What follows belongs to an exercise in optimizing a design on an open flow for a short achievable clock period and few clock cycles; a production flow would make more cautious choices.
Function was checked by simulation only, so behaviour that the tests miss may differ from the original.
Not every run is shown, and edits may drop behaviour that the tests do not exercise.
Power and IR drop assume default switching activity.

==> flow/design.v <==
module ALU2 (A,B, OpSel,zero, Res);
input [31:0] A;
input [31:0] B;
input [3:0] OpSel;
output zero;
output reg [31:0] Res;
always @(*)
begin
case(OpSel)
	4'h1: Res = A | B;             
	4'h2: Res = A + B;             
	4'h0: Res = A & B;             
	4'h6: Res = A - B;             
	4'h7: Res = (A < B)?  32'b1 : 32'b0;   
	default: Res = 32'b0;
endcase
end
assign zero = (Res==32'b0)? 1'b1 : 1'b0;
endmodule
module ALUControl2 (
	input [1:0] ALUOp,
	input [5:0] funct,
	output reg [3:0] OpSel
	);
	localparam
			AND = 4'h0,
			OR = 4'h1,
			ADD = 4'h2,
			SUB = 4'h6,
			SLT = 4'h7,
			ZERO = 4'hf;
	always @(*) begin
		case(ALUOp)
			2'b00: OpSel = ADD;  
			2'b01: OpSel = SUB;  
			2'b11: OpSel = ADD;  
			default: case(funct)   
				6'h24: OpSel = AND;
				6'h25: OpSel = OR;
				6'h20: OpSel = ADD;
				6'h22: OpSel = SUB;
				6'h2a: OpSel = SLT;
				default: OpSel = ZERO;  
			endcase
		endcase
	end
endmodule
module Control_unit (
	input [5:0] Opcode,
	output RegDst,ALUSrc,MemtoReg,RegWrite,
	       MemRead,MemWrite,Branch,extd,jump,
	output [1:0] ALUOp
	);
	 reg [10:0] controls;
	always @(*) begin
		case(Opcode)
			6'h23: controls = 11'b011_1100_0010;  
			6'h2b: controls = 11'b010_0010_0010;  
			6'h04: controls = 11'b000_0001_0110;  
			6'h08: controls = 11'b010_1000_1110;  
			6'h00: controls = 11'b100_1000_1010;  
			6'h02: controls = 11'b000_0000_0001;  
			default: controls = 11'b000_0000_0000;  
		endcase
	end
assign RegDst = controls[10];   assign ALUSrc = controls[9];
assign MemtoReg = controls[8];  assign RegWrite = controls[7];
assign MemRead = controls[6];   assign MemWrite = controls[5];
assign Branch = controls[4];    assign extd = controls[1];
assign jump = controls[0];      assign ALUOp = controls[3:2];
endmodule
module EX_MEM (input clk, input reset,
input RegWrite_1,input MemtoReg_1,            
input Branch_1,input MemRead_1,input MemWrite_1,    
input [31:0] Add_1,
input Zero_1,
input [31:0] AluRes_1,
input [31:0] ID_EX_1,
input [4:0] Mux_1,
output reg RegWrite_2,output reg MemtoReg_2,            
output reg Branch_2,output reg MemRead_2,output reg MemWrite_2,    
output reg [31:0] Add_2,
output reg Zero_2,
output reg [31:0] AluRes_2,
output reg [31:0] ID_EX_2,
output reg [4:0] Mux_2);
always @ (posedge clk) begin
if(reset==1) begin
RegWrite_2<=0;
Branch_2<=0;
MemRead_2<=0;
MemWrite_2<=0;
end
else begin
RegWrite_2<=RegWrite_1;
Branch_2<=Branch_1;
MemRead_2<=MemRead_1;
MemWrite_2<=MemWrite_1;
end
MemtoReg_2<=MemtoReg_1;
Add_2<=Add_1;
Zero_2<=Zero_1;
AluRes_2<=AluRes_1;
ID_EX_2<=ID_EX_1;
Mux_2<=Mux_1;
end
endmodule
module forwarding_unit
(
	input [4:0] Rs, Rt, ex_mem_Rd, mem_wb_Rd,
	input ex_mem_wb, mem_wb_wb,  
	output reg [1:0] forwardA, forwardB
);
always@*begin
	if(ex_mem_wb && (ex_mem_Rd != 0) && (ex_mem_Rd == Rs))
		forwardA = 2'b10;
	else if(mem_wb_wb && (mem_wb_Rd != 0) && (mem_wb_Rd == Rs))
		forwardA = 2'b01;
	else
		forwardA = 2'b00;
	if(ex_mem_wb && (ex_mem_Rd != 0) && (ex_mem_Rd == Rt))
		forwardB = 2'b10;
	else if(mem_wb_wb && (mem_wb_Rd != 0) && (mem_wb_Rd == Rt))
		forwardB = 2'b01;
	else
		forwardB = 2'b00;
end
endmodule
module Hazard (rt_ex,rs_id,rt_id,memread,branch,branch_b,jump,stall_pc,stall_control);
input [4:0] rt_ex,rs_id,rt_id;  
input memread,branch,branch_b,jump;  
output reg stall_pc,stall_control;  
always @(*)
begin
if ((memread==1 && (rt_ex==rs_id || rt_ex==rt_id)) || branch==1 || branch_b==1 || jump==1) 
stall_control = 1;  
else
stall_control = 0;
if((memread==1 && (rt_ex==rs_id || rt_ex==rt_id)) || branch==1 || branch_b==1)
stall_pc = 1;  
else
stall_pc = 0;
end
endmodule
module ID_EX (clk,reset,
RegWrite_1,MemtoReg_1,            
Branch_1,MemRead_1,MemWrite_1,    
RegDst_1,ALUOp_1,ALUSrc_1,         
IF_ID_1,                           
R1_1,R2_1,                         
SignEx_1,                          
Itwentyfive_1,                       
Itwenty_1,                         
Ififteen_1,                        
RegWrite_2,MemtoReg_2,
Branch_2,MemRead_2,MemWrite_2,
RegDst_2,ALUOp_2,ALUSrc_2,
IF_ID_2,
R1_2,R2_2,
SignEx_2,
Itwentyfive_2,
Itwenty_2,
Ififteen_2);
input clk,reset,RegWrite_1,MemtoReg_1,
Branch_1,MemRead_1,MemWrite_1,
RegDst_1,ALUSrc_1 ;
input [1:0] ALUOp_1;
input [31:0] IF_ID_1,
R1_1,R2_1,
SignEx_1 ;
input [4:0] Itwentyfive_1,Itwenty_1,Ififteen_1;
output reg RegWrite_2,MemtoReg_2,
Branch_2,MemRead_2,MemWrite_2,
RegDst_2,ALUSrc_2 ;
output reg [1:0] ALUOp_2;
output reg [31:0] IF_ID_2,
R1_2,R2_2,
SignEx_2 ;
output reg [4:0] Itwentyfive_2,Itwenty_2,Ififteen_2;
always @ (posedge clk) begin
if(reset==1) begin
RegWrite_2<=0;
Branch_2<=0;
MemRead_2<=0;
MemWrite_2<=0;
end
else begin
RegWrite_2<=RegWrite_1;
Branch_2<=Branch_1;
MemRead_2<=MemRead_1;
MemWrite_2<=MemWrite_1;
end
MemtoReg_2<=MemtoReg_1;
RegDst_2<=RegDst_1;
ALUOp_2<=ALUOp_1;
ALUSrc_2<=ALUSrc_1;
IF_ID_2<=IF_ID_1;
R1_2<=R1_1;
R2_2<=R2_1;
SignEx_2<=SignEx_1;
Itwentyfive_2<= Itwentyfive_1;
Itwenty_2<=Itwenty_1;
Ififteen_2<=Ififteen_1;
end
endmodule
module IF_ID (clk,reset,PCadder_1,InsMem_1,branch_1,stall,PCadder_2,InsMem_2,branch_2,stall_2);
input clk,reset;
input [31:0] PCadder_1;
input [31:0] InsMem_1;
input stall;
input branch_1;
output reg [31:0] PCadder_2;
output reg [31:0] InsMem_2;
output reg stall_2;
output reg branch_2;
always @ (posedge clk) begin
PCadder_2<=PCadder_1;
if(reset==1) begin
InsMem_2<=0;
stall_2<=1;
branch_2<=0;
end
else begin
InsMem_2<=InsMem_1;
stall_2<=stall;
branch_2<=branch_1;
end
end
endmodule
module MEM_WB (input clk, input reset,
input RegWrite_1,input MemtoReg_1,            
input [31:0] Read_data_1,
input [31:0] Address_1,
input [4:0] EX_MEM_1,
output reg RegWrite_2,output reg MemtoReg_2,            
output reg [31:0] Read_data_2,
output reg [31:0] Address_2,
output reg [4:0] EX_MEM_2
);
always @ (posedge clk) begin
if(reset==1)
RegWrite_2<=0;
else
RegWrite_2<=RegWrite_1;
MemtoReg_2<=MemtoReg_1;
Read_data_2<=Read_data_1;
Address_2<=Address_1;
EX_MEM_2<=EX_MEM_1;
end
endmodule
module Extender_32b_2 (
	input [15:0] immediate,	 
	input extd,  
	output [31:0] extendedno  
);
	assign extendedno = (extd==1) ?
	((immediate[15] == 1) ? {16'hFFFF,immediate}: {16'h0000,immediate}):{16'h0000,immediate};
endmodule
module Adder32bits (
	input [31:0] A,
	input [31:0] B,
	input stall,
	output [31:0] added,
	output Carry
);
	wire [32:0] sumandcarry;
	assign sumandcarry = (stall == 0) ? {1'b0,B} + {1'b0,A} : {1'b0,A};
	assign added = sumandcarry[31:0];
	assign Carry = sumandcarry[32];
endmodule
module Mux_2_to_1_32bits (
	input   [31:0]  passzero,
	input   [31:0]  passone,
	input   selection,
	output  [31:0]  selectedout
					);
assign  selectedout = (selection)? passone : passzero;
endmodule
module Mux_2_to_1_5bits (
	input   [4:0]  passzero,
	input   [4:0]  passone,
	input   selection,
	output  [4:0]  selectedout
					);
assign  selectedout = (selection)? passone : passzero;
endmodule
module Mux_3_to_1_32bits (
	input   [31:0]  passzero_zero, passzero_one, passone_zero,
	input   [1:0]   selection,
	output reg  [31:0]  selectedout
					);
	always@(*)begin
		case(selection)
		2'b00: selectedout = passzero_zero;
		2'b01: selectedout = passzero_one;
		default: selectedout = passone_zero;
		endcase
	end
endmodule
module Mux_16_to_8 (
	input RegWrite,MemtoReg,Branch,MemRead,MemWrite,RegDst,
	input [1:0] ALUOp,
	input ALUSrc,
	input selection,
	output reg RegWrite_f,MemtoReg_f,Branch_f,MemRead_f,MemWrite_f,RegDst_f,
	output reg [1:0] ALUOp_f,
	output reg ALUSrc_f
			);
always @(*) begin
if (selection == 0) begin
RegWrite_f = RegWrite; MemtoReg_f = MemtoReg; Branch_f = Branch; MemRead_f = MemRead;
MemWrite_f = MemWrite; RegDst_f = RegDst; ALUOp_f = ALUOp; ALUSrc_f = ALUSrc;
end
else begin
RegWrite_f = 0; MemtoReg_f = 0; Branch_f = 0; MemRead_f = 0;
MemWrite_f = 0; RegDst_f = 0;  ALUOp_f = 0; ALUSrc_f = 0;
end
end
endmodule
module And(input A,B, output c);
assign c = A & B;
endmodule
module shift2_32bits(input [31:0] A, output [31:0] c);
assign c = A << 2;
endmodule
module shift2_Jump(input [25:0] A, output [27:0] c);
assign c = {A ,2'b0};
endmodule
module PC (clk,DataIn,reset,DataOut);
input clk,reset;
input [31:0] DataIn;
output reg [31:0] DataOut;
always @ (posedge clk) begin
if(reset==1)
DataOut<=0;
else
DataOut<=DataIn;
end
endmodule
module registerfile(clk,RegWrite,R1,R2,W,WData,Out1,Out2);
input clk;
input RegWrite;
input [4:0] R1,R2;
input [4:0] W;
input [31:0] WData;
output reg [31:0] Out1,Out2;
reg [31:0] rf[1:31];
always@(*) begin
if(R1==0)
Out1=0;
else if(RegWrite==1 && W==R1)
Out1=WData;
else
Out1=rf[R1];
if(R2==0)
Out2=0;
else if(RegWrite==1 && W==R2)
Out2=WData;
else
Out2=rf[R2];
end
always@(posedge clk)
if(RegWrite ==1)
	if(W!=0) begin
		rf[W]<=WData;
end
endmodule
module mips_pipeline (
input clk,
input reset,
output [31:0] imem_addr,      
input  [31:0] imem_data,      
output [31:0] dmem_addr,      
output [31:0] dmem_wdata,     
output dmem_we,               
input  [31:0] dmem_rdata      
);
wire [31:0] outPC;
wire [31:0] pcin,outAdder4;       
wire [31:0] outInstruction;       
wire addercarr1,addercarr2;
wire [31:0] outInstruction_2;
wire [31:0] outAdder4_2;
wire RegWrite_2,MemtoReg_2,
Branch_2,MemRead_2,MemWrite_2,
RegDst_2,ALUSrc_2 ;
wire [1:0] ALUOp_2;
wire [31:0] outAdder4_3,
ReadData1_2,ReadData2_2,
OutExtender_2;
wire [14:0] outInstruction_3;
wire RegWrite_3,MemtoReg_3,
Branch_3,MemRead_3,MemWrite_3;
wire ALUzero_2;
wire [31:0] outAdderb_2,aluresult_2,ReadData2_3;
wire [4:0] writeRegister_2;
wire RegWrite_4,MemtoReg_4;
wire [31:0] memorydataout_2,aluresult_3;
wire [4:0] writeRegister_3;
wire stall_pc,stall_control,stall_control_2;
PC PC (clk,pcin,reset,outPC);  
assign imem_addr = outPC;
assign outInstruction = imem_data;
Adder32bits MyAdder (outPC,32'h4,stall_pc,outAdder4,addercarr1);   
wire RegWrite;
wire [31:0] W1Data;
wire [31:0] ReadData1;
wire [31:0] ReadData2;
wire [4:0] writeRegister;   
registerfile Register_File(clk,RegWrite_4,outInstruction_2 [25:21],outInstruction_2 [20:16],writeRegister_3,W1Data,ReadData1,ReadData2);
wire [3:0] OpSel;
wire [1:0] ALUOp,ALUOp_f;
wire RegDst,ALUSrc,MemtoReg,MemRead,MemWrite,Branch,extd,jump;
wire RegWrite_f,MemtoReg_f,Branch_f,Branch_b,MemRead_f,MemWrite_f,RegDst_f,ALUSrc_f;
wire ALUzero;
wire [31:0] aluresult;  
wire [31:0] mux_forward1_output, mux_forward2_output, mux_sec_stage_output;
wire [1:0] forwardA, forwardB;
ALU2 ALU (mux_forward1_output,mux_sec_stage_output,OpSel,ALUzero,aluresult);
wire MemRead_v = MemRead & ~stall_control_2;
wire Branch_v = Branch & ~stall_control_2;
wire jump_v = jump & ~stall_control_2;
Hazard my_hazard(outInstruction_2 [20:16],outInstruction [25:21],outInstruction [20:16],MemRead_v,Branch_v,Branch_b,jump_v,stall_pc,stall_control);
forwarding_unit my_fw(outInstruction_3[14:10], outInstruction_3[9:5], writeRegister_2, writeRegister_3,RegWrite_3, RegWrite_4,forwardA, forwardB);
Mux_3_to_1_32bits mux_forward1(ReadData1_2,W1Data, aluresult_2, forwardA,mux_forward1_output);
Mux_3_to_1_32bits mux_forward2(ReadData2_2,W1Data,aluresult_2,forwardB,mux_forward2_output);
Mux_2_to_1_32bits mux_sec_stage(mux_forward2_output,OutExtender_2,ALUSrc_2,mux_sec_stage_output);
Control_unit CU (
	outInstruction_2 [31:26],
	RegDst,ALUSrc,MemtoReg,RegWrite,
	       MemRead,MemWrite,Branch,extd,jump
	,ALUOp);
ALUControl2 CU_ALU (
	ALUOp_2,
OutExtender_2	[5:0],
	OpSel
	);
wire [31:0] OutExtender;   
Extender_32b_2 MyExt (
	outInstruction_2 [15:0],	 
	extd,  
	 OutExtender  
);
Mux_2_to_1_5bits  MuxRegister(
	outInstruction_3 [9:5],
	outInstruction_3 [4:0],
	RegDst_2,
	writeRegister
					);
wire [31:0] memorydataout,shiftout,outAdderb;
wire andgate;
assign dmem_addr = aluresult_2;
assign dmem_wdata = ReadData2_3;
assign dmem_we = MemWrite_3;
assign memorydataout = dmem_rdata;
Mux_2_to_1_32bits MUXdatamemory(aluresult_3,memorydataout_2,MemtoReg_4,W1Data);
Adder32bits MyAdder2 (outAdder4_3,shiftout,1'b0,outAdderb,addercarr2);
wire [31:0] BranchToJumpMuxs;
Mux_2_to_1_32bits MUXbranch(outAdder4,outAdderb,andgate,BranchToJumpMuxs);
And andbranch(Branch_2,ALUzero,andgate);
shift2_32bits branchshift(OutExtender_2,shiftout);
wire [27:0] OutputJumpShifter;
shift2_Jump JumpShifter(outInstruction_2 [25:0], OutputJumpShifter);
wire [31:0] JumpAddress= { outAdder4_2 [31:28] ,OutputJumpShifter};
Mux_2_to_1_32bits MUXjump (
	BranchToJumpMuxs,
	JumpAddress,
	jump_v,
	pcin
					);
IF_ID My_IF_ID (clk,reset,outAdder4,outInstruction,Branch_v,stall_control,
outAdder4_2,outInstruction_2,Branch_b,stall_control_2);
Mux_16_to_8 control_mux(RegWrite,MemtoReg,Branch,MemRead,MemWrite,RegDst,ALUOp,ALUSrc,stall_control_2,
RegWrite_f,MemtoReg_f,Branch_f,MemRead_f,MemWrite_f,RegDst_f,ALUOp_f,ALUSrc_f);
ID_EX My_ID_EX (clk,reset,
RegWrite_f,MemtoReg_f,Branch_f,MemRead_f,MemWrite_f,RegDst_f,ALUOp_f,ALUSrc_f,
outAdder4_2,ReadData1,ReadData2,OutExtender,outInstruction_2[25:21],outInstruction_2 [20:16],outInstruction_2 [15:11],
RegWrite_2,MemtoReg_2,Branch_2,MemRead_2,MemWrite_2,RegDst_2,ALUOp_2,ALUSrc_2,
outAdder4_3,ReadData1_2,ReadData2_2,OutExtender_2,outInstruction_3[14:10],outInstruction_3 [9:5],outInstruction_3 [4:0]);
EX_MEM My_EX_MEM (clk,reset,RegWrite_2,MemtoReg_2,Branch_2,MemRead_2,MemWrite_2,outAdderb,ALUzero,aluresult,mux_forward2_output,writeRegister,
RegWrite_3,MemtoReg_3,Branch_3,MemRead_3,MemWrite_3,outAdderb_2,ALUzero_2,aluresult_2,ReadData2_3,writeRegister_2);
MEM_WB My_MEM_WB (clk,reset,RegWrite_3,MemtoReg_3,memorydataout,aluresult_2,writeRegister_2,
RegWrite_4,MemtoReg_4,memorydataout_2,aluresult_3,writeRegister_3);
endmodule
==> flow/run.sh <==
#!/bin/bash
# synth_recipe.tcl (not shown) runs the flow's synth.tcl, then flattens the netlist and writes it again
# the make line also repeats each setting of config.mk as NAME=value (left out here)
make -C /OpenROAD-flow-scripts/flow DESIGN_CONFIG=/design/flow/config.mk WORK_HOME=/design/flow/orfs CLKGATE_MAP_FILE= SYNTH_SCRIPT=/design/flow/synth_recipe.tcl finish
==> flow/config.mk <==
export PLATFORM = sky130hd
export DESIGN_NAME = mips_pipeline
export DESIGN_NICKNAME = mips_pipeline
export VERILOG_FILES = /design/flow/design.v
export SDC_FILE = /design/flow/constraint.sdc
export NUM_CORES = 4
export LEC_CHECK = 0
export CAP_MARGIN = 20
export CORE_MARGIN = 2
export CORE_UTILIZATION = 40
export SLEW_MARGIN = 20
==> flow/constraint.sdc <==
create_clock -name core_clock -period 8.0 [get_ports {clk}]
set_input_delay 1.6000 -clock core_clock [delete_from_list [all_inputs] [get_ports {clk}]]
set_output_delay 1.6000 -clock core_clock [all_outputs]
set_load 0.01 [all_outputs]
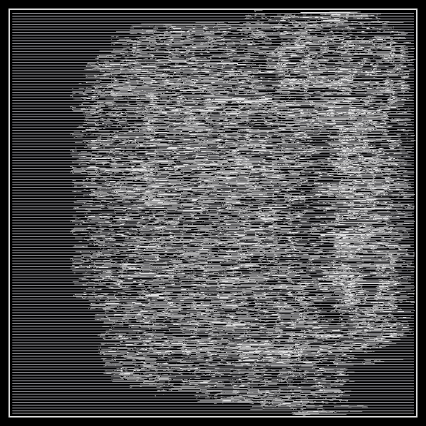
(run_1/m1.png)
Drawn at 1 px/um. Supply wires on this layer in gray.
share of all routed wire: 40%
wire length on this layer: 84.6 mm
nets with wire on the layer: 4,554
met1 Use GR: 0.344
Total Wirelength: 211,000 um
Vias: 42,600

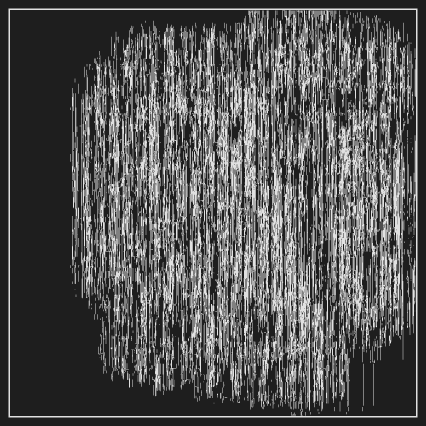
(run_1/m2.png)
Drawn at 1 px/um.
wire length on this layer: 97.9 mm
main direction: vertical
met2 Use GR: 0.399

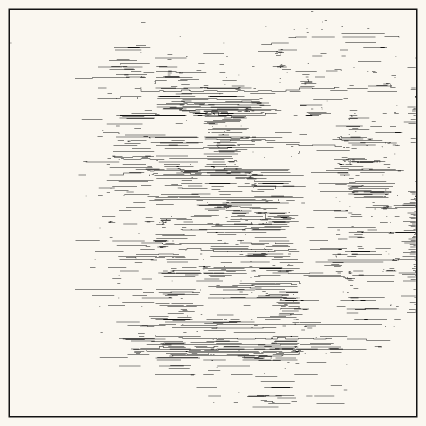
(run_1/m3.png)
Drawn at 1 px/um.
share of all routed wire: 9.4%
nets with wire on the layer: 515
wire length on this layer: 19,700 um
main direction: horizontal
longest straight run: 165 um
met3 GRT Util: 0.0556

==> run 1: power by group through the flow <==
stage / logic [W] / registers, W / clock network (W)
after CTS: 0.00330 / 0.00883 / 0.00687
final: 0.00333 / 0.00883 / 0.00678
after floorplan: 0.00194 / 0.00881 / 0
after global routing: 0.00359 / 0.00885 / 0.00714
after global placement: 0.00326 / 0.00898 / 0
after detailed placement: 0.00329 / 0.00898 / 0
==> run 1: metal layers <==
layer | track usage | wire, um | vias to the layer above
met3 | 0.0556 | 19700 | 419
met5 | 0 | 322 | -
li1 | - | - | 18100
met1 | 0.344 | 84600 | 21900
met4 | 0.0954 | 8560 | 12
met2 | 0.399 | 97900 | 2215
==> run 1: layout by cell type (no fill, tap or decap), types with 16 or more instances in the layout <==
cell type,count
a211oi_1,20
a21oi_1,251
a221o_1,20
a221oi_1,110
and2_1,18
buf_4,110
clkbuf_1,30
clkbuf_16,153
clkdlybuf4s50_1,161
clkinv_1,29
clkinv_2,16
dfxtp_1,361
edfxtp_1,992
ha_1,127
inv_1,116
mux2_2,175
mux2i_1,199
mux4_2,426
nand2_1,205
nand2b_1,24
nand3_1,49
nand4_1,16
nor2_1,176
nor2_4,31
nor2b_1,76
nor3_1,107
nor4_1,18
o211ai_1,47
o21a_1,32
o21ai_0,192
o221ai_1,30
o31ai_1,23
or3_1,17
xnor2_1,64
xor2_1,38
==> run 1: path summary, 6_finish.rpt <==
kind,from,end,slack [ps],depth (start not counted)
setup reg to reg,My_MEM_WB.EX_MEM_2[2],PC.DataOut[23],570,24
hold / removal,My_IF_ID.PCadder_2[12],My_ID_EX.IF_ID_2[12],320,0
setup / recovery,My_MEM_WB.EX_MEM_2[2],PC.DataOut[23],570,24
hold reg to reg,My_IF_ID.PCadder_2[12],My_ID_EX.IF_ID_2[12],320,0
==> run 1: cell families (layout without fill, tap and decap cells) <==
kind of cell | after synthesis | in the layout | share of synthesized area
and+or+nand+nor | 816 | 816 | 0.0611
xor gates and xnor gates | 102 | 102 | 0.0138
muxes | 800 | 800 | 0.210
buffers and inverters | 435 | 661 | 0.0257
AOI/OAI and AO/OA | 861 | 861 | 0.0884
adders and majority gates | 130 | 130 | 0.0255
DFF | 1364 | 1364 | 0.576
other | 0 | 1 | 0
==> reports/results.txt, run 1 <==
status = finished clean
EDFF count, synth = 992
Initial Utilization = 0.403
# Taps = 2,160
Reg power frac = 0.466
final non-filler cell total = 6,895
Bufs and invs on worst path = 3
multi-input combinational area share = 0.353
clock root buffer master = clkbuf_16
most frequent cell after synthesis = edfxtp_1
Hold Fails Final Rpt = 0
Synth Cell Area = 0.0647 mm2
Worst VDD drop = 0.247 mV
Non-clk invs = 117
P_leak = 24.1 nW
initial antenna violation count = 3
Cells after DPL = 6,635
RSZ-0062 raised after global routing = no
clock transition at the registers of the reported paths = 70 ps
via-per-instance ratio = 6.17
design area = 0.0740 mm2
largest register by flop count = Register_File.rf
Fin Setup TNS = 0 ps
combinational power share = 0.176
Setup CP Type = reg -> reg
Tot Pwr = 0.0189 W
dpl ws = 698 ps
Max Cap Viol = 0
share of cells above drive strength 1 = 0.215
top cell category = sequential cells
Synth area leaders = edfxtp_1 (46%), mux4_2 (15%), dfxtp_1 (12%)
area share of the largest cell type after synthesis = 0.461
crit path launch type = flop
Placed Instance Area = 0.0693 mm2
CTS Buf Count = 147
GRT Total Usage = 0.254
final worst-path setup slack = 570 ps
FF/Latch Area = 0.0373 mm2
Max Root-Sink Buffers = 3
Final Max Tran Viols = 0
sequential fraction of the synthesis area = 0.576
Int Pwr = 0.0135 W
Slew headroom = 0.271
CTS tree = built
Largest register FFs = 992
sequential share of cell area = 0.504
minimum clock period = 7430 ps
Worst-Skew Late Latency = 790 ps
die height = 406 um
num rows = 147
Die X = 406 um
Remaining DRCs = 0
clock share of power = 0.358
Non-clk bufs = 285
Yosys top cell by area = edfxtp_1
crit path cell chain = or3_1 > o31ai_1 > nor4_2 > buf_12 > mux2i_1 > o21ai_0 > mux2_2 > ha_1 > inv_1 > fa_1 > nand2b_1 > a211oi_1 > o211a_1 > o31ai_1 > a21oi_1 > o31ai_1 > nand3_1 > nand4b_1 > nor4_1 > nand4b_1 > or3_1 > buf_4 > nor4_1 > a221o_1
synth unique cells = 83
Fillers = 14,000
switching share of power = 0.286
CP peak stage delay = 890 ps
Total Die Area = 0.165 mm2
Hold Crit Class = reg -> reg
multi-input logic area = 0.0261 mm2
Max Fanout on Critical Path = 27
Routed WL per cell = 30.6 um
Worst setup EP type = flop
Post-CTS Setup Bufs = 0
Crit path top cell by count = o31ai_1
clk_skew = 26.5 ps
total gr overflow = 0
Hold Buf Count CTS = 0
FMAX = 135 MHz
Post-CTS Resized = 0
Setup Viol. Count Final = 0
register bit total from synthesis = 1,364
Clock Buffer Count = 188
PwrDens = 256 mW/mm2
largest net degree at the start of global routing = 79
num ports = 163
Async SR Flop Fraction = 0
CTS Sinks = 1,364
vias in the first global route = 41,500
Testbench counts for the RTL of run 1, summed over its fixed seeds: cycles 26,068.
## Run 2: files that changed since run 1, shown whole
==> flow/design.v <==
module mips_pipeline (
  input         clk,
  input         reset,
  output [31:0] imem_addr,
  input  [31:0] imem_data,
  output [31:0] dmem_addr,
  output [31:0] dmem_wdata,
  output        dmem_we,
  input  [31:0] dmem_rdata
);
localparam NB = 4;    
reg  [29:0] pc;                        
reg  [NB-1:0] bv;                      
reg  [29:0]   btag [0:NB-1];
reg  [29:0]   btgt [0:NB-1];
reg  [2:0]    bptr;
reg         v_d;
reg  [31:0] ins_d;
reg  [29:0] pc_d;
reg         hit_d;
reg  [29:0] btgt_d;
reg         beq_e, pred_e, hit_e;
reg         rw_e, ld_e, sw_e;
reg  [4:0]  dst_e;
reg  [29:0] alt_e, pn_e, btgt_e;
reg  [31:0] rsv_e, rtv_e, imm_e;
reg         alusrc_e, sub_e, and_e, or_e, ar_e, slt_e;
reg         fam_e, faw_e, fbm_e, fbw_e;
reg         fix_m;
reg  [29:0] npc_m;
reg         rw_m, ld_m, sw_m;
reg  [4:0]  dst_m;
reg  [31:0] alu_m, sd_m;
reg         rw_w;
reg  [4:0]  dst_w;
reg  [31:0] wbd;
reg  [31:0] rf [1:31];
assign imem_addr = {pc, 2'b00};
wire [NB-1:0] bhit;
genvar gi;
generate
  for (gi = 0; gi < NB; gi = gi + 1) begin : g_hit
    assign bhit[gi] = bv[gi] && (btag[gi] == pc);
  end
endgenerate
wire hit = |bhit;
reg [29:0] btarget;
integer bi;
always @(*) begin
  btarget = 30'd0;
  for (bi = 0; bi < NB; bi = bi + 1)
    btarget = btarget | (btgt[bi] & {30{bhit[bi]}});
end
wire [29:0] pc_inc = pc + 30'd1;
wire [5:0] op    = ins_d[31:26];
wire [4:0] rs    = ins_d[25:21];
wire [4:0] rt    = ins_d[20:16];
wire [4:0] rd    = ins_d[15:11];
wire [5:0] funct = ins_d[5:0];
wire [31:0] simm = {{16{ins_d[15]}}, ins_d[15:0]};
wire is_r    = (op == 6'h00);
wire is_addi = (op == 6'h08);
wire is_lw   = (op == 6'h23);
wire is_sw   = (op == 6'h2b);
wire is_beq  = (op == 6'h04);
wire is_j    = (op == 6'h02);
wire use_rs = is_r | is_addi | is_lw | is_sw | is_beq;
wire use_rt = is_r | is_sw | is_beq;
wire [4:0] dst_d = is_r ? rd : rt;
wire rw_d = (is_r | is_addi | is_lw) && (dst_d != 5'd0);
wire stall = v_d && ld_e &&
             ((use_rs && rs == dst_e) || (use_rt && rt == dst_e));
wire pred_d = is_j | (is_beq & (ins_d[15] | (rs == rt)));
wire [29:0] pc4_d = pc_d + 30'd1;
wire [29:0] brt_d = pc4_d + simm[29:0];
wire [29:0] tgt_d = is_j ? {pc4_d[29:26], ins_d[25:0]} : brt_d;
wire [31:0] wb_rs = (rw_w && dst_w == rs) ? wbd : rf[rs];
wire [31:0] wb_rt = (rw_w && dst_w == rt) ? wbd : rf[rt];
wire [31:0] rsv_d = (rs == 5'd0) ? 32'd0 : wb_rs;
wire [31:0] rtv_d = (rt == 5'd0) ? 32'd0 : wb_rt;
wire [31:0] a  = fam_e ? alu_m : faw_e ? wbd : rsv_e;
wire [31:0] bf = fbm_e ? alu_m : fbw_e ? wbd : rtv_e;
wire [31:0] b  = alusrc_e ? imm_e : bf;
wire [31:0] bx = b ^ {32{sub_e}};
wire [32:0] sum = {1'b0, a} + {1'b0, bx} + {32'd0, sub_e};
wire [31:0] res = ({32{and_e}} & (a & b)) |
                  ({32{or_e}}  & (a | b)) |
                  ({32{ar_e}}  & sum[31:0]) |
                  {31'd0, slt_e & ~sum[32]};
wire eq = (a == bf);
wire ex_mis = beq_e & (eq != pred_e);
wire fix_x = hit_e & (pn_e != btgt_e) & ~ex_mis;
wire mem_redirect = fix_m;
wire ex_redirect  = ex_mis & ~mem_redirect;
wire id_go       = v_d & ~stall & ~ex_redirect & ~mem_redirect;
wire id_redirect = id_go & pred_d & ~hit_d;
wire btb_fill    = v_d & ~stall & pred_d & ~hit_d;
always @(posedge clk) begin
  if (reset)             pc <= 30'd0;
  else if (mem_redirect) pc <= npc_m;
  else if (ex_redirect)  pc <= alt_e;
  else if (id_redirect) pc <= tgt_d;
  else if (stall)       pc <= pc;
  else if (hit)         pc <= btarget;
  else                  pc <= pc_inc;
  if (reset || mem_redirect) begin
    bv   <= {NB{1'b0}};
    bptr <= 3'd0;
  end else if (btb_fill) begin
    bv[bptr] <= 1'b1;
    bptr <= (bptr == NB - 1) ? 3'd0 : bptr + 3'd1;
  end
  if (btb_fill) begin
    btag[bptr] <= pc_d;
    btgt[bptr] <= tgt_d;
  end
  if (reset || mem_redirect || ex_redirect || id_redirect) v_d <= 1'b0;
  else if (!stall)                        v_d <= 1'b1;
  if (!stall) begin
    ins_d  <= imem_data;
    pc_d   <= pc;
    hit_d  <= hit;
    btgt_d <= btarget;
  end
  if (reset || !id_go) begin
    beq_e <= 1'b0; hit_e <= 1'b0; rw_e <= 1'b0; ld_e <= 1'b0; sw_e <= 1'b0;
  end else begin
    beq_e <= is_beq;
    hit_e <= hit_d;
    rw_e  <= rw_d;
    ld_e  <= is_lw & rw_d;
    sw_e  <= is_sw;
  end
  pred_e   <= pred_d;
  dst_e    <= dst_d;
  alt_e    <= pred_d ? pc4_d : brt_d;
  pn_e     <= pred_d ? tgt_d : pc4_d;
  btgt_e   <= btgt_d;
  rsv_e    <= rsv_d;
  rtv_e    <= rtv_d;
  imm_e    <= simm;
  alusrc_e <= ~is_r;
  sub_e    <= is_r & (funct == 6'h22 || funct == 6'h2a);
  and_e    <= is_r & (funct == 6'h24);
  or_e     <= is_r & (funct == 6'h25);
  ar_e     <= ~is_r | (funct == 6'h20) | (funct == 6'h22);
  slt_e    <= is_r & (funct == 6'h2a);
  fam_e    <= rw_e && dst_e == rs;
  faw_e    <= rw_m && dst_m == rs;
  fbm_e    <= rw_e && dst_e == rt;
  fbw_e    <= rw_m && dst_m == rt;
  if (reset || mem_redirect) begin
    fix_m <= 1'b0; rw_m <= 1'b0; ld_m <= 1'b0; sw_m <= 1'b0;
  end else begin
    fix_m <= fix_x; rw_m <= rw_e; ld_m <= ld_e; sw_m <= sw_e;
  end
  npc_m <= pn_e;
  dst_m <= dst_e;
  alu_m <= res;
  sd_m  <= bf;
  if (reset) rw_w <= 1'b0;
  else       rw_w <= rw_m;
  dst_w <= dst_m;
  wbd   <= ld_m ? dmem_rdata : alu_m;
  if (rw_w) rf[dst_w] <= wbd;
end
assign dmem_addr  = alu_m;
assign dmem_wdata = sd_m;
assign dmem_we    = sw_m;
endmodule
==> flow/config.mk <==
export PLATFORM = sky130hd
export DESIGN_NAME = mips_pipeline
export DESIGN_NICKNAME = mips_pipeline
export VERILOG_FILES = /design/flow/design.v
export SDC_FILE = /design/flow/constraint.sdc
export NUM_CORES = 4
export LEC_CHECK = 0
export ABC_CLOCK_PERIOD_IN_PS = 2500
export CAP_MARGIN = 20
export CORE_MARGIN = 2
export CORE_UTILIZATION = 40
export SETUP_SLACK_MARGIN = 5.0
export SLEW_MARGIN = 20
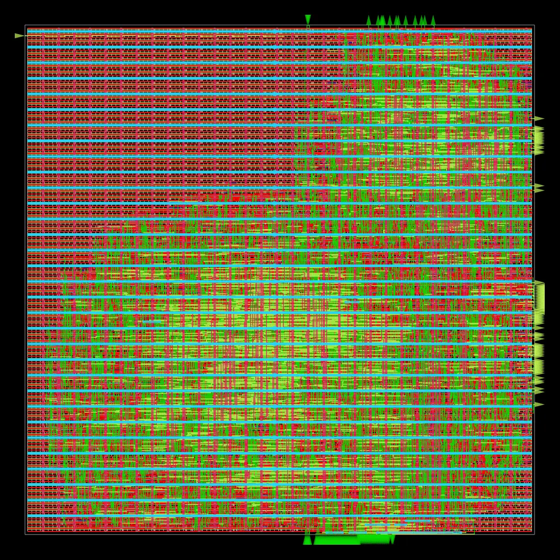
(run_2/chip.png)
Total Wirelength: 285,000 um
Die X: 444 um
num ports: 163
Final Util: 0.511

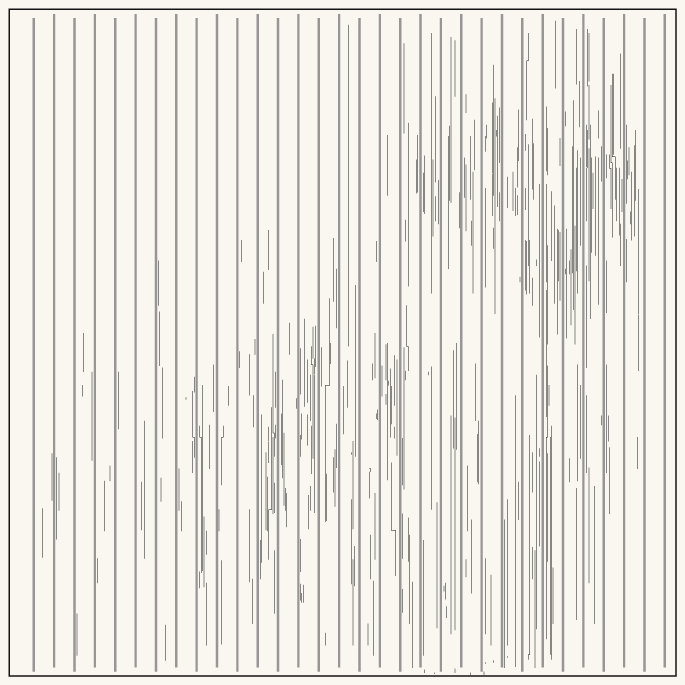
(run_2/m4.png)
Drawn at 1.5 px/um. Supply wires on this layer in gray.
nets with wire on the layer: 221
share of all routed wire: 4.7%
longest straight run: 214 um
wire length on this layer: 13,400 um
main direction: vertical
Vias: 53,900

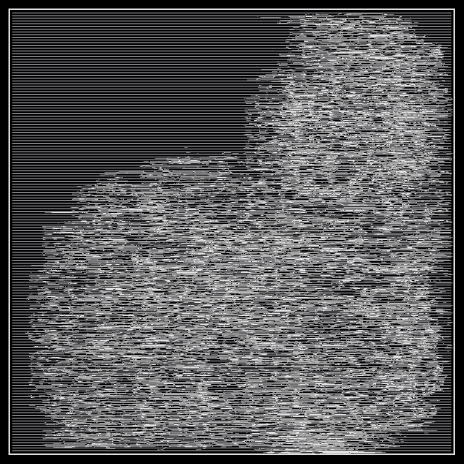
(run_2/m1.png)
Drawn at 1 px/um. Supply wires on this layer in gray.
wire length on this layer: 110 mm
share of all routed wire: 39%
met1 Use GR: 0.378

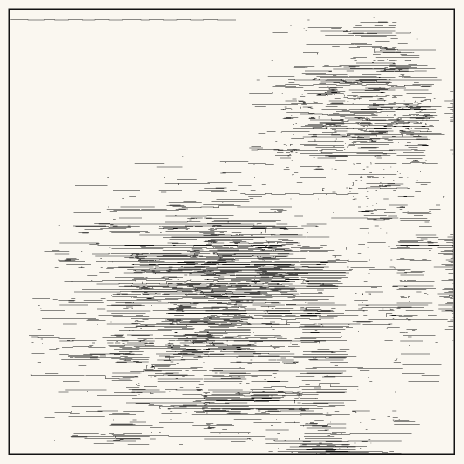
(run_2/m3.png)
Drawn at 1 px/um.
met3 GRT Util: 0.0705

==> run 2 against run 1 <==
  * Clock skew grew 39 ps
  * Final area increased by 33%
  * Critical endpoint is now alt_e[29]
  * Still clean
  * Wire length up 35%
  * Clock-buffer cell count up 56
  * Flip-flop and latch count rose by 331
==> reports/results.txt, run 2 <==
vias in the first global route = 51,000 (+23%)
area share of the largest cell type after synthesis = 0.515 (+0.0541)
Worst path slowest cell = or4_1
Total Die Area = 0.197 mm2 (+19%)
design area = 0.0981 mm2 (+33%)
Placed Instance Area = 0.0824 mm2 (+19%)
Int Pwr = 0.0163 W (+21%)
simple-gate share of the synthesized area = 0.0562 (-0.00496)
Max Root-Sink Buffers = 3 (unchanged)
CTS tree = built
most frequent cell after synthesis = edfxtp_1
grt peak-use layer = met2
P_leak = 34.7 nW (+44%)
minimum clock period = 4230 ps (-3200 ps)
Setup CP Type = reg -> reg
FF/Latch Area = 0.0475 mm2 (+27%)
Synth Area in Adders = 0.0123 (-0.0132)
register bit total from synthesis = 1,695 (+24%)
combinational family with the most area after synthesis = multiplexers
clock transition at the registers of the reported paths = 60 ps (about the same)
Synth Area in Compound Gates = 0.0693 (-0.0191)
final non-filler cell total = 8,619 (+25%)
Cells after DPL = 7,696 (+16%)
Yosys warning count = 1
Slew headroom = 0.167 (-0.104)
Worst VDD drop = 0.229 mV (-7.5%)
synth unique cells = 80 (-3.6%)
Remaining DRCs = 0 (unchanged)
total gr overflow = 0 (unchanged)
clk_skew = 65.8 ps (+39.3 ps)
Synth Cell Area = 0.0773 mm2 (+20%)
Worst setup EP type = flop
sequential fraction of the synthesis area = 0.611 (+0.0348)
initial antenna violation count = 16 (+13)
crit path cell chain = and4_4 > and3_4 > nand4_1 > buf_4 > buf_4 > or4_1 > xnor2_1 > ha_1 > a21oi_1 > o21ai_2 > xnor2_1 > buf_4 > buf_4 > buf_4 > buf_4 > nor2_4 > xnor2_1
Setup Viol. Count Final = 0 (unchanged)
dpl ws = 2910 ps (+2210 ps)
multi-input logic area = 0.0316 mm2 (+21%)
num rows = 161 (+9.5%)
Max Cap Viol = 0 (unchanged)
CP required = 8660 ps
Async SR Flop Fraction = 0 (unchanged)
Largest register FFs = 992 (unchanged)
Final Max Tran Viols = 0 (unchanged)
crit path launch type = flop
largest net degree at the start of global routing = 73 (-7.6%)
GRT Total Usage = 0.272 (+0.0183)
Fillers = 15,700 (+12%)
combinational power share = 0.135 (-0.041)
CP peak stage delay = 530 ps (-360 ps)
Hold Buf Count CTS = 0 (unchanged)
CTS Buf Count = 181 (+23%)
Synth area leaders = edfxtp_1 (51%), mux4_2 (13%), dfxtp_1 (9.6%)
status = finished clean
clock share of power = 0.373 (+0.015)
Bufs and invs on worst path = 6 (+3)
EDFF count, synth = 1,325 (+34%)
via-per-instance ratio = 6.25 (+1.3%)
Crit path top cell by count = buf_4
RSZ-0062 raised after global routing = yes
FMAX = 237 MHz (+76%)
largest register by flop count = rf
Hold Crit Class = reg -> reg
H-tree depth = 4
share of cells above drive strength 1 = 0.370 (+0.156)
Initial Utilization = 0.402 (-0.000560)
Hold Fails Final Rpt = 0 (unchanged)
met2 Use GR = 0.408 (+0.00848)
CTS Sinks = 1,695 (+24%)
Yosys top cell by area = edfxtp_1
final worst-path setup slack = 3770 ps (+3200 ps)
Testbench counts for the RTL of run 2, summed over its fixed seeds: cycles 20,161.
==> run 2: worst reg2reg max path, cell delays in order (launching register included) <==
cell and delay, ps:
edfxtp_1 460, and4_4 300, and3_4 220, nand4_1 240, buf_4 240, buf_4 130, or4_1 530, xnor2_1 490
ha_1 380, a21oi_1 170, o21ai_2 80, xnor2_1 130, buf_4 170, buf_4 120, buf_4 120, buf_4 130
nor2_4 80, xnor2_1 80
==> run 2: cells by family (layout without fill, tap and decap cells) <==
family / Yosys count / count (layout)
flip-flops: 1695 / 1695
AND/OR/NAND/NOR: 928 / 936
AO/OA/AOI/OAI: 855 / 855
multiplexers: 847 / 848
buffers and inverters: 469 / 1315
XOR/XNOR: 359 / 359
adder cells (fa/ha/maj): 75 / 75
other: 1 / 10
==> run 2: path summary, 6_finish.rpt <==
kind / startpoint / cells after the start / slack, ps / end
setup / recovery: pc_d[13] / 17 / 3770 / alt_e[29]
hold / removal: btgt_d[20] / 0 / 320 / btgt_e[20]
setup reg to reg: pc_d[13] / 17 / 3770 / alt_e[29]
hold reg to reg: btgt_d[20] / 0 / 320 / btgt_e[20]
==> run 2: metal layers <==
metal  up-vias  share of wire
met3       690           0.12
met1     27600           0.39
met2      3638           0.44
met4        16          0.047
li1      21900              -
met5         -        0.00061
==> run 2: what timing repair did <==
action | 4_1_cts | 5_1_grt
pin swaps | 115 | 165
endpoints found under the setup margin | 871 | 658
gates cloned | 34 | 35
setup buffers | 307 | 207
endpoints found under the hold margin | 0 | 0
gates resized for setup | 1049 | 338
==> run 2: power groups by stage <==
| stage | registers (W) | clock network [W] | logic, W |
|---|---|---|---|
| floorplan | 0.0109 | 0 | 0.00116 |
| global placement | 0.0111 | 0 | 0.00218 |
| detailed placement | 0.0111 | 0 | 0.00220 |
| CTS | 0.0110 | 0.00841 | 0.00268 |
| global route | 0.0110 | 0.00876 | 0.00312 |
| finish | 0.0110 | 0.00835 | 0.00301 |
==> run 2: layout make-up <==
type / count / share of cell area
antenna: 8 / 0.000204
clock buffer: 244 / 0.0508
clock inverter: 88 / 0.00928
inverter: 115 / 0.00450
multi-input combinational: 3075 / 0.322
sequential: 1695 / 0.484
tap: 2526 / 0.0322
timing repair buffer: 868 / 0.0966
==> run 3: a larger rewrite; changed files in full <==
==> flow/design.v <==
module mips_pipeline (
  input         clk,
  input         reset,
  output [31:0] imem_addr,
  input  [31:0] imem_data,
  output [31:0] dmem_addr,
  output [31:0] dmem_wdata,
  output        dmem_we,
  input  [31:0] dmem_rdata
);
reg  [29:0] pc;                        
reg         v_d;
reg  [31:0] ins_d;
reg         pred_d;
reg  [29:0] alt_d;
reg         beq_e, pred_e;
reg         rw_e, ld_e, sw_e;
reg  [4:0]  dst_e;
reg  [29:0] alt_e;
reg  [31:0] rsv_e, rtv_e, imm_e;
reg         alusrc_e, sub_e, and_e, or_e, ar_e, slt_e;
reg         fam_e, faw_e, fbm_e, fbw_e;
reg         rw_m, ld_m, sw_m;
reg  [4:0]  dst_m;
reg  [31:0] alu_m, sd_m;
reg         rw_w;
reg  [4:0]  dst_w;
reg  [31:0] wbd;
reg  [31:0] rf [1:31];
assign imem_addr = {pc, 2'b00};
wire [29:0] pc_inc = pc + 30'd1;
wire [5:0]  f_op   = imem_data[31:26];
wire        f_j    = (f_op == 6'h02);
wire        f_beq  = (f_op == 6'h04);
wire        f_pred = f_j | (f_beq & (imem_data[15] | (imem_data[25:21] == imem_data[20:16])));
wire [29:0] f_brt  = pc_inc + {{14{imem_data[15]}}, imem_data[15:0]};
wire [29:0] f_tgt  = f_j ? {pc_inc[29:26], imem_data[25:0]} : f_brt;
wire [29:0] f_npc  = f_pred ? f_tgt : pc_inc;
wire [5:0] op    = ins_d[31:26];
wire [4:0] rs    = ins_d[25:21];
wire [4:0] rt    = ins_d[20:16];
wire [4:0] rd    = ins_d[15:11];
wire [5:0] funct = ins_d[5:0];
wire [31:0] simm = {{16{ins_d[15]}}, ins_d[15:0]};
wire is_r    = (op == 6'h00);
wire is_addi = (op == 6'h08);
wire is_lw   = (op == 6'h23);
wire is_sw   = (op == 6'h2b);
wire is_beq  = (op == 6'h04);
wire use_rs = is_r | is_addi | is_lw | is_sw | is_beq;
wire use_rt = is_r | is_sw | is_beq;
wire [4:0] dst_d = is_r ? rd : rt;
wire rw_d = (is_r | is_addi | is_lw) && (dst_d != 5'd0);
wire stall = v_d && ld_e &&
             ((use_rs && rs == dst_e) || (use_rt && rt == dst_e));
wire [31:0] wb_rs = (rw_w && dst_w == rs) ? wbd : rf[rs];
wire [31:0] wb_rt = (rw_w && dst_w == rt) ? wbd : rf[rt];
wire [31:0] rsv_d = (rs == 5'd0) ? 32'd0 : wb_rs;
wire [31:0] rtv_d = (rt == 5'd0) ? 32'd0 : wb_rt;
wire [31:0] a  = fam_e ? alu_m : faw_e ? wbd : rsv_e;
wire [31:0] bf = fbm_e ? alu_m : fbw_e ? wbd : rtv_e;
wire [31:0] b  = alusrc_e ? imm_e : bf;
wire [31:0] bx = b ^ {32{sub_e}};
wire [32:0] sum = {1'b0, a} + {1'b0, bx} + {32'd0, sub_e};
wire [31:0] res = ({32{and_e}} & (a & b)) |
                  ({32{or_e}}  & (a | b)) |
                  ({32{ar_e}}  & sum[31:0]) |
                  {31'd0, slt_e & ~sum[32]};
wire eq = (a == bf);
wire ex_redirect = beq_e & (eq != pred_e);
wire id_go       = v_d & ~stall & ~ex_redirect;
always @(posedge clk) begin
  if (reset)            pc <= 30'd0;
  else if (ex_redirect) pc <= alt_e;
  else if (!stall)      pc <= f_npc;
  if (reset || ex_redirect) v_d <= 1'b0;
  else if (!stall)          v_d <= 1'b1;
  if (!stall) begin
    ins_d  <= imem_data;
    pred_d <= f_pred;
    alt_d  <= f_pred ? pc_inc : f_brt;
  end
  if (reset || !id_go) begin
    beq_e <= 1'b0; rw_e <= 1'b0; ld_e <= 1'b0; sw_e <= 1'b0;
  end else begin
    beq_e <= is_beq;
    rw_e  <= rw_d;
    ld_e  <= is_lw & rw_d;
    sw_e  <= is_sw;
  end
  pred_e   <= pred_d;
  dst_e    <= dst_d;
  alt_e    <= alt_d;
  rsv_e    <= rsv_d;
  rtv_e    <= rtv_d;
  imm_e    <= simm;
  alusrc_e <= ~is_r;
  sub_e    <= is_r & (funct == 6'h22 || funct == 6'h2a);
  and_e    <= is_r & (funct == 6'h24);
  or_e     <= is_r & (funct == 6'h25);
  ar_e     <= ~is_r | (funct == 6'h20) | (funct == 6'h22);
  slt_e    <= is_r & (funct == 6'h2a);
  fam_e    <= rw_e && dst_e == rs;
  faw_e    <= rw_m && dst_m == rs;
  fbm_e    <= rw_e && dst_e == rt;
  fbw_e    <= rw_m && dst_m == rt;
  if (reset) begin
    rw_m <= 1'b0; ld_m <= 1'b0; sw_m <= 1'b0;
  end else begin
    rw_m <= rw_e; ld_m <= ld_e; sw_m <= sw_e;
  end
  dst_m <= dst_e;
  alu_m <= res;
  sd_m  <= bf;
  if (reset) rw_w <= 1'b0;
  else       rw_w <= rw_m;
  dst_w <= dst_m;
  wbd   <= ld_m ? dmem_rdata : alu_m;
  if (rw_w) rf[dst_w] <= wbd;
end
assign dmem_addr  = alu_m;
assign dmem_wdata = sd_m;
assign dmem_we    = sw_m;
endmodule
==> flow/config.mk <==
export PLATFORM = sky130hd
export DESIGN_NAME = mips_pipeline
export DESIGN_NICKNAME = mips_pipeline
export VERILOG_FILES = /design/flow/design.v
export SDC_FILE = /design/flow/constraint.sdc
export NUM_CORES = 4
export LEC_CHECK = 0
export ABC_CLOCK_PERIOD_IN_PS = 2500
export CAP_MARGIN = 20
export CORE_MARGIN = 2
export CORE_UTILIZATION = 55
export SETUP_SLACK_MARGIN = 5.0
export SLEW_MARGIN = 20
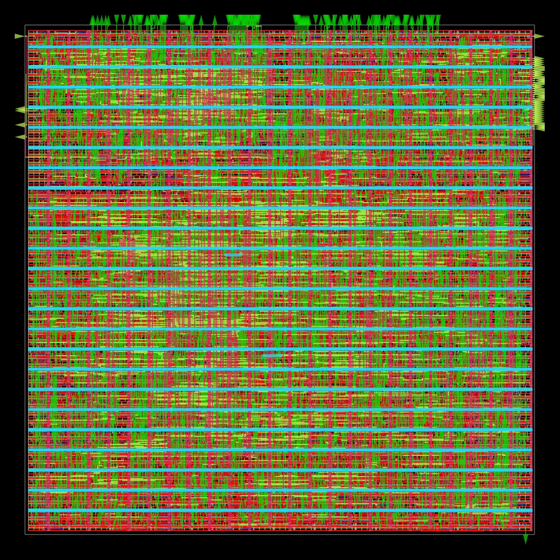
(run_3/chip.png)
Final Util: 0.683
die height: 344 um
Total Wirelength: 215,000 um
Total Die Area: 0.118 mm2
Die X: 344 um

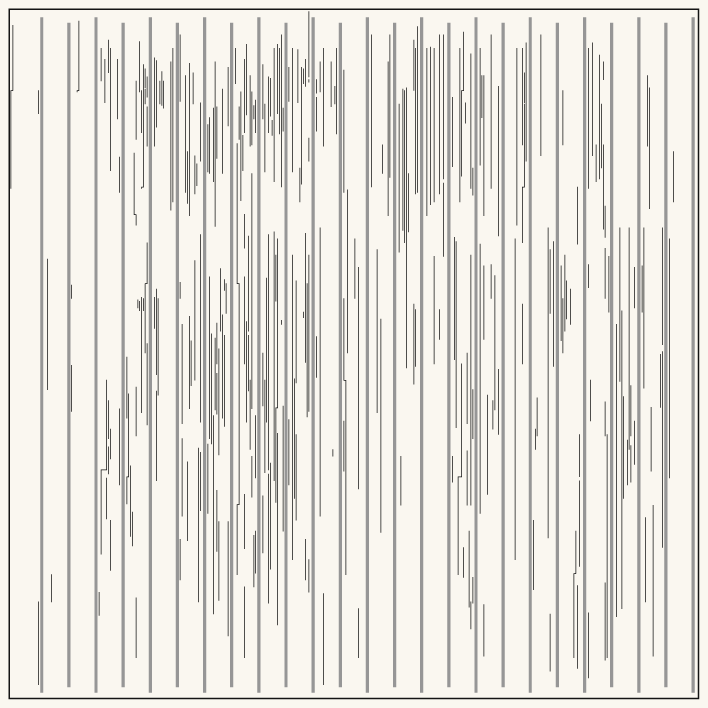
(run_3/m4.png)
Drawn at 2 px/um. Supply wires on this layer in gray.
longest straight run: 161 um
share of all routed wire: 6.3%
wire length on this layer: 13,500 um
Vias: 43,200

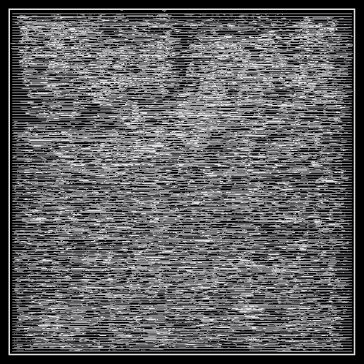
(run_3/m1.png)
Drawn at 1 px/um. Supply wires on this layer in gray.
longest straight run: 75.9 um
main direction: horizontal
share of all routed wire: 36%
met1 Use GR: 0.475

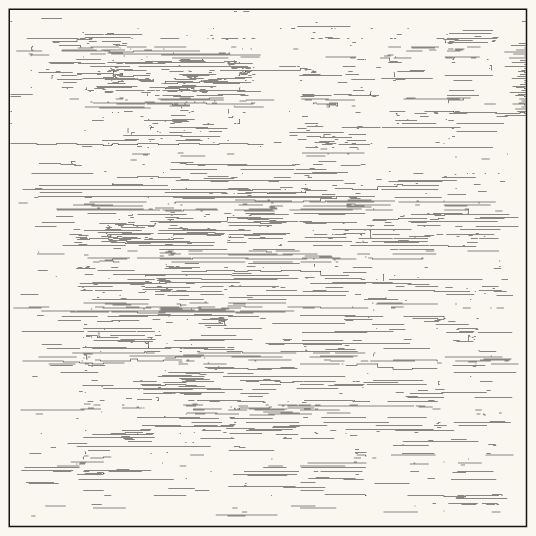
(run_3/m3.png)
Drawn at 1.5 px/um.
nets with wire on the layer: 653
share of all routed wire: 9.6%
longest straight run: 198 um
met3 GRT Util: 0.0657

==> run 3 against run 2 <==
  * Utilization increased by 17 points
  * Sequential power decreased by 19%
  * Synthesized cell count decreased by 21%
  * Clock power decreased by 24%
  * Global-route usage increased by 9.0 points
  * Synthesized area decreased by 18%
  * First-iteration DRC count decreased by 33%
  * Register-to-register slack improved by 400 ps
  * Via count decreased by 20%
  * Flip-flop and latch count decreased by 369
==> reports/results.txt, run 3 <==
Async SR Flop Fraction = 0 (unchanged)
Hold Buf Count CTS = 0 (unchanged)
synth unique cells = 82 (+2.5%)
minimum clock period = 3820 ps (-405 ps)
WHS Path Cells = 0 (unchanged)
clk_skew = 21.4 ps (-44.4 ps)
Remaining DRCs = 0 (unchanged)
CTS Buf Count = 139 (-23%)
register bit total from synthesis = 1,326 (-22%)
Largest register FFs = 992 (unchanged)
Yosys top cell by area = edfxtp_1
nets@finish = 4,708
Worst VDD drop = 0.243 mV (+6.0%)
EDFF count, synth = 1,055 (-20%)
CP required = 8480 ps (-180 ps)
Worst-Skew Late Latency = 770 ps
Max Fanout on Critical Path = 4
Mapped Cells = 4,139
Syn-to-layout area delta = 23.1%
GRT Total Usage = 0.362 (+0.0900)
period utilisation layout = 0.478
most frequent cells in the layout = edfxtp_1 (1,055), mux4_2 (514), buf_4 (266)
Slew headroom = 0.349 (+0.182)
sequential fraction of the synthesis area = 0.584 (-0.0266)
r2r endpoint = alt_d[29]
RSZ-0062 raised after global routing = yes
vias in the first global route = 43,700 (-14%)
first-pass GRT wire length = 304,000 um
Min-Delay Endpoint = imm_e[7]
dpl ws = 2790 ps (-116 ps)
share of cells above drive strength 1 = 0.386 (+0.0157)
P_leak = 27.0 nW (-22%)
initial antenna violation count = 4 (-12)
Max Cap Viol = 0 (unchanged)
Synth Cell Area = 0.0635 mm2 (-18%)
Setup CP Type = reg -> reg
largest net degree at the start of global routing = 115 (+58%)
reg2reg path depth = 17 (unchanged)
Worst Hold Launch = ins_d[7]
num rows = 124 (-23%)
Synth area leaders = edfxtp_1 (50%), mux4_2 (18%), dfxtp_1 (8.5%)
H-tree depth = 4 (unchanged)
number of I/O port buffers = 160
Worst setup EP type = flop
largest register by flop count = rf
status = finished clean
Fin Setup TNS = 0 ps
Least-Margin Pin Slew = 977 ps
Max Root-Sink Buffers = 3 (unchanged)
FMAX = 262 MHz (+11%)
area share of the largest cell type after synthesis = 0.499 (-0.0161)
CTS tree = built
Routed WL per cell = 34.7 um
Final Max Tran Viols = 0 (unchanged)
Initial Utilization = 0.555 (+0.153)
final worst-path setup slack = 4180 ps (+405 ps)
num ports = 163 (unchanged)
CP Data Arrival Time = 4310 ps
via-per-instance ratio = 6.97 (+11%)
most frequent cell after synthesis = edfxtp_1
GPL Wtd Cong = 0.879
CTS Sinks = 1,326 (-22%)
Yosys warning count = 1 (unchanged)
dpl hpwl = 119,000 um
Hold Fails Final Rpt = 0 (unchanged)
R2R Setup Slk = 4180 ps (+400 ps)
total gr overflow = 0 (unchanged)
clock transition at the registers of the reported paths = 60 ps (about the same)
Setup Viol. Count Final = 0 (unchanged)
Worst R2R Start = pc[2]
crit path launch type = flop
Core Region = 0.115 mm2
synth cell count leaders = edfxtp_1 (1,055), mux4_2 (514), dfxtp_1 (271)
Hold Crit Class = reg -> reg
syn_area_per_cell = 15.3 um2
most common cell after layout, fill and taps aside = edfxtp_1
clock root buffer master = clkbuf_16
Synth Flop Type = edfxtp_1
initial DRC count = 5,292
PwrDens = 228 mW/mm2
Testbench counts for the RTL of run 3, summed over its fixed seeds: cycles 19,751.
run 3: critical path: stages (launching register included):
cell	delay, ps
dfxtp_4	350
and4_4	240
nand4_1	110
buf_6	160
nor4_4	330
nand3_2	140
xnor2_2	160
buf_6	130
ha_4	230
a211oi_4	260
nor2_4	80
nor4_4	160
o41a_1	220
a21oi_2	90
o21a_1	260
or3_4	400
a31oi_4	150
a41oi_1	50
run 3: area by class of cell:
cell class,instances,area [um2]
well taps,1512,1890
fillers,7661,36300
diodes,1,2.50
clock buffers,178,3760
clock inverters,74,632
flip-flops and latches,1326,37400
inverters,66,270
multi-input cells,2462,28100
repair inverters,1,16.3
repair buffers,576,6110
run 3: metal layers:
metal,vias to the layer above,GRT usage,part of all wire
met5,-,0,0.000093
met3,661,0.0657,0.096
li1,17500,-,-
met1,22300,0.475,0.36
met4,4,0.196,0.063
met2,2659,0.579,0.48
run 3: timing repair:
item	in CTS	in global routing
pin swaps	150	127
resized for setup	944	154
gates cloned	26	5
buffers inserted	221	84
setup endpoints to repair	337	320
run 3: stage by stage:
stage / std cells / utilization / hold WS, ps / area [um2] / total power [W]
after floorplan: 4140 / - / 323 / 64100 / 0.00993
after global placement: 5607 / 0.588 / 325 / 67300 / 0.0110
final: 6196 / 0.683 / 333 / 78200 / 0.0179
after CTS: 6106 / 0.669 / 330 / 76600 / 0.0177
after detailed placement: 5607 / 0.588 / 328 / 67300 / 0.0111
after global routing: 6195 / 0.683 / 341 / 78200 / 0.0183
run 3: cell families after synthesis:
kind of cell,Yosys count,share of synthesized area
AO/OA/AOI/OAI,690,0.0685
XOR/XNOR,172,0.0237
adder cells (fa/ha/maj),70,0.0140
buffers and inverters,359,0.0232
flip-flops,1326,0.584
multiplexers,839,0.236
other,1,0.0000590
AND/OR/NAND/NOR,682,0.0502
run 3: where the power goes:
group	total [W]	internal (W)	switching, W
Combinational	0.00266	0.00113	0.00152
Clock	0.00632	0.00354	0.00278
Sequential	0.00888	0.00827	0.000609
run 3: worst max-delay path by stage:
stage,start,end,slack (ps)
after floorplan,imem_data[0],pc[18],4170
after global placement,imem_data[20],pc[10],2830
after detailed placement,imem_data[20],pc[9],2790
after CTS,pc[3],alt_d[29],4240
after global routing,pc[3],alt_d[29],4030
final,pc[2],alt_d[29],4180
==> run 4: a larger rewrite; changed files in full <==
==> flow/design.v <==
module mips_pipeline (
  input         clk,
  input         reset,
  output [31:0] imem_addr,
  input  [31:0] imem_data,
  output [31:0] dmem_addr,
  output [31:0] dmem_wdata,
  output        dmem_we,
  input  [31:0] dmem_rdata
);
reg  [29:0] pc;                        
reg         v_d;
reg  [31:0] ins_d;
reg         pred_d;
reg  [29:0] pc4_d, brt_d;
reg         beq_e, pred_e;
reg         rw_e, ld_e, sw_e;
reg  [4:0]  dst_e;
reg  [29:0] alt_e;
reg  [31:0] rsv_e, rtv_e, imm_e;
reg         sub_e, and_e, or_e, ar_e, slt_e;
reg         fam_e, faw_e, far_e;           
reg         bam_e, baw_e, bar_e, bai_e;    
reg         fbm_e, fbw_e;                  
reg  [31:0] rtvx_e;                        
reg         rw_m, ld_m, sw_m;
reg  [4:0]  dst_m;
reg  [31:0] alu_m, sd_m;
reg         rw_w;
reg  [4:0]  dst_w;
reg  [31:0] wbd;
reg  [31:0] rf [1:31];
assign imem_addr = {pc, 2'b00};
wire [29:0] pc_inc = pc + 30'd1;
wire [5:0]  f_op   = imem_data[31:26];
wire        f_j    = (f_op == 6'h02);
wire        f_beq  = (f_op == 6'h04);
wire        f_pred = f_j | (f_beq & (imem_data[15] | (imem_data[25:21] == imem_data[20:16])));
wire [16:0] f_lo   = {1'b0, pc[15:0]} + {1'b0, imem_data[15:0]} + 17'd1;
wire [13:0] pc_hi  = pc[29:16];
wire [13:0] pc_hip = pc_hi + 14'd1;
wire [13:0] pc_him = pc_hi - 14'd1;
wire [13:0] f_hi   = imem_data[15] ? (f_lo[16] ? pc_hi : pc_him)
                                   : (f_lo[16] ? pc_hip : pc_hi);
wire [29:0] f_brt  = {f_hi, f_lo[15:0]};
wire [29:0] f_tgt  = f_j ? {pc_inc[29:26], imem_data[25:0]} : f_brt;
wire [29:0] f_npc  = f_pred ? f_tgt : pc_inc;
wire [5:0] op    = ins_d[31:26];
wire [4:0] rs    = ins_d[25:21];
wire [4:0] rt    = ins_d[20:16];
wire [4:0] rd    = ins_d[15:11];
wire [5:0] funct = ins_d[5:0];
wire [31:0] simm = {{16{ins_d[15]}}, ins_d[15:0]};
wire is_r    = (op == 6'h00);
wire is_addi = (op == 6'h08);
wire is_lw   = (op == 6'h23);
wire is_sw   = (op == 6'h2b);
wire is_beq  = (op == 6'h04);
wire use_rs = is_r | is_addi | is_lw | is_sw | is_beq;
wire use_rt = is_r | is_sw | is_beq;
wire [4:0] dst_d = is_r ? rd : rt;
wire rw_d = (is_r | is_addi | is_lw) && (dst_d != 5'd0);
wire sub_d = is_r & (funct == 6'h22 || funct == 6'h2a);
wire fa_m = rw_e && dst_e == rs;
wire fa_w = rw_m && dst_m == rs;
wire fb_m = rw_e && dst_e == rt;
wire fb_w = rw_m && dst_m == rt;
wire stall = v_d && ld_e &&
             ((use_rs && rs == dst_e) || (use_rt && rt == dst_e));
wire [31:0] wb_rs = (rw_w && dst_w == rs) ? wbd : rf[rs];
wire [31:0] wb_rt = (rw_w && dst_w == rt) ? wbd : rf[rt];
wire [31:0] rsv_d = (rs == 5'd0) ? 32'd0 : wb_rs;
wire [31:0] rtv_d = (rt == 5'd0) ? 32'd0 : wb_rt;
wire [31:0] a  = ({32{fam_e}} & alu_m) | ({32{faw_e}} & wbd) | ({32{far_e}} & rsv_e);
wire [31:0] bf = fbm_e ? alu_m : fbw_e ? wbd : rtv_e;
wire [31:0] bx = ({32{bam_e}} & (alu_m ^ {32{sub_e}})) |
                 ({32{baw_e}} & (wbd ^ {32{sub_e}})) |
                 ({32{bar_e}} & rtvx_e) |
                 ({32{bai_e}} & imm_e);
wire [31:0] sum;
wire        cout;
ks_add32 u_add (.a(a), .b(bx), .ci(sub_e), .s(sum), .co(cout));
wire [31:0] res = ({32{and_e}} & (a & bx)) |
                  ({32{or_e}}  & (a | bx)) |
                  ({32{ar_e}}  & sum) |
                  {31'd0, slt_e & ~cout};
wire eq = (a == bf);
wire ex_redirect = beq_e & (eq != pred_e);
wire id_go       = v_d & ~stall & ~ex_redirect;
always @(posedge clk) begin
  if (reset)            pc <= 30'd0;
  else if (ex_redirect) pc <= alt_e;
  else if (!stall)      pc <= f_npc;
  if (reset || ex_redirect) v_d <= 1'b0;
  else if (!stall)          v_d <= 1'b1;
  if (!stall) begin
    ins_d  <= imem_data;
    pred_d <= f_pred;
    pc4_d  <= pc_inc;
    brt_d  <= f_brt;
  end
  if (reset || !id_go) begin
    beq_e <= 1'b0; rw_e <= 1'b0; ld_e <= 1'b0; sw_e <= 1'b0;
  end else begin
    beq_e <= is_beq;
    rw_e  <= rw_d;
    ld_e  <= is_lw & rw_d;
    sw_e  <= is_sw;
  end
  pred_e   <= pred_d;
  dst_e    <= dst_d;
  alt_e    <= pred_d ? pc4_d : brt_d;
  rsv_e    <= rsv_d;
  rtv_e    <= rtv_d;
  imm_e    <= simm;
  sub_e    <= sub_d;
  and_e    <= is_r & (funct == 6'h24);
  or_e     <= is_r & (funct == 6'h25);
  ar_e     <= ~is_r | (funct == 6'h20) | (funct == 6'h22);
  slt_e    <= is_r & (funct == 6'h2a);
  fam_e    <= fa_m;
  faw_e    <= ~fa_m & fa_w;
  far_e    <= ~fa_m & ~fa_w;
  fbm_e    <= fb_m;
  fbw_e    <= fb_w;
  bam_e    <= is_r & fb_m;
  baw_e    <= is_r & ~fb_m & fb_w;
  bar_e    <= is_r & ~fb_m & ~fb_w;
  bai_e    <= ~is_r;
  rtvx_e   <= rtv_d ^ {32{sub_d}};
  if (reset) begin
    rw_m <= 1'b0; ld_m <= 1'b0; sw_m <= 1'b0;
  end else begin
    rw_m <= rw_e; ld_m <= ld_e; sw_m <= sw_e;
  end
  dst_m <= dst_e;
  alu_m <= res;
  sd_m  <= bf;
  if (reset) rw_w <= 1'b0;
  else       rw_w <= rw_m;
  dst_w <= dst_m;
  wbd   <= ld_m ? dmem_rdata : alu_m;
  if (rw_w) rf[dst_w] <= wbd;
end
assign dmem_addr  = alu_m;
assign dmem_wdata = sd_m;
assign dmem_we    = sw_m;
endmodule
module ks_add32 (
  input  [31:0] a,
  input  [31:0] b,
  input         ci,
  output [31:0] s,
  output        co
);
wire [31:0] p = a ^ b;
wire [31:0] g0 = a & b;
reg  [31:0] g, t;
integer i, k;
always @(*) begin
  g = g0;
  t = p;
  g[0] = g0[0] | (p[0] & ci);
  for (k = 1; k < 32; k = k * 2)
    for (i = 31; i >= k; i = i - 1) begin
      g[i] = g[i] | (t[i] & g[i-k]);
      t[i] = t[i] & t[i-k];
    end
end
assign s  = p ^ {g[30:0], ci};
assign co = g[31];
endmodule
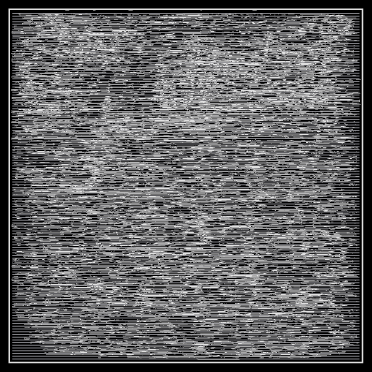
(run_4/m1.png)
Drawn at 1 px/um. Supply wires on this layer in gray.
Vias: 45,100
Total Wirelength: 222,000 um
met1 Use GR: 0.486

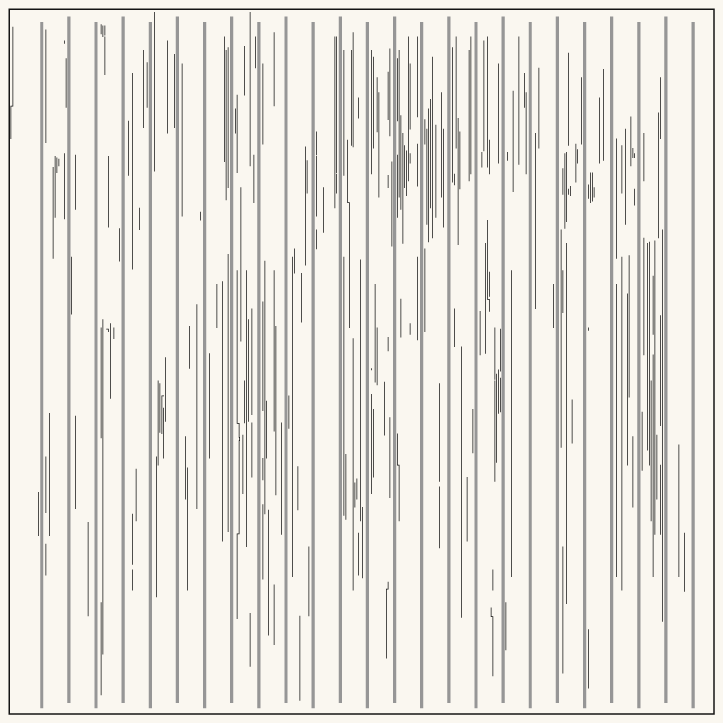
(run_4/m4.png)
Drawn at 2 px/um. Supply wires on this layer in gray.
longest straight run: 196 um
main direction: vertical
wire length on this layer: 11,200 um

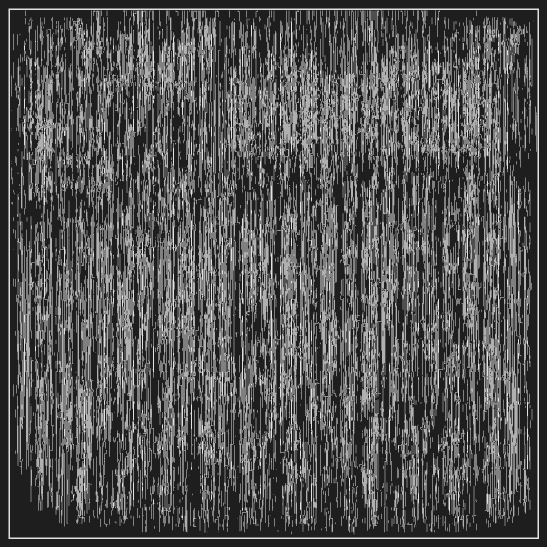
(run_4/m2.png)
Drawn at 1.5 px/um.
wire length on this layer: 103 mm
share of all routed wire: 46%
met2 Use GR: 0.547

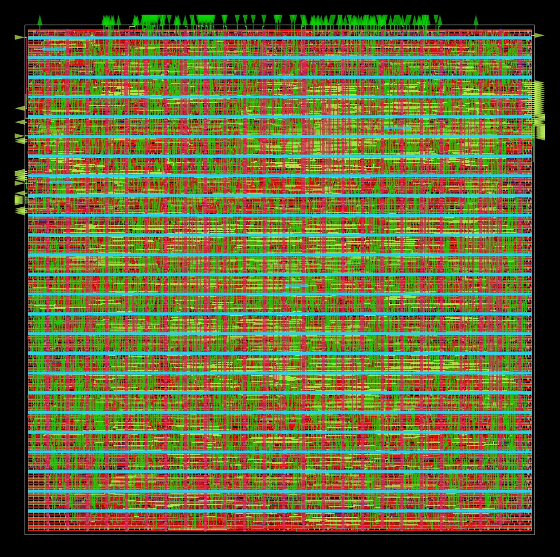
(run_4/chip.png)
design area: 0.0801 mm2
final non-filler cell total: 6,522
Final Util: 0.668
num rows: 127
die height: 352 um

==> run 4 against run 3 <==
  * Still clean on timing, DRC and antenna
  * Via count grew 4.6%
  * Combinational power grew 2%
  * Utilization shrank 1.5 points
  * First-iteration DRC count grew 14%
  * Flip-flop and latch count grew 71
  * Wire length grew 3.1%
  * Critical endpoint is now alu_m[29]
  * Largest cell class unchanged
  * Largest power group unchanged
==> reports/results.txt, run 4 <==
DR WL met3 = 21,200 um (+2.4%)
minimum clock period = 3640 ps (-179 ps)
Max Root-Sink Buffers = 3 (unchanged)
Placed Instance Area = 0.0704 mm2 (+4.6%)
area share of the largest cell type after synthesis = 0.490 (-0.00854)
initial antenna violation count = 5 (+1)
Routed WL per cell = 34.0 um (-2.1%)
Min-Delay Endpoint = imm_e[9]
Post-CTS Setup Bufs = 206 (-6.8%)
Remaining DRCs = 0 (unchanged)
Mapped Cells = 4,374 (+5.7%)
nets@finish = 4,944 (+5.0%)
first-pass GRT wire length = 308,000 um (+1.4%)
clk_skew = 29.2 ps (+7.84 ps)
CP Data Arrival Time = 4300 ps (about the same)
most common cell after layout, fill and taps aside = edfxtp_1
Setup CP Type = reg -> reg
clock root buffer master = clkbuf_16
synth unique cells = 79 (-3.7%)
RSZ-0062 raised after global routing = yes
CP required = 8660 ps (+180 ps)
dpl hpwl = 121,000 um (+2.0%)
Synth Cell Area = 0.0665 mm2 (+4.6%)
Worst R2R Start = baw_e
EDFF count, synth = 1,085 (+2.8%)
Worst-Skew Late Latency = 790 ps (+20 ps)
Final Max Tran Viols = 0 (unchanged)
register bit total from synthesis = 1,397 (+5.4%)
number of I/O port buffers = 160 (unchanged)
R2R Setup Slk = 4360 ps (+180 ps)
Hold Buf Count CTS = 0 (unchanged)
r2r endpoint = alu_m[29]
total gr overflow = 0 (unchanged)
PwrDens = 231 mW/mm2 (+0.99%)
met3 GRT Util = 0.0651 (-0.000568)
Tot Pwr = 0.0185 W (+3.5%)
Post-CTS Resized = 686 (-27%)
Syn-to-layout area delta = 20.6%
CTS Buf Count = 149 (+7.2%)
most frequent cell after synthesis = edfxtp_1
clock transition at the registers of the reported paths = 60 ps (about the same)
crit path launch type = flop
WHS Path Cells = 0 (unchanged)
sequential fraction of the synthesis area = 0.584 (about the same)
Largest register FFs = 992 (unchanged)
Die X = 352 um (+2.3%)
Top Layer Used = met5
GRT Total Usage = 0.352 (-0.0100)
Fin Setup TNS = 0 ps (unchanged)
reg2reg path depth = 21 (+4)
Core Region = 0.120 mm2 (+4.8%)
most frequent cells in the layout = edfxtp_1 (1,085), mux4_2 (490), buf_4 (297)
Met1 Routed Length = 86,400 um (+11%)
grt peak-use layer = met2
Setup Viol. Count Final = 0 (unchanged)
Hold Crit Class = reg -> reg
Slew headroom = 0.332 (-0.0167)
largest register by flop count = rf
Max Fanout on Critical Path = 6 (+2)
Fillers = 8,328 (+8.7%)
P_leak = 28.0 nW (+3.7%)
Least-Margin Pin Slew = 1000 ps (+25.1 ps)
Synth Flop Type = edfxtp_1
Synth area leaders = edfxtp_1 (49%), mux4_2 (17%), dfxtp_1 (9.4%)
status = finished clean
period utilisation layout = 0.455 (-0.0224)
num ports = 163 (unchanged)
Initial Utilization = 0.554 (-0.000763)
FMAX = 275 MHz (+4.9%)
Yosys top cell by area = edfxtp_1
synth cell count leaders = edfxtp_1 (1,085), mux4_2 (490), dfxtp_1 (312)
syn_area_per_cell = 15.2 um2 (-0.99%)
Hold Fails Final Rpt = 0 (unchanged)
via-per-instance ratio = 6.92 (-0.67%)
initial DRC count = 6,059 (+14%)
CTS Sinks = 1,397 (+5.4%)
Hold WS = 357 ps (+23.5 ps)
met2 WL = 103,000 um (about the same)
Worst VDD drop = 0.215 mV (-11%)
largest net degree at the start of global routing = 97 (-16%)
Yosys warning count = 2 (+1)
Max Cap Viol = 0 (unchanged)
share of cells above drive strength 1 = 0.355 (-0.0315)
Async SR Flop Fraction = 0 (unchanged)
Total Die Area = 0.124 mm2 (+4.6%)
Worst setup EP type = flop
Worst Hold Launch = ins_d[9]
vias in the first global route = 43,500 (-0.47%)
Testbench counts for the RTL of run 4, summed over its fixed seeds: cycles 19,751.
==> run 4: cell types whose count changed in the layout (fill, tap and decap cells not counted), sizes merged, moves of 30 or more <==
cell | previous run | this run
dfxtp | 271 | 312
a222oi | 1 | 32
edfxtp | 1055 | 1085
o211ai | 26 | 64
mux2i | 225 | 136
a211o | 5 | 38
o21ai | 159 | 86
mux2 | 103 | 184
and2 | 6 | 39
a21oi | 245 | 164
a221oi | 36 | 69
inv | 67 | 102
clkdlybuf4s15 | 23 | 54
==> run 4: cell families after synthesis <==
family                     Yosys count  synth area share
DFF                               1397             0.584
muxes                              808             0.217
AOI/OAI and AO/OA                  769            0.0827
and+or+nand+nor                    741            0.0543
buffers and inverters              431            0.0264
xor gates and xnor gates           140            0.0184
adders and majority gates           87            0.0167
other                                1         0.0000564
==> run 4: cell type report <==
class	count	area (um2)	area share
well taps	1612	2020	0.0252
flip-flops and latches	1397	39100	0.489
clock inverters	66	552	0.00689
multi-input cells	2555	27800	0.347
diodes	5	12.5	0.000156
repair buffers	590	6120	0.0764
clock buffers	198	4040	0.0504
inverters	99	413	0.00515
==> run 4: stage by stage <==
step	std cells	util	setup WS (ps)
final	6522	0.668	4360
after global routing	6518	0.668	4270
after CTS	6422	0.654	4430
after detailed placement	5930	0.587	2610
after global placement	5930	0.587	2650
after floorplan	4375	-	4000
==> run 4: how the worst max path moves through the flow <==
stage                 start        end  slack, ps
2_1_floorplan  imem_data[0]     pc[25]       4000
3_3_place_gp   imem_data[0]     pc[28]       2650
3_5_place_dp   imem_data[0]     pc[28]       2610
4_1_cts               sub_e   alu_m[0]       4430
5_1_grt               bam_e  alu_m[29]       4270
6_report              baw_e  alu_m[29]       4360
==> run 4: report_power, final <==
part | switching, W | internal [W] | total (W)
registers | 0.000504 | 0.00862 | 0.00912
logic | 0.00157 | 0.00115 | 0.00271
clock network | 0.00283 | 0.00382 | 0.00665
==> run 4: critical path: stages (launching register included) <==
cell       delay [ps]
dfxtp_4           360
buf_12            140
inv_12             60
o22ai_4           120
nor2_2             60
nor2_1            110
a221o_1           170
inv_2              60
fa_2              400
buf_4             160
buf_6             100
buf_6             110
nor2b_4           140
o2111ai_4         180
a21boi_4          200
o221a_4           300
buf_6             120
a21oi_2            60
o21bai_2          220
buf_4             160
mux2i_1           170
a21oi_1            80
==> run 5, diff against run 4 <==
--- a/flow/config.mk
+++ b/flow/config.mk
@@ -9,5 +9,6 @@
 export CAP_MARGIN = 20
 export CORE_MARGIN = 2
 export CORE_UTILIZATION = 55
-export SETUP_SLACK_MARGIN = 5.0
+export PLACE_DENSITY = 0.72
+export SETUP_SLACK_MARGIN = 5
 export SLEW_MARGIN = 20
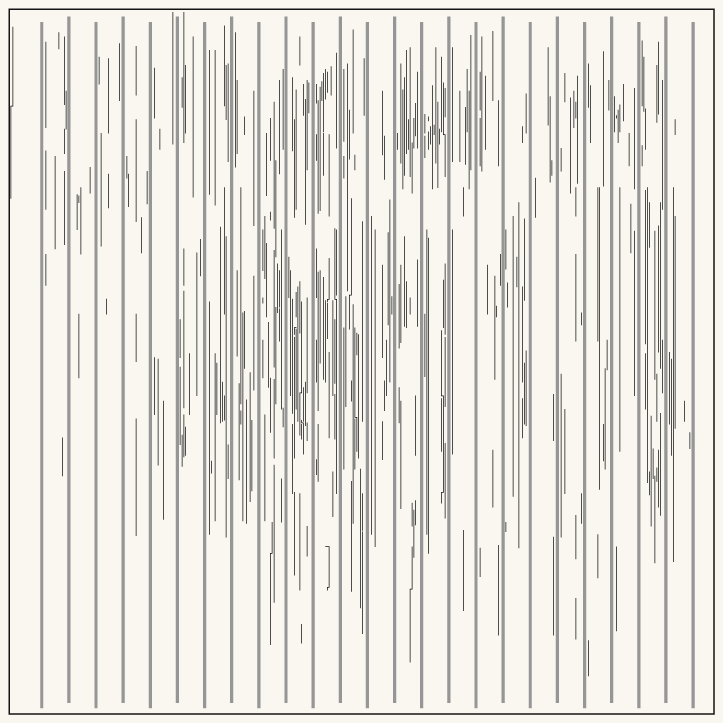
(run_5/m4.png)
Drawn at 2 px/um. Supply wires on this layer in gray.
share of all routed wire: 6.3%
nets with wire on the layer: 243
Vias: 45,900
Total Wirelength: 216,000 um

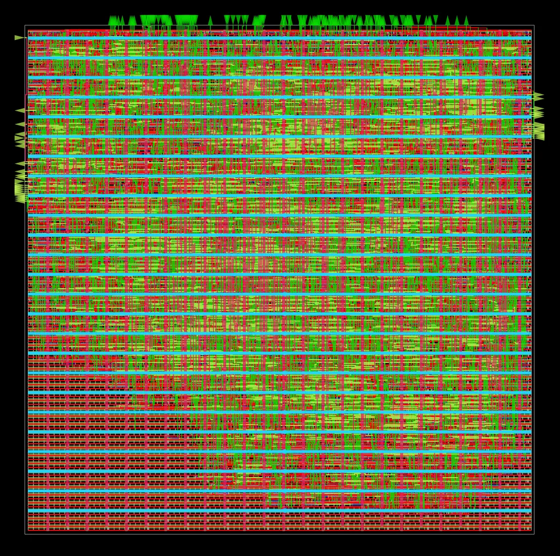
(run_5/chip.png)
Final Util: 0.662
final non-filler cell total: 6,436
design area: 0.0794 mm2
Total Die Area: 0.124 mm2
Die X: 352 um

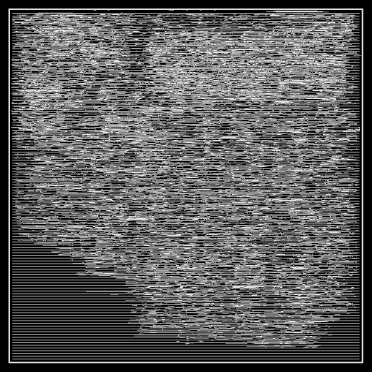
(run_5/m1.png)
Drawn at 1 px/um. Supply wires on this layer in gray.
met1 Use GR: 0.465

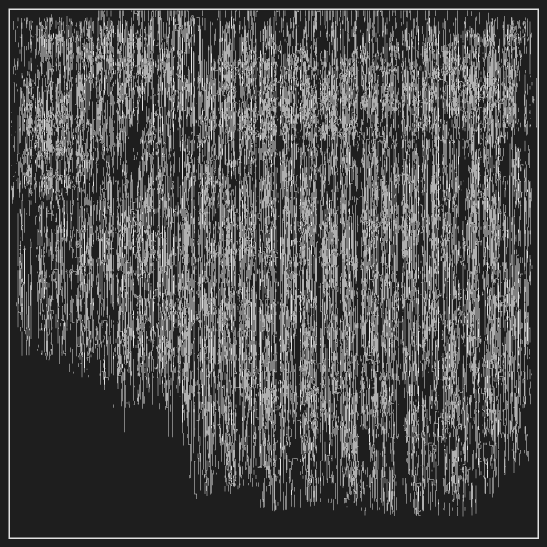
(run_5/m2.png)
Drawn at 1.5 px/um.
longest straight run: 161 um
nets with wire on the layer: 4,378
share of all routed wire: 45%
wire length on this layer: 97.1 mm
met2 Use GR: 0.513

==> run 5 against run 4 <==
  * Still clean on timing, DRC and antenna
  * Critical path depth shrank 11
  * Sequential power is 0.7% higher
  * Largest power group unchanged
  * Non-clock buffer count shrank 81
==> reports/results.txt, run 5 <==
Final Max Tran Viols = 0 (unchanged)
Mapped Cells = 4,374 (unchanged)
Routed WL per cell = 33.5 um (-1.4%)
initial antenna violation count = 3 (-2)
most frequent cell after synthesis = edfxtp_1
crit path cell chain = buf_12 > mux2_4 > o211ai_1 > nand4_1 > nor4_4 > nand4_1 > mux2i_4 > buf_12 > or4_4 > a21oi_2
crit path launch type = flop
share of cells above drive strength 1 = 0.339 (-0.0153)
num ports = 163 (unchanged)
most frequent cells in the layout = edfxtp_1 (1,085), mux4_2 (490), buf_4 (231)
num rows = 127 (unchanged)
met2 WL = 97,100 um (-5.7%)
synth cell count leaders = edfxtp_1 (1,085), mux4_2 (490), dfxtp_1 (312)
Async SR Flop Fraction = 0 (unchanged)
Max Cap Viol = 0 (unchanged)
PwrDens = 232 mW/mm2 (+0.76%)
RSZ-0062 raised after global routing = yes
Bufs and invs on worst path = 2 (-6)
via-per-instance ratio = 7.14 (+3.2%)
EDFF count, synth = 1,085 (unchanged)
multi-input logic area = 0.0277 mm2 (-0.57%)
FF/Latch Area = 0.0392 mm2 (about the same)
minimum clock period = 3660 ps (+19.5 ps)
CTS Buf Count = 143 (-4.0%)
GRT Total Usage = 0.341 (-0.0113)
Hold Fails Final Rpt = 0 (unchanged)
Yosys warning count = 2 (unchanged)
vias in the first global route = 44,100 (+1.4%)
dpl hpwl = 115,000 um (-5.4%)
final worst-path setup slack = 4340 ps (-19.5 ps)
Least-Margin Pin Slew = 1290 ps (+292 ps)
Yosys top cell by area = edfxtp_1
Worst-Skew Late Latency = 770 ps (-20 ps)
Remaining DRCs = 0 (unchanged)
Hold Crit Class = reg -> reg
Hold WS = 338 ps (-18.3 ps)
Top Layer Used = met4
Max Fanout on Critical Path = 5 (-1)
largest net degree at the start of global routing = 65 (-33%)
synth unique cells = 79 (unchanged)
Core Region = 0.120 mm2 (unchanged)
largest register by flop count = rf
CP required = 8680 ps (+20 ps)
total gr overflow = 0 (unchanged)
nets@finish = 4,852 (-1.9%)
Largest register FFs = 992 (unchanged)
P_leak = 27.6 nW (-1.4%)
CTS Sinks = 1,397 (unchanged)
clock transition at the registers of the reported paths = 60 ps (about the same)
initial DRC count = 7,260 (+20%)
Initial Utilization = 0.554 (unchanged)
Synth area leaders = edfxtp_1 (49%), mux4_2 (17%), dfxtp_1 (9.4%)
Worst VDD drop = 0.209 mV (-2.9%)
delay-heaviest family, CP = simple AND/OR/NAND/NOR gates
Setup CP Type = reg -> reg
Fillers = 7,983 (-4.1%)
Syn-to-layout area delta = 19.5%
CP Data Arrival Time = 4340 ps (+40 ps)
Synth Cell Area = 0.0665 mm2 (unchanged)
most common cell after layout, fill and taps aside = edfxtp_1
Worst setup EP type = flop
register bit total from synthesis = 1,397 (unchanged)
sequential fraction of the synthesis area = 0.584 (unchanged)
dpl ws = 2720 ps (+109 ps)
period utilisation layout = 0.458 (+0.00243)
Slew headroom = 0.137 (-0.195)
clock root buffer master = clkbuf_16
first-pass GRT wire length = 302,000 um (-2.0%)
Synth Flop Type = edfxtp_1
CP peak stage delay = 510 ps (+110 ps)
clk_skew = 31.2 ps (+1.99 ps)
status = finished clean
run 5: final cells by class:
type	count	area share
flip-flops and latches	1397	0.493
multi-input cells	2550	0.349
repair buffers	509	0.0687
clock buffers	188	0.0487
well taps	1612	0.0254
clock inverters	79	0.0105
inverters	99	0.00512
diodes	2	0.0000630
run 5: cell families after synthesis:
family                     count (synthesis)  share of synthesized area
DFF                                     1397                      0.584
muxes                                    808                      0.217
AOI/OAI and AO/OA                        769                     0.0827
and+or+nand+nor                          741                     0.0543
buffers and inverters                    431                     0.0264
xor gates and xnor gates                 140                     0.0184
adders and majority gates                 87                     0.0167
other                                      1                  0.0000564
run 5: final timing paths:
kind / startpoint / endpoint / slack, ps / cells past startpoint
worst max register to register: fbw_e / pc[28] / 4340 / 10
worst min-delay path: ins_d[10] / imm_e[10] / 340 / 0
worst max-delay path: fbw_e / pc[28] / 4340 / 10
worst min register to register: ins_d[10] / imm_e[10] / 340 / 0
run 5: stage by stage:
| stage | util | power [W] | cells | cell area [um2] |
|---|---|---|---|---|
| final | 0.662 | 0.0185 | 6436 | 79400 |
| after global routing | 0.662 | 0.0189 | 6436 | 79400 |
| after CTS | 0.651 | 0.0183 | 6366 | 78100 |
| after detailed placement | 0.586 | 0.0114 | 5921 | 70400 |
| after global placement | 0.586 | 0.0114 | 5921 | 70400 |
| after floorplan | - | 0.0104 | 4375 | 67000 |
run 5: power breakdown:
part | internal (W) | switching, W | leakage [nW]
Clock | 0.00378 | 0.00293 | 2.30
Sequential | 0.00862 | 0.000554 | 12.6
Combinational | 0.00111 | 0.00145 | 12.7
Total | 0.0135 | 0.00494 | 27.6
run 5: timing repair:
action / in CTS / in global routing
buffers inserted: 153 / 63
gates resized for setup: 617 / 174
endpoints found under the setup margin: 459 / 157
gates cloned: 25 / 5
hold buffers: 0 / 0
pin swaps: 91 / 99
run 5: per-layer routing:
metal | vias up | global-route usage
met2 | 3615 | 0.513
met3 | 764 | 0.0799
met4 | 0 | 0.179
met1 | 23200 | 0.465
li1 | 18300 | -
met5 | - | 0
==> run 6, diff against run 5 <==
--- a/flow/design.v
+++ b/flow/design.v
@@ -21,7 +21,7 @@
 reg         sub_e, and_e, or_e, ar_e, slt_e;
 reg         fam_e, faw_e, far_e;           
 reg         bam_e, baw_e, bar_e, bai_e;    
-reg         fbm_e, fbw_e;                  
+reg         fbm_e, fbw_e, fbr_e;           
 reg  [31:0] rtvx_e;                        
 reg         rw_m, ld_m, sw_m;
 reg  [4:0]  dst_m;
@@ -72,7 +72,7 @@
 wire [31:0] rsv_d = (rs == 5'd0) ? 32'd0 : wb_rs;
 wire [31:0] rtv_d = (rt == 5'd0) ? 32'd0 : wb_rt;
 wire [31:0] a  = ({32{fam_e}} & alu_m) | ({32{faw_e}} & wbd) | ({32{far_e}} & rsv_e);
-wire [31:0] bf = fbm_e ? alu_m : fbw_e ? wbd : rtv_e;
+wire [31:0] bf = ({32{fbm_e}} & alu_m) | ({32{fbw_e}} & wbd) | ({32{fbr_e}} & rtv_e);
 wire [31:0] bx = ({32{bam_e}} & (alu_m ^ {32{sub_e}})) |
                  ({32{baw_e}} & (wbd ^ {32{sub_e}})) |
                  ({32{bar_e}} & rtvx_e) |
@@ -122,7 +122,8 @@
   faw_e    <= ~fa_m & fa_w;
   far_e    <= ~fa_m & ~fa_w;
   fbm_e    <= fb_m;
-  fbw_e    <= fb_w;
+  fbw_e    <= ~fb_m & fb_w;
+  fbr_e    <= ~fb_m & ~fb_w;
   bam_e    <= is_r & fb_m;
   baw_e    <= is_r & ~fb_m & fb_w;
   bar_e    <= is_r & ~fb_m & ~fb_w;
--- a/flow/config.mk
+++ b/flow/config.mk
@@ -8,7 +8,6 @@
 export ABC_CLOCK_PERIOD_IN_PS = 2500
 export CAP_MARGIN = 20
 export CORE_MARGIN = 2
-export CORE_UTILIZATION = 55
-export PLACE_DENSITY = 0.72
+export CORE_UTILIZATION = 65
 export SETUP_SLACK_MARGIN = 5
 export SLEW_MARGIN = 20
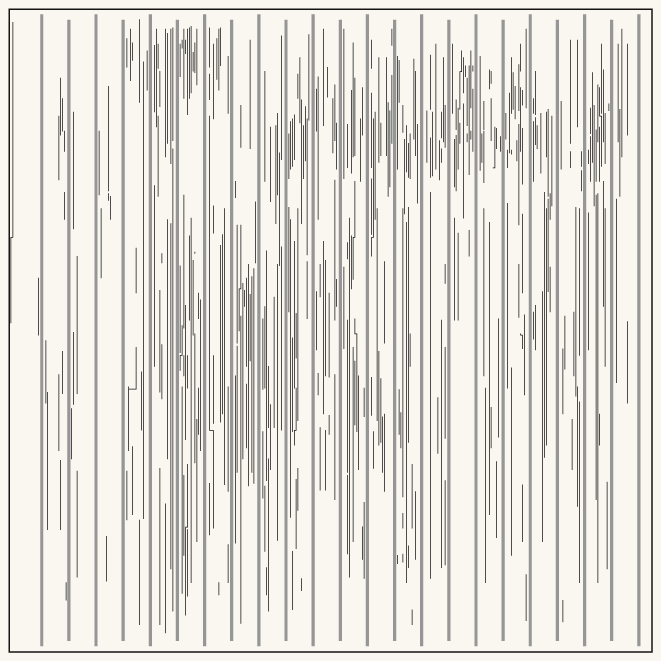
(run_6/m4.png)
Drawn at 2 px/um. Supply wires on this layer in gray.
share of all routed wire: 7.5%
main direction: vertical
Vias: 45,300
Total Wirelength: 218,000 um

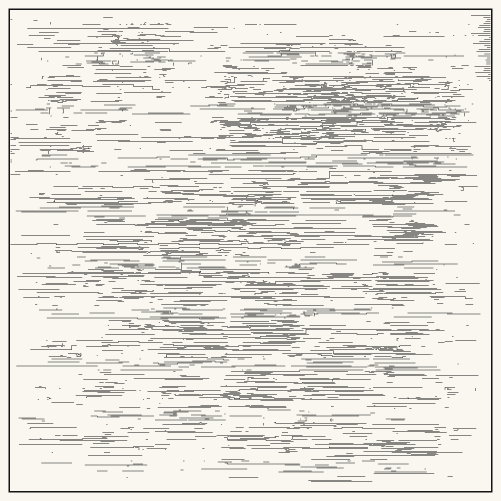
(run_6/m3.png)
Drawn at 1.5 px/um.
nets with wire on the layer: 889
share of all routed wire: 13%
met3 GRT Util: 0.104

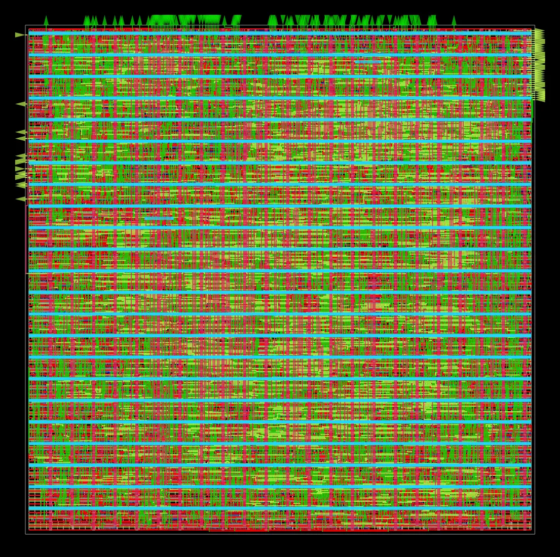
(run_6/chip.png)
num rows: 116
final non-filler cell total: 6,033
Die X: 321 um
Total Die Area: 0.103 mm2

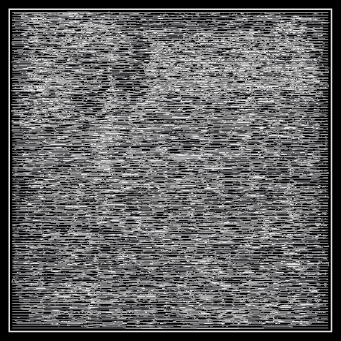
(run_6/m1.png)
Drawn at 1 px/um. Supply wires on this layer in gray.
nets with wire on the layer: 4,554
wire length on this layer: 73.2 mm
share of all routed wire: 34%
met1 Use GR: 0.544

==> run 6 against run 5 <==
  * Still clean on timing, DRC and antenna
  * Largest cell class unchanged
  * Synthesized cell count shrank 4.0%
  * Sequential share of layout area grew 0.27 points
  * Via count shrank 1.5%
  * Non-clock buffer count grew 77
==> reports/results.txt, run 6 <==
clock transition at the registers of the reported paths = 60 ps (about the same)
simple-gate share of the synthesized area = 0.0446 (-0.00975)
Hold Crit Class = reg -> reg
Min-Delay Endpoint = imm_e[6]
minimum clock period = 3870 ps (+209 ps)
Worst setup EP type = flop
status = finished clean
Final Max Tran Viols = 0 (unchanged)
Initial Utilization = 0.654 (+0.0996)
period utilisation layout = 0.484 (+0.0261)
dpl hpwl = 113,000 um (-1.5%)
first-pass GRT wire length = 305,000 um (+0.91%)
share of cells above drive strength 1 = 0.357 (+0.0172)
crit path launch type = flop
clock root buffer master = clkbuf_16
num ports = 163 (unchanged)
Cells after DPL = 5,447 (-8.0%)
Yosys top cell by area = edfxtp_1
Largest register FFs = 992 (unchanged)
clk_skew = 25.0 ps (-6.22 ps)
Synth Area in Adders = 0.0169 (+0.000178)
CTS Sinks = 1,398 (+0.072%)
Worst VDD drop = 0.185 mV (-11%)
synth unique cells = 76 (-3.8%)
Final Util = 0.792 (+0.130)
Worst Hold Launch = ins_d[6]
Least-Margin Pin Slew = 1090 ps (-200 ps)
GRT Total Usage = 0.418 (+0.0768)
vias in the first global route = 44,300 (+0.46%)
design area = 0.0790 mm2 (-0.52%)
P_leak = 27.6 nW (-0.10%)
largest net degree at the start of global routing = 94 (+45%)
Synth Area in Compound Gates = 0.0786 (-0.00406)
Placed Instance Area = 0.0687 mm2 (-2.4%)
most frequent cells in the layout = edfxtp_1 (1,085), mux4_2 (483), buf_4 (285)
WHS Path Cells = 0 (unchanged)
combinational family with the most area after synthesis = multiplexers
Syn-to-layout area delta = 21.2%
Hold Fails Final Rpt = 0 (unchanged)
largest register by flop count = rf
nets@finish = 4,769 (-1.7%)
Routed WL per cell = 36.1 um (+7.8%)
Tot Pwr = 0.0187 W (+1.2%)
initial antenna violation count = 6 (+3)
most frequent cell after synthesis = edfxtp_1
final worst-path setup slack = 4130 ps (-209 ps)
r2r endpoint = alu_m[16]
RSZ-0062 raised after global routing = yes
CTS Buf Count = 145 (+1.4%)
reg2reg path depth = 18 (+8)
Yosys warning count = 2 (unchanged)
PwrDens = 236 mW/mm2 (+1.7%)
Core Region = 0.0997 mm2 (-17%)
Synth Flop Type = edfxtp_1
via-per-instance ratio = 7.50 (+5.1%)
Max Fanout on Critical Path = 4 (-1)
most common cell after layout, fill and taps aside = edfxtp_1
Synth Cell Area = 0.0652 mm2 (-2.0%)
Max Cap Viol = 0 (unchanged)
Testbench counts for the RTL of run 6, summed over its fixed seeds: cycles 19,751.
==> run 6: changes by cell type after synthesis, moves of 27 or more <==
cell and delta:
xnor2_1 +64, inv_1 +32, o211ai_1 -57, mux2_2 -62
a222oi_1 +32, a211o_1 -37, o221ai_1 +27, a21o_1 -30
==> run 6: per-layer routing <==
metal  share of wire  GRT usage  wire length, um
met1            0.34      0.544            73200
met2            0.46      0.637           100000
met3            0.13      0.104            28600
met4           0.075      0.260            16300
met5         0.00014          0               31
==> run 6: cell families (layout without fill, tap and decap cells) <==
group / after synthesis / count (layout)
other: 1 / 5
AOI/OAI and AO/OA: 704 / 704
and+or+nand+nor: 616 / 618
xor gates and xnor gates: 179 / 179
DFF: 1398 / 1398
buffers and inverters: 450 / 981
adders and majority gates: 86 / 86
muxes: 764 / 764
==> run 6: worst max path at each step <==
stage | start | end | slack (ps) | cells past startpoint
after floorplan | imem_data[0] | pc[26] | 3910 | 14
after global placement | imem_data[0] | pc[20] | 2920 | 15
after detailed placement | imem_data[0] | pc[20] | 2890 | 15
after CTS | bam_e | alu_m[0] | 4330 | 18
after global routing | bam_e | alu_m[16] | 4050 | 18
final | bam_e | alu_m[16] | 4130 | 18
==> run 6: critical path, cell delays in order, from the launching register on <==
cell      delay [ps]
dfxtp_4          350
buf_12           150
buf_12           140
a221oi_2         240
nor2_1            70
a221o_1          290
inv_2             80
fa_2             220
fa_2             200
nand2b_4         140
a21oi_4           60
o31a_1           360
buf_6            150
o211ai_1         290
a21oi_2          130
or2_4            290
a21oi_2          150
xor2_1           210
o221ai_1         180
==> run 6: repair_timing <==
| item | 4_1_cts | 5_1_grt |
|---|---|---|
| pin swaps | 149 | 99 |
| resized for setup | 698 | 164 |
| buffers inserted | 217 | 71 |
| cloned | 26 | 7 |
| endpoints found under the setup margin | 374 | 178 |
| hold buffers | 0 | 0 |
==> run 6: report_power, final <==
group,total (W),switching [W],internal (W)
clock,0.00680,0.00283,0.00397
sequential,0.00920,0.000559,0.00864
combinational,0.00268,0.00154,0.00114
==> run 6: area by class of cell <==
| type | instances | area, um2 |
|---|---|---|
| diodes | 3 | 7.51 |
| clock buffers | 196 | 4130 |
| clock inverters | 66 | 634 |
| fillers | 5322 | 20700 |
| inverters | 131 | 563 |
| multi-input cells | 2353 | 26500 |
| flip-flops and latches | 1398 | 39200 |
| well taps | 1298 | 1620 |
| repair buffers | 586 | 6390 |
| repair inverters | 2 | 17.5 |
==> run 7, diff against run 6 <==
--- a/flow/design.v
+++ b/flow/design.v
@@ -14,7 +14,7 @@
 reg         pred_d;
 reg  [29:0] pc4_d, brt_d;
 reg         beq_e, pred_e;
-reg         rw_e, ld_e, sw_e;
+reg         rw_e, ld_e, sw_e, mem_e;
 reg  [4:0]  dst_e;
 reg  [29:0] alt_e;
 reg  [31:0] rsv_e, rtv_e, imm_e;
@@ -26,6 +26,7 @@
 reg         rw_m, ld_m, sw_m;
 reg  [4:0]  dst_m;
 reg  [31:0] alu_m, sd_m;
+reg  [31:0] da_m;                      
 reg         rw_w;
 reg  [4:0]  dst_w;
 reg  [31:0] wbd;
@@ -100,12 +101,13 @@
     brt_d  <= f_brt;
   end
   if (reset || !id_go) begin
-    beq_e <= 1'b0; rw_e <= 1'b0; ld_e <= 1'b0; sw_e <= 1'b0;
+    beq_e <= 1'b0; rw_e <= 1'b0; ld_e <= 1'b0; sw_e <= 1'b0; mem_e <= 1'b0;
   end else begin
     beq_e <= is_beq;
     rw_e  <= rw_d;
     ld_e  <= is_lw & rw_d;
     sw_e  <= is_sw;
+    mem_e <= is_sw | is_lw;
   end
   pred_e   <= pred_d;
   dst_e    <= dst_d;
@@ -136,6 +138,7 @@
   end
   dst_m <= dst_e;
   alu_m <= res;
+  da_m  <= sum & {32{mem_e}};
   sd_m  <= bf;
   if (reset) rw_w <= 1'b0;
   else       rw_w <= rw_m;
@@ -143,7 +146,7 @@
   wbd   <= ld_m ? dmem_rdata : alu_m;
   if (rw_w) rf[dst_w] <= wbd;
 end
-assign dmem_addr  = alu_m;
+assign dmem_addr  = da_m;
 assign dmem_wdata = sd_m;
 assign dmem_we    = sw_m;
 endmodule
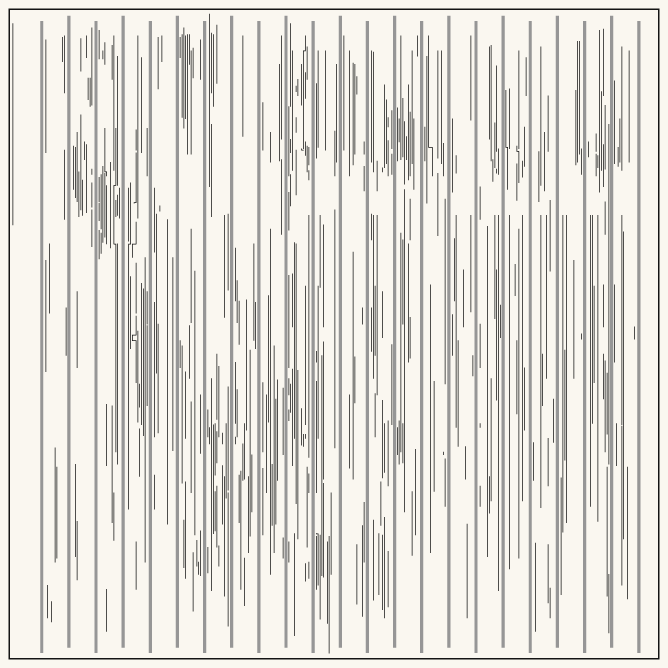
(run_7/m4.png)
Drawn at 2 px/um. Supply wires on this layer in gray.
longest straight run: 188 um
nets with wire on the layer: 278
wire length on this layer: 16,700 um
main direction: vertical
Vias: 46,500
Total Wirelength: 220,000 um

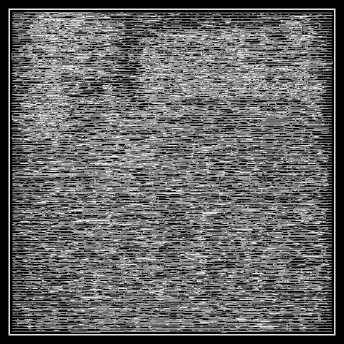
(run_7/m1.png)
Drawn at 1 px/um. Supply wires on this layer in gray.
longest straight run: 92.5 um
nets with wire on the layer: 4,631
main direction: horizontal
met1 Use GR: 0.548

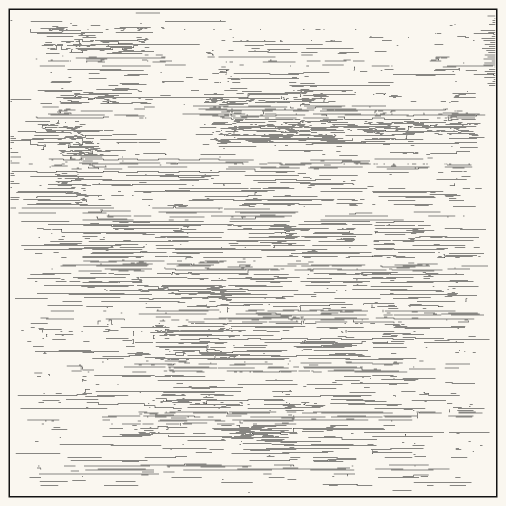
(run_7/m3.png)
Drawn at 1.5 px/um.
wire length on this layer: 27.4 mm
share of all routed wire: 12%
met3 GRT Util: 0.0941

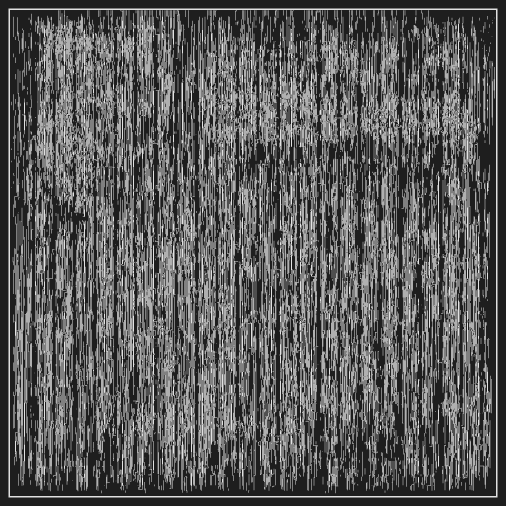
(run_7/m2.png)
Drawn at 1.5 px/um.
share of all routed wire: 46%
longest straight run: 110 um
main direction: vertical
nets with wire on the layer: 4,475
wire length on this layer: 100 mm
met2 Use GR: 0.625

==> run 7 against run 6 <==
  * Register-to-register slack gained 210 ps
  * Sequential share of layout area shrank 0.36 points
  * Synthesized area grew 2.1%
  * Wire length grew 0.87%
  * Final area grew 2.2%
  * Critical path type is now in -> reg
==> reports/results.txt, run 7 <==
share of cells above drive strength 1 = 0.352 (-0.00497)
status = finished clean
Routed WL per cell = 35.2 um (-2.6%)
RSZ-0062 raised after global routing = yes
combinational power share = 0.134 (-0.009)
Yosys top cell by area = edfxtp_1
nets@finish = 4,913 (+3.0%)
vias in the first global route = 44,700 (+0.86%)
crit path cell chain = buf_12 > inv_12 > ha_4 > inv_2 > fa_2 > a211oi_4 > nor4_2 > or3_4 > o21a_4 > buf_6 > buf_6 > buf_6 > o21ai_4 > o21a_1 > o211ai_1 > a22o_1
Die X = 324 um (+1.1%)
DRT antenna net count = 0
CTS Buf Count = 146 (+0.69%)
first-pass GRT wire length = 305,000 um (about the same)
CP peak stage delay = 440 ps (+80 ps)
Power Clock = 0.00668 W (-2%)
Hold Crit Class = reg -> reg
synth unique cells = 82 (+7.9%)
DR WL met3 = 27,400 um (-4.1%)
power in sequential cells = 0.00939 W (+2%)
Final Max Tran Viols = 0 (unchanged)
Synth Flop Type = edfxtp_1
switching share of power = 0.264 (+0.000375)
Max Cap Viol = 0 (unchanged)
Int Pwr = 0.0137 W (-0.65%)
clk_skew = 32.3 ps (+7.25 ps)
final non-filler cell total = 6,246 (+3.5%)
Worst setup EP type = flop
Core Region = 0.102 mm2 (+2.0%)
minimum clock period = 3670 ps (-199 ps)
Met1 Routed Length = 75,500 um (+3.1%)
Crit path top cell by count = buf_6
Comb. pwr = 0.00249 W (-7%)
Hold Fails Final Rpt = 0 (unchanged)
most frequent cell after synthesis = edfxtp_1
clock root buffer master = clkbuf_16
most common cell after layout, fill and taps aside = edfxtp_1
CTS Sinks = 1,431 (+2.4%)
Max Fanout on Critical Path = 5 (+1)
grt peak-use layer = met2
met2 WL = 100,000 um (+0.41%)
Top Layer Used = met5
Worst VDD drop = 0.252 mV (+36%)
period utilisation layout = 0.459 (-0.0248)
num ports = 163 (unchanged)
Syn-to-layout area delta = 21.3% (about the same)
Largest register FFs = 992 (unchanged)
PwrDens = 230 mW/mm2 (-2.7%)
crit path launch type = input port
Yosys warning count = 2 (unchanged)
largest register by flop count = rf
Reg power frac = 0.506 (+0.013)
Synth Cell Area = 0.0666 mm2 (+2.1%)
via-per-instance ratio = 7.45 (-0.70%)
Initial Utilization = 0.654 (+0.000654)
initial antenna violation count = 6 (unchanged)
Least-Margin Pin Slew = 1270 ps (+176 ps)
FMAX = 272 MHz
area share of the largest cell type after synthesis = 0.489
EDFF count, synth = 1,085
GPL Wtd Cong = 0.911
Total Die Area = 0.105 mm2 (+2.1%)
Hold Buf Count CTS = 0 (unchanged)
Fillers = 5,439 (+2.2%)
clock transition at the registers of the reported paths = 60 ps (about the same)
most frequent cells in the layout = edfxtp_1 (1,085), mux4_2 (499), buf_4 (297)
switching power total = 0.00490 W (-0.46%)
clock share of power = 0.360 (-0.004)
dpl hpwl = 117,000 um (+3.6%)
Testbench counts for the RTL of run 7, summed over its fixed seeds: cycles 19,751.
## run 7: changes by cell type in the layout (fill, tap and decap cells not counted), moves of 17 or more
| cell | change |
|---|---|
| a221o_1 | +27 |
| and2_1 | +21 |
| clkdlybuf4s15_2 | -27 |
| dfxtp_1 | +62 |
| dfxtp_4 | -25 |
| mux2_2 | +17 |
| mux2i_1 | -41 |
| nand3_1 | +17 |
| nor2_1 | +28 |
| o211ai_1 | +29 |
| o221ai_1 | -45 |
| xnor2_1 | -68 |
| xor2_1 | +59 |
## run 7: layout make-up
type	instances	area, um2	area share
flip-flops and latches	1431	39700	0.492
multi-input cells	2458	27800	0.344
repair buffers	592	6310	0.0782
clock buffers	205	4230	0.0523
well taps	1368	1710	0.0212
inverters	130	552	0.00683
clock inverters	52	382	0.00473
repair inverters	2	27.5	0.000341
diodes	8	20.0	0.000248
## run 7: critical path: cells and delay by family
family / cells / cell delay (ps)
and+or+nand+nor: 2 / 520
AOI/OAI and AO/OA: 6 / 1180
adders and majority gates: 2 / 480
buffers and inverters: 6 / 520
## run 7: metrics by stage
stage	utilization	total power, W	instance area [um2]	hold WS [ps]	setup slack (ps)
2_1_floorplan	-	0.0105	67200	323	3760
3_3_place_gp	0.690	0.0114	70200	327	2830
3_5_place_dp	0.690	0.0114	70200	327	2830
4_1_cts	0.778	0.0183	79100	341	4330
5_1_grt	0.794	0.0190	80700	348	4170
6_report	0.794	0.0186	80700	341	4330
## run 7: final timing paths
check	from	end	slack [ps]	cells after the start
worst max-delay path	imem_data[0]	pc[20]	4330	16
worst min-delay path	ins_d[8]	imm_e[8]	340	0
worst max register to register	bam_e	alu_m[28]	4340	18
worst min register to register	ins_d[8]	imm_e[8]	340	0
## run 7: cell families after synthesis
kind of cell,share of synthesized area
AND/OR/NAND/NOR,0.0507
other,0.0000563
flip-flops,0.594
buffers and inverters,0.0270
XOR/XNOR,0.0232
AO/OA/AOI/OAI,0.0785
adder cells (fa/ha/maj),0.0165
multiplexers,0.211
## run 7: repair_timing
item / 4_1_cts / 5_1_grt
pin swaps: 194 / 128
setup endpoints to repair: 464 / 220
gates resized for setup: 622 / 166
setup buffers: 224 / 76
cloned: 22 / 11
## Run 8: files that changed since run 7, shown whole
==> flow/design.v <==
module mips_pipeline (
  input         clk,
  input         reset,
  output [31:0] imem_addr,
  input  [31:0] imem_data,
  output [31:0] dmem_addr,
  output [31:0] dmem_wdata,
  output        dmem_we,
  input  [31:0] dmem_rdata
);
reg  [29:0] pc;                        
reg         v_d;
reg  [31:0] ins_d;
reg         pred_d;
reg  [29:0] pc4_d, brt_d;
reg         beq_e, pred_e;
reg         rw_e, ld_e, sw_e, mem_e;
reg  [4:0]  dst_e;
reg  [29:0] alt_e;
reg  [31:0] ap_e;                      
reg  [31:0] bp_e;                      
reg  [31:0] rp_e;                      
reg         fam_e, bam_e, fbm_e;       
reg         sub_e, and_e, or_e, ar_e, slt_e;
reg         rw_m, ld_m, sw_m;
reg  [4:0]  dst_m;
reg  [31:0] alu_m, sd_m;
reg  [31:0] da_m;                      
reg         rw_w;
reg  [4:0]  dst_w;
reg  [31:0] wbd;
reg  [31:0] rf [1:31];
assign imem_addr = {pc, 2'b00};
wire [29:0] pc_inc = pc + 30'd1;
wire [5:0]  f_op   = imem_data[31:26];
wire        f_j    = (f_op == 6'h02);
wire        f_beq  = (f_op == 6'h04);
wire        f_pred = f_j | (f_beq & (imem_data[15] | (imem_data[25:21] == imem_data[20:16])));
wire [16:0] f_lo   = {1'b0, pc[15:0]} + {1'b0, imem_data[15:0]} + 17'd1;
wire [13:0] pc_hi  = pc[29:16];
wire [13:0] pc_hip = pc_hi + 14'd1;
wire [13:0] pc_him = pc_hi - 14'd1;
wire [13:0] f_hi   = imem_data[15] ? (f_lo[16] ? pc_hi : pc_him)
                                   : (f_lo[16] ? pc_hip : pc_hi);
wire [29:0] f_brt  = {f_hi, f_lo[15:0]};
wire [29:0] f_tgt  = f_j ? {pc_inc[29:26], imem_data[25:0]} : f_brt;
wire [29:0] f_npc  = f_pred ? f_tgt : pc_inc;
wire [5:0] op    = ins_d[31:26];
wire [4:0] rs    = ins_d[25:21];
wire [4:0] rt    = ins_d[20:16];
wire [4:0] rd    = ins_d[15:11];
wire [5:0] funct = ins_d[5:0];
wire [31:0] simm = {{16{ins_d[15]}}, ins_d[15:0]};
wire is_r    = (op == 6'h00);
wire is_addi = (op == 6'h08);
wire is_lw   = (op == 6'h23);
wire is_sw   = (op == 6'h2b);
wire is_beq  = (op == 6'h04);
wire use_rs = is_r | is_addi | is_lw | is_sw | is_beq;
wire use_rt = is_r | is_sw | is_beq;
wire [4:0] dst_d = is_r ? rd : rt;
wire rw_d = (is_r | is_addi | is_lw) && (dst_d != 5'd0);
wire sub_d = is_r & (funct == 6'h22 || funct == 6'h2a);
wire stall = v_d && ld_e &&
             ((use_rs && rs == dst_e) || (use_rt && rt == dst_e));
wire [31:0] wb_rs = (rw_w && dst_w == rs) ? wbd : rf[rs];
wire [31:0] wb_rt = (rw_w && dst_w == rt) ? wbd : rf[rt];
wire [31:0] rsv_d = (rs == 5'd0) ? 32'd0 : wb_rs;
wire [31:0] rtv_d = (rt == 5'd0) ? 32'd0 : wb_rt;
wire [31:0] mem_val = ld_m ? dmem_rdata : alu_m;
wire fa_m = rw_e && dst_e == rs;
wire fb_m = rw_e && dst_e == rt;
wire fa_k = rw_m && dst_m == rs;
wire fb_k = rw_m && dst_m == rt;
wire [31:0] ap_d = fa_k ? mem_val : rsv_d;
wire [31:0] rp_d = fb_k ? mem_val : rtv_d;
wire [31:0] bp_d = is_r ? (rp_d ^ {32{sub_d}}) : simm;
wire [31:0] a  = fam_e ? alu_m : ap_e;
wire [31:0] bf = fbm_e ? alu_m : rp_e;
wire [31:0] bx = bam_e ? (alu_m ^ {32{sub_e}}) : bp_e;
wire [31:0] sum;
wire        cout;
ks_add32 u_add (.a(a), .b(bx), .ci(sub_e), .s(sum), .co(cout));
wire [31:0] res = ({32{and_e}} & (a & bx)) |
                  ({32{or_e}}  & (a | bx)) |
                  ({32{ar_e}}  & sum) |
                  {31'd0, slt_e & ~cout};
wire eq = (a == bf);
wire ex_redirect = beq_e & (eq != pred_e);
wire id_go       = v_d & ~stall & ~ex_redirect;
always @(posedge clk) begin
  if (reset)            pc <= 30'd0;
  else if (ex_redirect) pc <= alt_e;
  else if (!stall)      pc <= f_npc;
  if (reset || ex_redirect) v_d <= 1'b0;
  else if (!stall)          v_d <= 1'b1;
  if (!stall) begin
    ins_d  <= imem_data;
    pred_d <= f_pred;
    pc4_d  <= pc_inc;
    brt_d  <= f_brt;
  end
  if (reset || !id_go) begin
    beq_e <= 1'b0; rw_e <= 1'b0; ld_e <= 1'b0; sw_e <= 1'b0; mem_e <= 1'b0;
  end else begin
    beq_e <= is_beq;
    rw_e  <= rw_d;
    ld_e  <= is_lw & rw_d;
    sw_e  <= is_sw;
    mem_e <= is_sw | is_lw;
  end
  pred_e <= pred_d;
  dst_e  <= dst_d;
  alt_e  <= pred_d ? pc4_d : brt_d;
  ap_e   <= ap_d;
  bp_e   <= bp_d;
  rp_e   <= rp_d;
  fam_e  <= fa_m;
  fbm_e  <= fb_m;
  bam_e  <= is_r & fb_m;
  sub_e  <= sub_d;
  and_e  <= is_r & (funct == 6'h24);
  or_e   <= is_r & (funct == 6'h25);
  ar_e   <= ~is_r | (funct == 6'h20) | (funct == 6'h22);
  slt_e  <= is_r & (funct == 6'h2a);
  if (reset) begin
    rw_m <= 1'b0; ld_m <= 1'b0; sw_m <= 1'b0;
  end else begin
    rw_m <= rw_e; ld_m <= ld_e; sw_m <= sw_e;
  end
  dst_m <= dst_e;
  alu_m <= res;
  da_m  <= sum & {32{mem_e}};
  sd_m  <= bf;
  if (reset) rw_w <= 1'b0;
  else       rw_w <= rw_m;
  dst_w <= dst_m;
  wbd   <= mem_val;
  if (rw_w) rf[dst_w] <= wbd;
end
assign dmem_addr  = da_m;
assign dmem_wdata = sd_m;
assign dmem_we    = sw_m;
endmodule
module ks_add32 (
  input  [31:0] a,
  input  [31:0] b,
  input         ci,
  output [31:0] s,
  output        co
);
wire [31:0] p = a ^ b;
wire [31:0] g0 = a & b;
reg  [31:0] g, t;
integer i, k;
always @(*) begin
  g = g0;
  t = p;
  g[0] = g0[0] | (p[0] & ci);
  for (k = 1; k < 32; k = k * 2)
    for (i = 31; i >= k; i = i - 1) begin
      g[i] = g[i] | (t[i] & g[i-k]);
      t[i] = t[i] & t[i-k];
    end
end
assign s  = p ^ {g[30:0], ci};
assign co = g[31];
endmodule
==> flow/config.mk <==
export PLATFORM = sky130hd
export DESIGN_NAME = mips_pipeline
export DESIGN_NICKNAME = mips_pipeline
export VERILOG_FILES = /design/flow/design.v
export SDC_FILE = /design/flow/constraint.sdc
export NUM_CORES = 4
export LEC_CHECK = 0
export ABC_CLOCK_PERIOD_IN_PS = 2500
export CAP_MARGIN = 20
export CORE_MARGIN = 2
export CORE_UTILIZATION = 55
export SETUP_SLACK_MARGIN = 5
export SLEW_MARGIN = 20
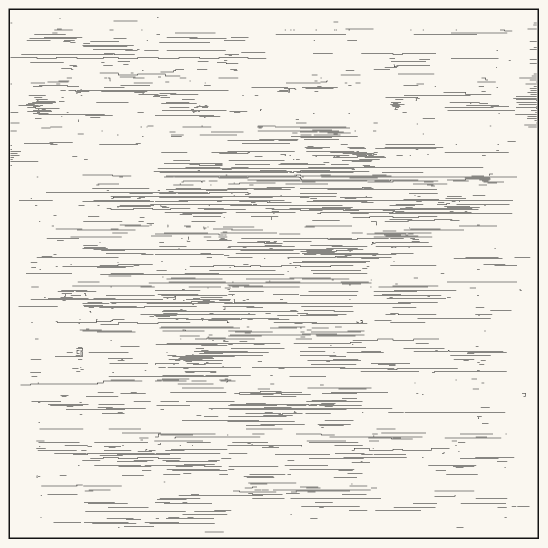
(run_8/m3.png)
Drawn at 1.5 px/um.
share of all routed wire: 9.8%
longest straight run: 160 um
Total Wirelength: 219,000 um
Vias: 43,200

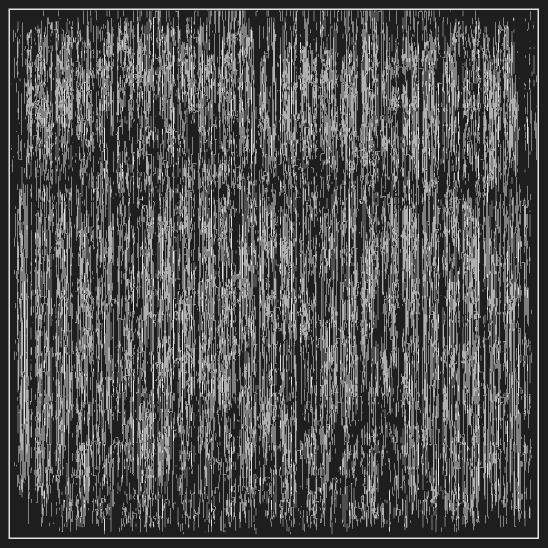
(run_8/m2.png)
Drawn at 1.5 px/um.
met2 Use GR: 0.545

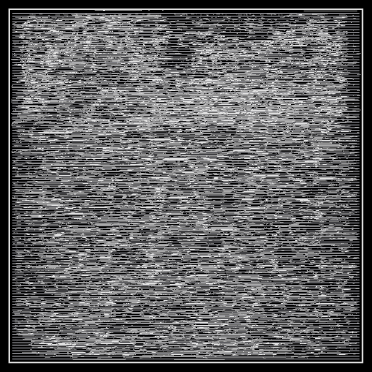
(run_8/m1.png)
Drawn at 1 px/um. Supply wires on this layer in gray.
longest straight run: 85.6 um
share of all routed wire: 39%
main direction: horizontal
met1 Use GR: 0.484

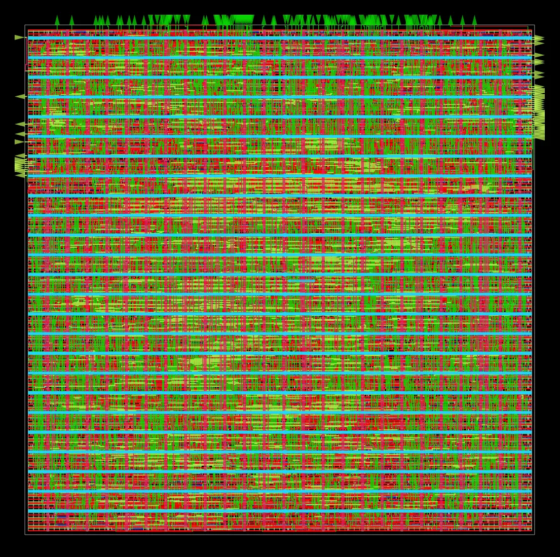
(run_8/chip.png)
die height: 352 um
Die X: 352 um
design area: 0.0815 mm2
num rows: 127

==> run 8 against run 7 <==
  * Utilization fell by 11 points
  * Combinational power grew 6%
  * Wire length decreased by 0.45%
  * Via count shrank 7.1%
==> reports/results.txt, run 8 <==
most common cell after layout, fill and taps aside = edfxtp_1
vias in the first global route = 42,000 (-6.1%)
combinational power share = 0.135 (about the same)
minimum clock period = 3770 ps (+99.7 ps)
GRT Total Usage = 0.350
DRT antenna net count = 0 (unchanged)
Hold Fails Final Rpt = 0 (unchanged)
Min-Delay Endpoint = dst_m[4]
initial antenna violation count = 4 (-2)
GPL Wtd Cong = 0.896 (-1.6%)
crit path launch type = input port
Reg power frac = 0.502 (-0.004)
Max Fanout on Critical Path = 6 (+1)
clock root buffer master = clkbuf_16
EDFF count, synth = 1,085 (unchanged)
Worst setup EP type = flop
WHS Path Cells = 0 (unchanged)
Tot Pwr = 0.0195 W (+4.9%)
clock share of power = 0.363 (+0.003)
reg2reg path depth = 13 (-5)
Core Region = 0.120 mm2 (+18%)
r2r endpoint = alu_m[30]
most frequent cell after synthesis = edfxtp_1
power in sequential cells = 0.00977 W (+4.0%)
Worst R2R Start = fam_e
Yosys warning count = 2 (unchanged)
switching power total = 0.00532 W (+8.6%)
Largest register FFs = 992 (unchanged)
Worst VDD drop = 0.245 mV (-2.8%)
clk_skew = 18.6 ps (-13.6 ps)
Hold Buf Count CTS = 0 (unchanged)
switching share of power = 0.273 (+0.00925)
area share of the largest cell type after synthesis = 0.490 (+0.000626)
dpl hpwl = 113,000 um (-3.3%)
Max Cap Viol = 0 (unchanged)
RSZ-0062 raised after global routing = yes
Placed Instance Area = 0.0702 mm2 (about the same)
num ports = 163 (unchanged)
Total Die Area = 0.124 mm2 (+18%)
synth unique cells = 89 (+8.5%)
Yosys top cell by area = edfxtp_1
Async SR Flop Fraction = 0
Syn-to-layout area delta = 22.6%
first-pass GRT wire length = 302,000 um (-0.89%)
CTS Sinks = 1,413 (-1.3%)
Routed WL per cell = 34.0 um (-3.4%)
Fillers = 8,217 (+51%)
most frequent cells in the layout = edfxtp_1 (1,085), mux4_2 (548), dfxtp_1 (261)
Worst Hold Launch = dst_e[4]
largest register by flop count = rf
CTS Buf Count = 151 (+3.4%)
Power Clock = 0.00708 W (+6.0%)
Synth Flop Type = edfxtp_1
Hold Crit Class = reg -> reg
Least-Margin Pin Slew = 1220 ps (-50.2 ps)
Comb. pwr = 0.00263 W (+6%)
PwrDens = 239 mW/mm2 (+4.0%)
nets@finish = 4,852 (-1.2%)
clock transition at the registers of the reported paths = 60 ps (about the same)
R2R Setup Slk = 4340 ps (about the same)
Int Pwr = 0.0142 W (+3.6%)
status = finished clean
Testbench counts for the RTL of run 8, summed over its fixed seeds: cycles 19,751.
## run 8: per-layer routing
layer  up-vias  wire length [um]  global-route usage
met4         2              9520               0.148
met1     22600             85100               0.484
met5         -                16                   0
met3       433             21400              0.0706
met2      2395            103000               0.545
li1      17800                 -                   -
## run 8: repair_timing
action                     in CTS  in global routing
setup buffers                 178                 88
gates resized for setup       647                243
setup endpoints to repair     384                219
pin swaps                     104                117
gates cloned                   31                 15
## run 8: cell type report
class / count / area [um2] / area share
Multi-Input combinational cell: 2458 / 28400 / 0.348
Timing Repair Buffer: 540 / 6230 / 0.0764
Clock buffer: 207 / 4270 / 0.0524
Antenna cell: 1 / 2.50 / 0.0000307
Clock inverter: 72 / 704 / 0.00865
Inverter: 136 / 528 / 0.00648
Tap cell: 1612 / 2020 / 0.0248
Sequential cell: 1413 / 39300 / 0.483
## run 8: worst max-delay path by stage
stage                  from  endpoint  slack, ps  cells after the start
2_1_floorplan  imem_data[0]    pc[18]       3960                     13
4_1_cts        imem_data[0]    pc[25]       4360                     14
5_1_grt        imem_data[0]    pc[25]       4160                     14
3_5_place_dp   imem_data[0]    pc[25]       2840                     14
3_3_place_gp   imem_data[0]    pc[18]       2910                     14
6_report       imem_data[0]    pc[25]       4230                     14
## run 8: worst max-delay path, stage by stage
cell and delay, ps:
buf_12 90, inv_12 30, ha_4 150, inv_2 60, fa_2 220, a211oi_2 80, o211ai_1 360, a31oi_4 190
o311a_4 400, or3_4 440, o32ai_4 290, xor2_1 230, nand2_1 70, a311oi_1 250
## run 8: metrics by stage
stage	util	hold slack, ps	std cells	setup WS (ps)
2_1_floorplan	-	373	4307	3960
3_3_place_gp	0.585	385	5846	2910
3_5_place_dp	0.585	385	5846	2840
4_1_cts	0.661	392	6334	4360
5_1_grt	0.679	392	6438	4160
6_report	0.679	391	6439	4230
## run 8: cells by family (layout without fill, tap and decap cells)
logic type	count (synthesis)	in the layout	share of synthesized area
AO/OA/AOI/OAI	610	612	0.0604
XOR/XNOR	222	222	0.0292
adder cells (fa/ha/maj)	86	86	0.0165
buffers and inverters	445	955	0.0267
flip-flops	1413	1413	0.589
multiplexers	838	840	0.231
other	1	3	0.0000564
AND/OR/NAND/NOR	691	696	0.0472
==> run 9, diff against run 8 <==
--- a/flow/design.v
+++ b/flow/design.v
@@ -23,6 +23,8 @@
 reg         fam_e, bam_e, fbm_e;       
 reg         sub_e, and_e, or_e, ar_e, slt_e;
 reg         rw_m, ld_m, sw_m;
+reg         mis_m;                     
+reg  [29:0] alt_m;                     
 reg  [4:0]  dst_m;
 reg  [31:0] alu_m, sd_m;
 reg  [31:0] da_m;                      
@@ -85,14 +87,18 @@
                   ({32{or_e}}  & (a | bx)) |
                   ({32{ar_e}}  & sum) |
                   {31'd0, slt_e & ~cout};
-wire eq = (a == bf);
-wire ex_redirect = beq_e & (eq != pred_e);
-wire id_go       = v_d & ~stall & ~ex_redirect;
+wire eq_rr = (ap_e == rp_e);
+wire eq_mr = (alu_m == rp_e);
+wire eq_rm = (ap_e == alu_m);
+wire eq = fam_e ? (fbm_e | eq_mr) : (fbm_e ? eq_rm : eq_rr);
+wire ex_mis      = beq_e & (eq != pred_e);
+wire redirect    = mis_m;
+wire id_go       = v_d & ~stall & ~redirect;
 always @(posedge clk) begin
   if (reset)            pc <= 30'd0;
-  else if (ex_redirect) pc <= alt_e;
+  else if (redirect)    pc <= alt_m;
   else if (!stall)      pc <= f_npc;
-  if (reset || ex_redirect) v_d <= 1'b0;
+  if (reset || redirect)    v_d <= 1'b0;
   else if (!stall)          v_d <= 1'b1;
   if (!stall) begin
     ins_d  <= imem_data;
@@ -123,11 +129,12 @@
   or_e   <= is_r & (funct == 6'h25);
   ar_e   <= ~is_r | (funct == 6'h20) | (funct == 6'h22);
   slt_e  <= is_r & (funct == 6'h2a);
-  if (reset) begin
-    rw_m <= 1'b0; ld_m <= 1'b0; sw_m <= 1'b0;
+  if (reset || redirect) begin
+    rw_m <= 1'b0; ld_m <= 1'b0; sw_m <= 1'b0; mis_m <= 1'b0;
   end else begin
-    rw_m <= rw_e; ld_m <= ld_e; sw_m <= sw_e;
+    rw_m <= rw_e; ld_m <= ld_e; sw_m <= sw_e; mis_m <= ex_mis;
   end
+  alt_m <= alt_e;
   dst_m <= dst_e;
   alu_m <= res;
   da_m  <= sum & {32{mem_e}};
--- a/flow/config.mk
+++ b/flow/config.mk
@@ -9,5 +9,5 @@
 export CAP_MARGIN = 20
 export CORE_MARGIN = 2
 export CORE_UTILIZATION = 55
-export SETUP_SLACK_MARGIN = 5
+export SETUP_SLACK_MARGIN = 5.0
 export SLEW_MARGIN = 20
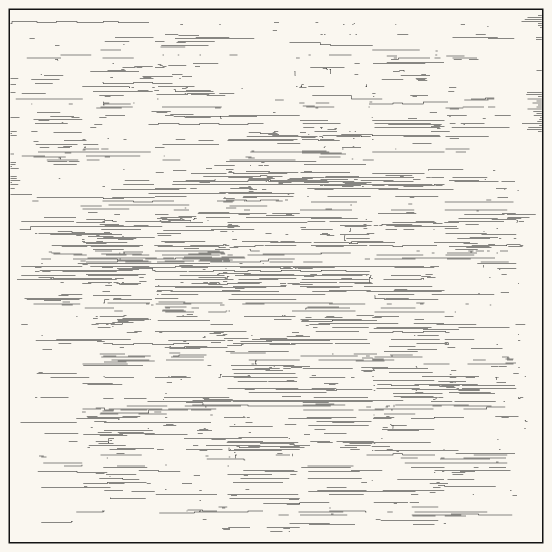
(run_9/m3.png)
Drawn at 1.5 px/um.
Vias: 44,000
Total Wirelength: 217,000 um
met3 GRT Util: 0.0532

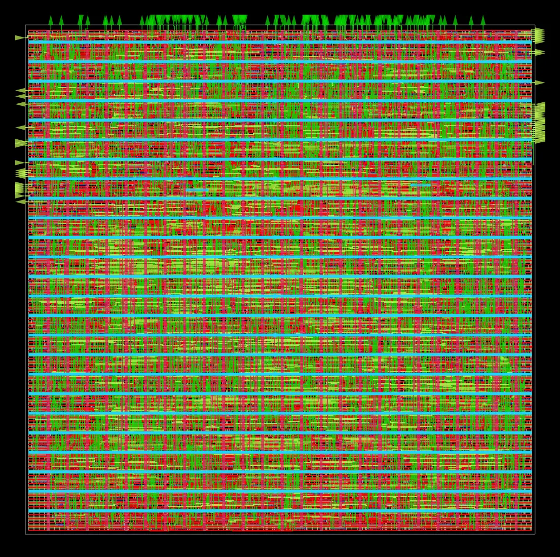
(run_9/chip.png)
num rows: 128
Die X: 355 um
die height: 355 um

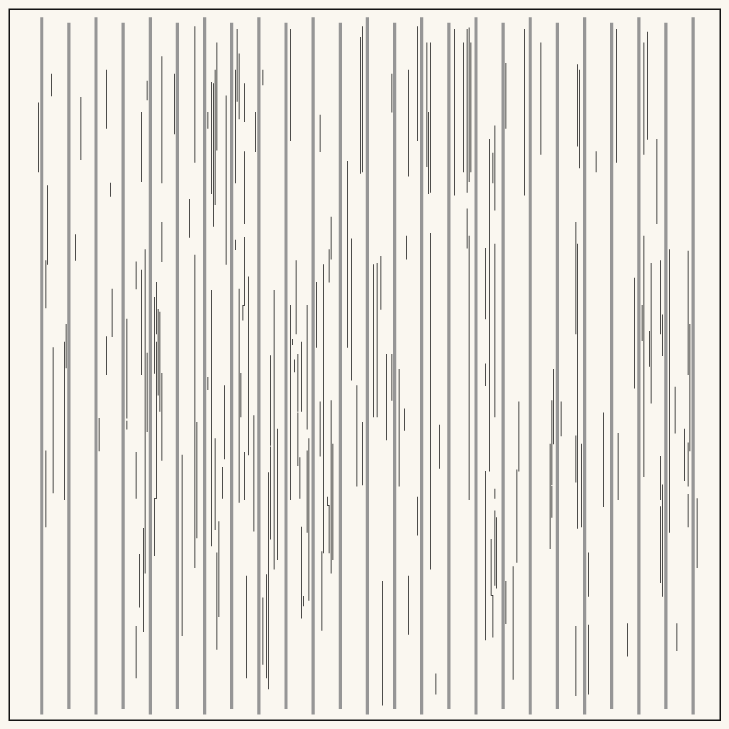
(run_9/m4.png)
Drawn at 2 px/um. Supply wires on this layer in gray.
main direction: vertical
wire length on this layer: 9,080 um
nets with wire on the layer: 125

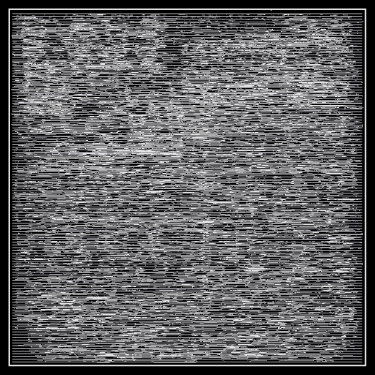
(run_9/m1.png)
Drawn at 1 px/um. Supply wires on this layer in gray.
longest straight run: 93.1 um
share of all routed wire: 39%
main direction: horizontal
met1 Use GR: 0.484

==> run 9 against run 8 <==
  * Still clean
  * Clock-buffer cell count grew 9
  * Via count grew 1.7%
  * Die area grew 1.7%
  * Combinational power is essentially flat
  * Fmax grew 16%
  * Synthesized cell count grew 3.2%
  * Clock skew grew 3.4 ps
  * Synthesized area grew 1.8%
==> reports/results.txt, run 9 <==
CTS Sinks = 1,444 (+2.2%)
Core Region = 0.122 mm2 (+1.6%)
multi-input logic area = 0.0279 mm2 (-1.8%)
Synth Flop Type = edfxtp_1
DRT antenna net count = 0 (unchanged)
Yosys top cell by area = edfxtp_1
ANT cells = 2 (+1)
CP peak stage delay = 480 ps (+40 ps)
Max Cap Viol = 0 (unchanged)
Routed WL per cell = 33.3 um (-1.9%)
crit path cell chain = buf_6 > mux2_4 > fa_2 > a211oi_2 > o21ai_2 > a41o_4 > a2111oi_4 > o21bai_1 > a21oi_1 > xnor2_1 > a221o_1
Least-Margin Pin Slew = 1110 ps (-112 ps)
# Taps = 1,625 (+0.81%)
Reg power frac = 0.495 (-0.007)
clock share of power = 0.370 (+0.007)
clock root buffer master = clkbuf_16
Yosys warning count = 2 (unchanged)
nets@finish = 4,901 (+1.0%)
Post-Synth XOR/XNOR Area = 0.0271 (-0.00219)
status = finished clean
Non-clk bufs = 461 (-15%)
Synth Area in Adders = 0.0162 (-0.000287)
most common cell after layout, fill and taps aside = edfxtp_1
FF/Latch Area = 0.0399 mm2 (+1.5%)
combinational power share = 0.135 (about the same)
Int Pwr = 0.0143 W (+1.3%)
minimum clock period = 3260 ps (-513 ps)
Syn-to-layout area delta = 19.1%
most frequent cell after synthesis = edfxtp_1
simple-gate share of the synthesized area = 0.0495 (+0.00221)
GRT Total Usage = 0.341 (-0.00942)
EDFF count, synth = 1,085 (unchanged)
Non-clk invs = 144 (+5.9%)
final non-filler cell total = 6,500 (+0.95%)
Hold Crit Class = reg -> reg
mux contribution to synthesized area = 0.220 (-0.0113)
combinational family with the most area after synthesis = multiplexers
Async SR Flop Fraction = 0 (unchanged)
synth unique cells = 82 (-7.9%)
RSZ-0062 raised after global routing = yes
crit path launch type = flop
Testbench counts for the RTL of run 9, summed over its fixed seeds: cycles 19,971.
-- run 9: changes by cell type in the layout (fill, tap and decap cells not counted), sizes merged, moves of 23 or more --
cell | previous run | this run
a211oi | 92 | 151
buf | 381 | 324
mux2i | 230 | 189
dfxtp | 328 | 359
o22ai | 74 | 46
mux2 | 62 | 86
xor2 | 100 | 77
-- run 9: path summary, 6_finish.rpt --
| path | from | slack (ps) | cells after the start | endpoint |
|---|---|---|---|---|
| setup / recovery | fam_e | 4740 | 11 | alu_m[27] |
| hold / removal | alt_e[9] | 320 | 0 | alt_m[9] |
| setup reg to reg | fam_e | 4740 | 11 | alu_m[27] |
| hold reg to reg | alt_e[9] | 320 | 0 | alt_m[9] |
-- run 9: worst max-delay path: cells and delay by family, from the launching register on --
kind / cells / cell delay (ps)
compound gates: 7 / 1800
flops: 1 / 400
fa+ha+maj: 1 / 400
mux: 1 / 310
buf+inv: 1 / 120
xor+xnor: 1 / 110
-- run 9: per-stage QoR --
step | total power, W | area [um2] | setup slack, ps
after global placement | 0.0121 | 71200 | 3340
after global routing | 0.0202 | 80600 | 4690
after floorplan | 0.0110 | 68000 | 4350
after CTS | 0.0195 | 79500 | 4750
after detailed placement | 0.0121 | 71200 | 3310
final | 0.0196 | 80600 | 4740
-- run 9: cell families after synthesis --
logic type	Yosys count
AO/OA/AOI/OAI	703
XOR/XNOR	209
adder cells (fa/ha/maj)	86
buffers and inverters	462
flip-flops	1444
multiplexers	808
other	1
AND/OR/NAND/NOR	731
-- run 9: layer usage --
metal,global-route usage,part of all wire,up-vias
met5,0,0.00012,-
met4,0.129,0.042,4
met3,0.0532,0.099,439
met2,0.536,0.47,2513
met1,0.484,0.39,22800
li1,-,-,18200
-- run 9: timing repair --
action / 4_1_cts / 5_1_grt
gates resized for setup: 641 / 142
buffers inserted: 136 / 42
setup endpoints to repair: 343 / 228
pin swaps: 109 / 93
hold endpoints to repair: 0 / 0
gates cloned: 23 / 11

Setup slack of run 9, layout unchanged: 4.741 ns with ideal ports, 4.741 ns with driving cells assumed (clock clkbuf_16, inputs buf_2), 3.949 ns with port delays also shifted by the 0.863 ns mid clock arrival.
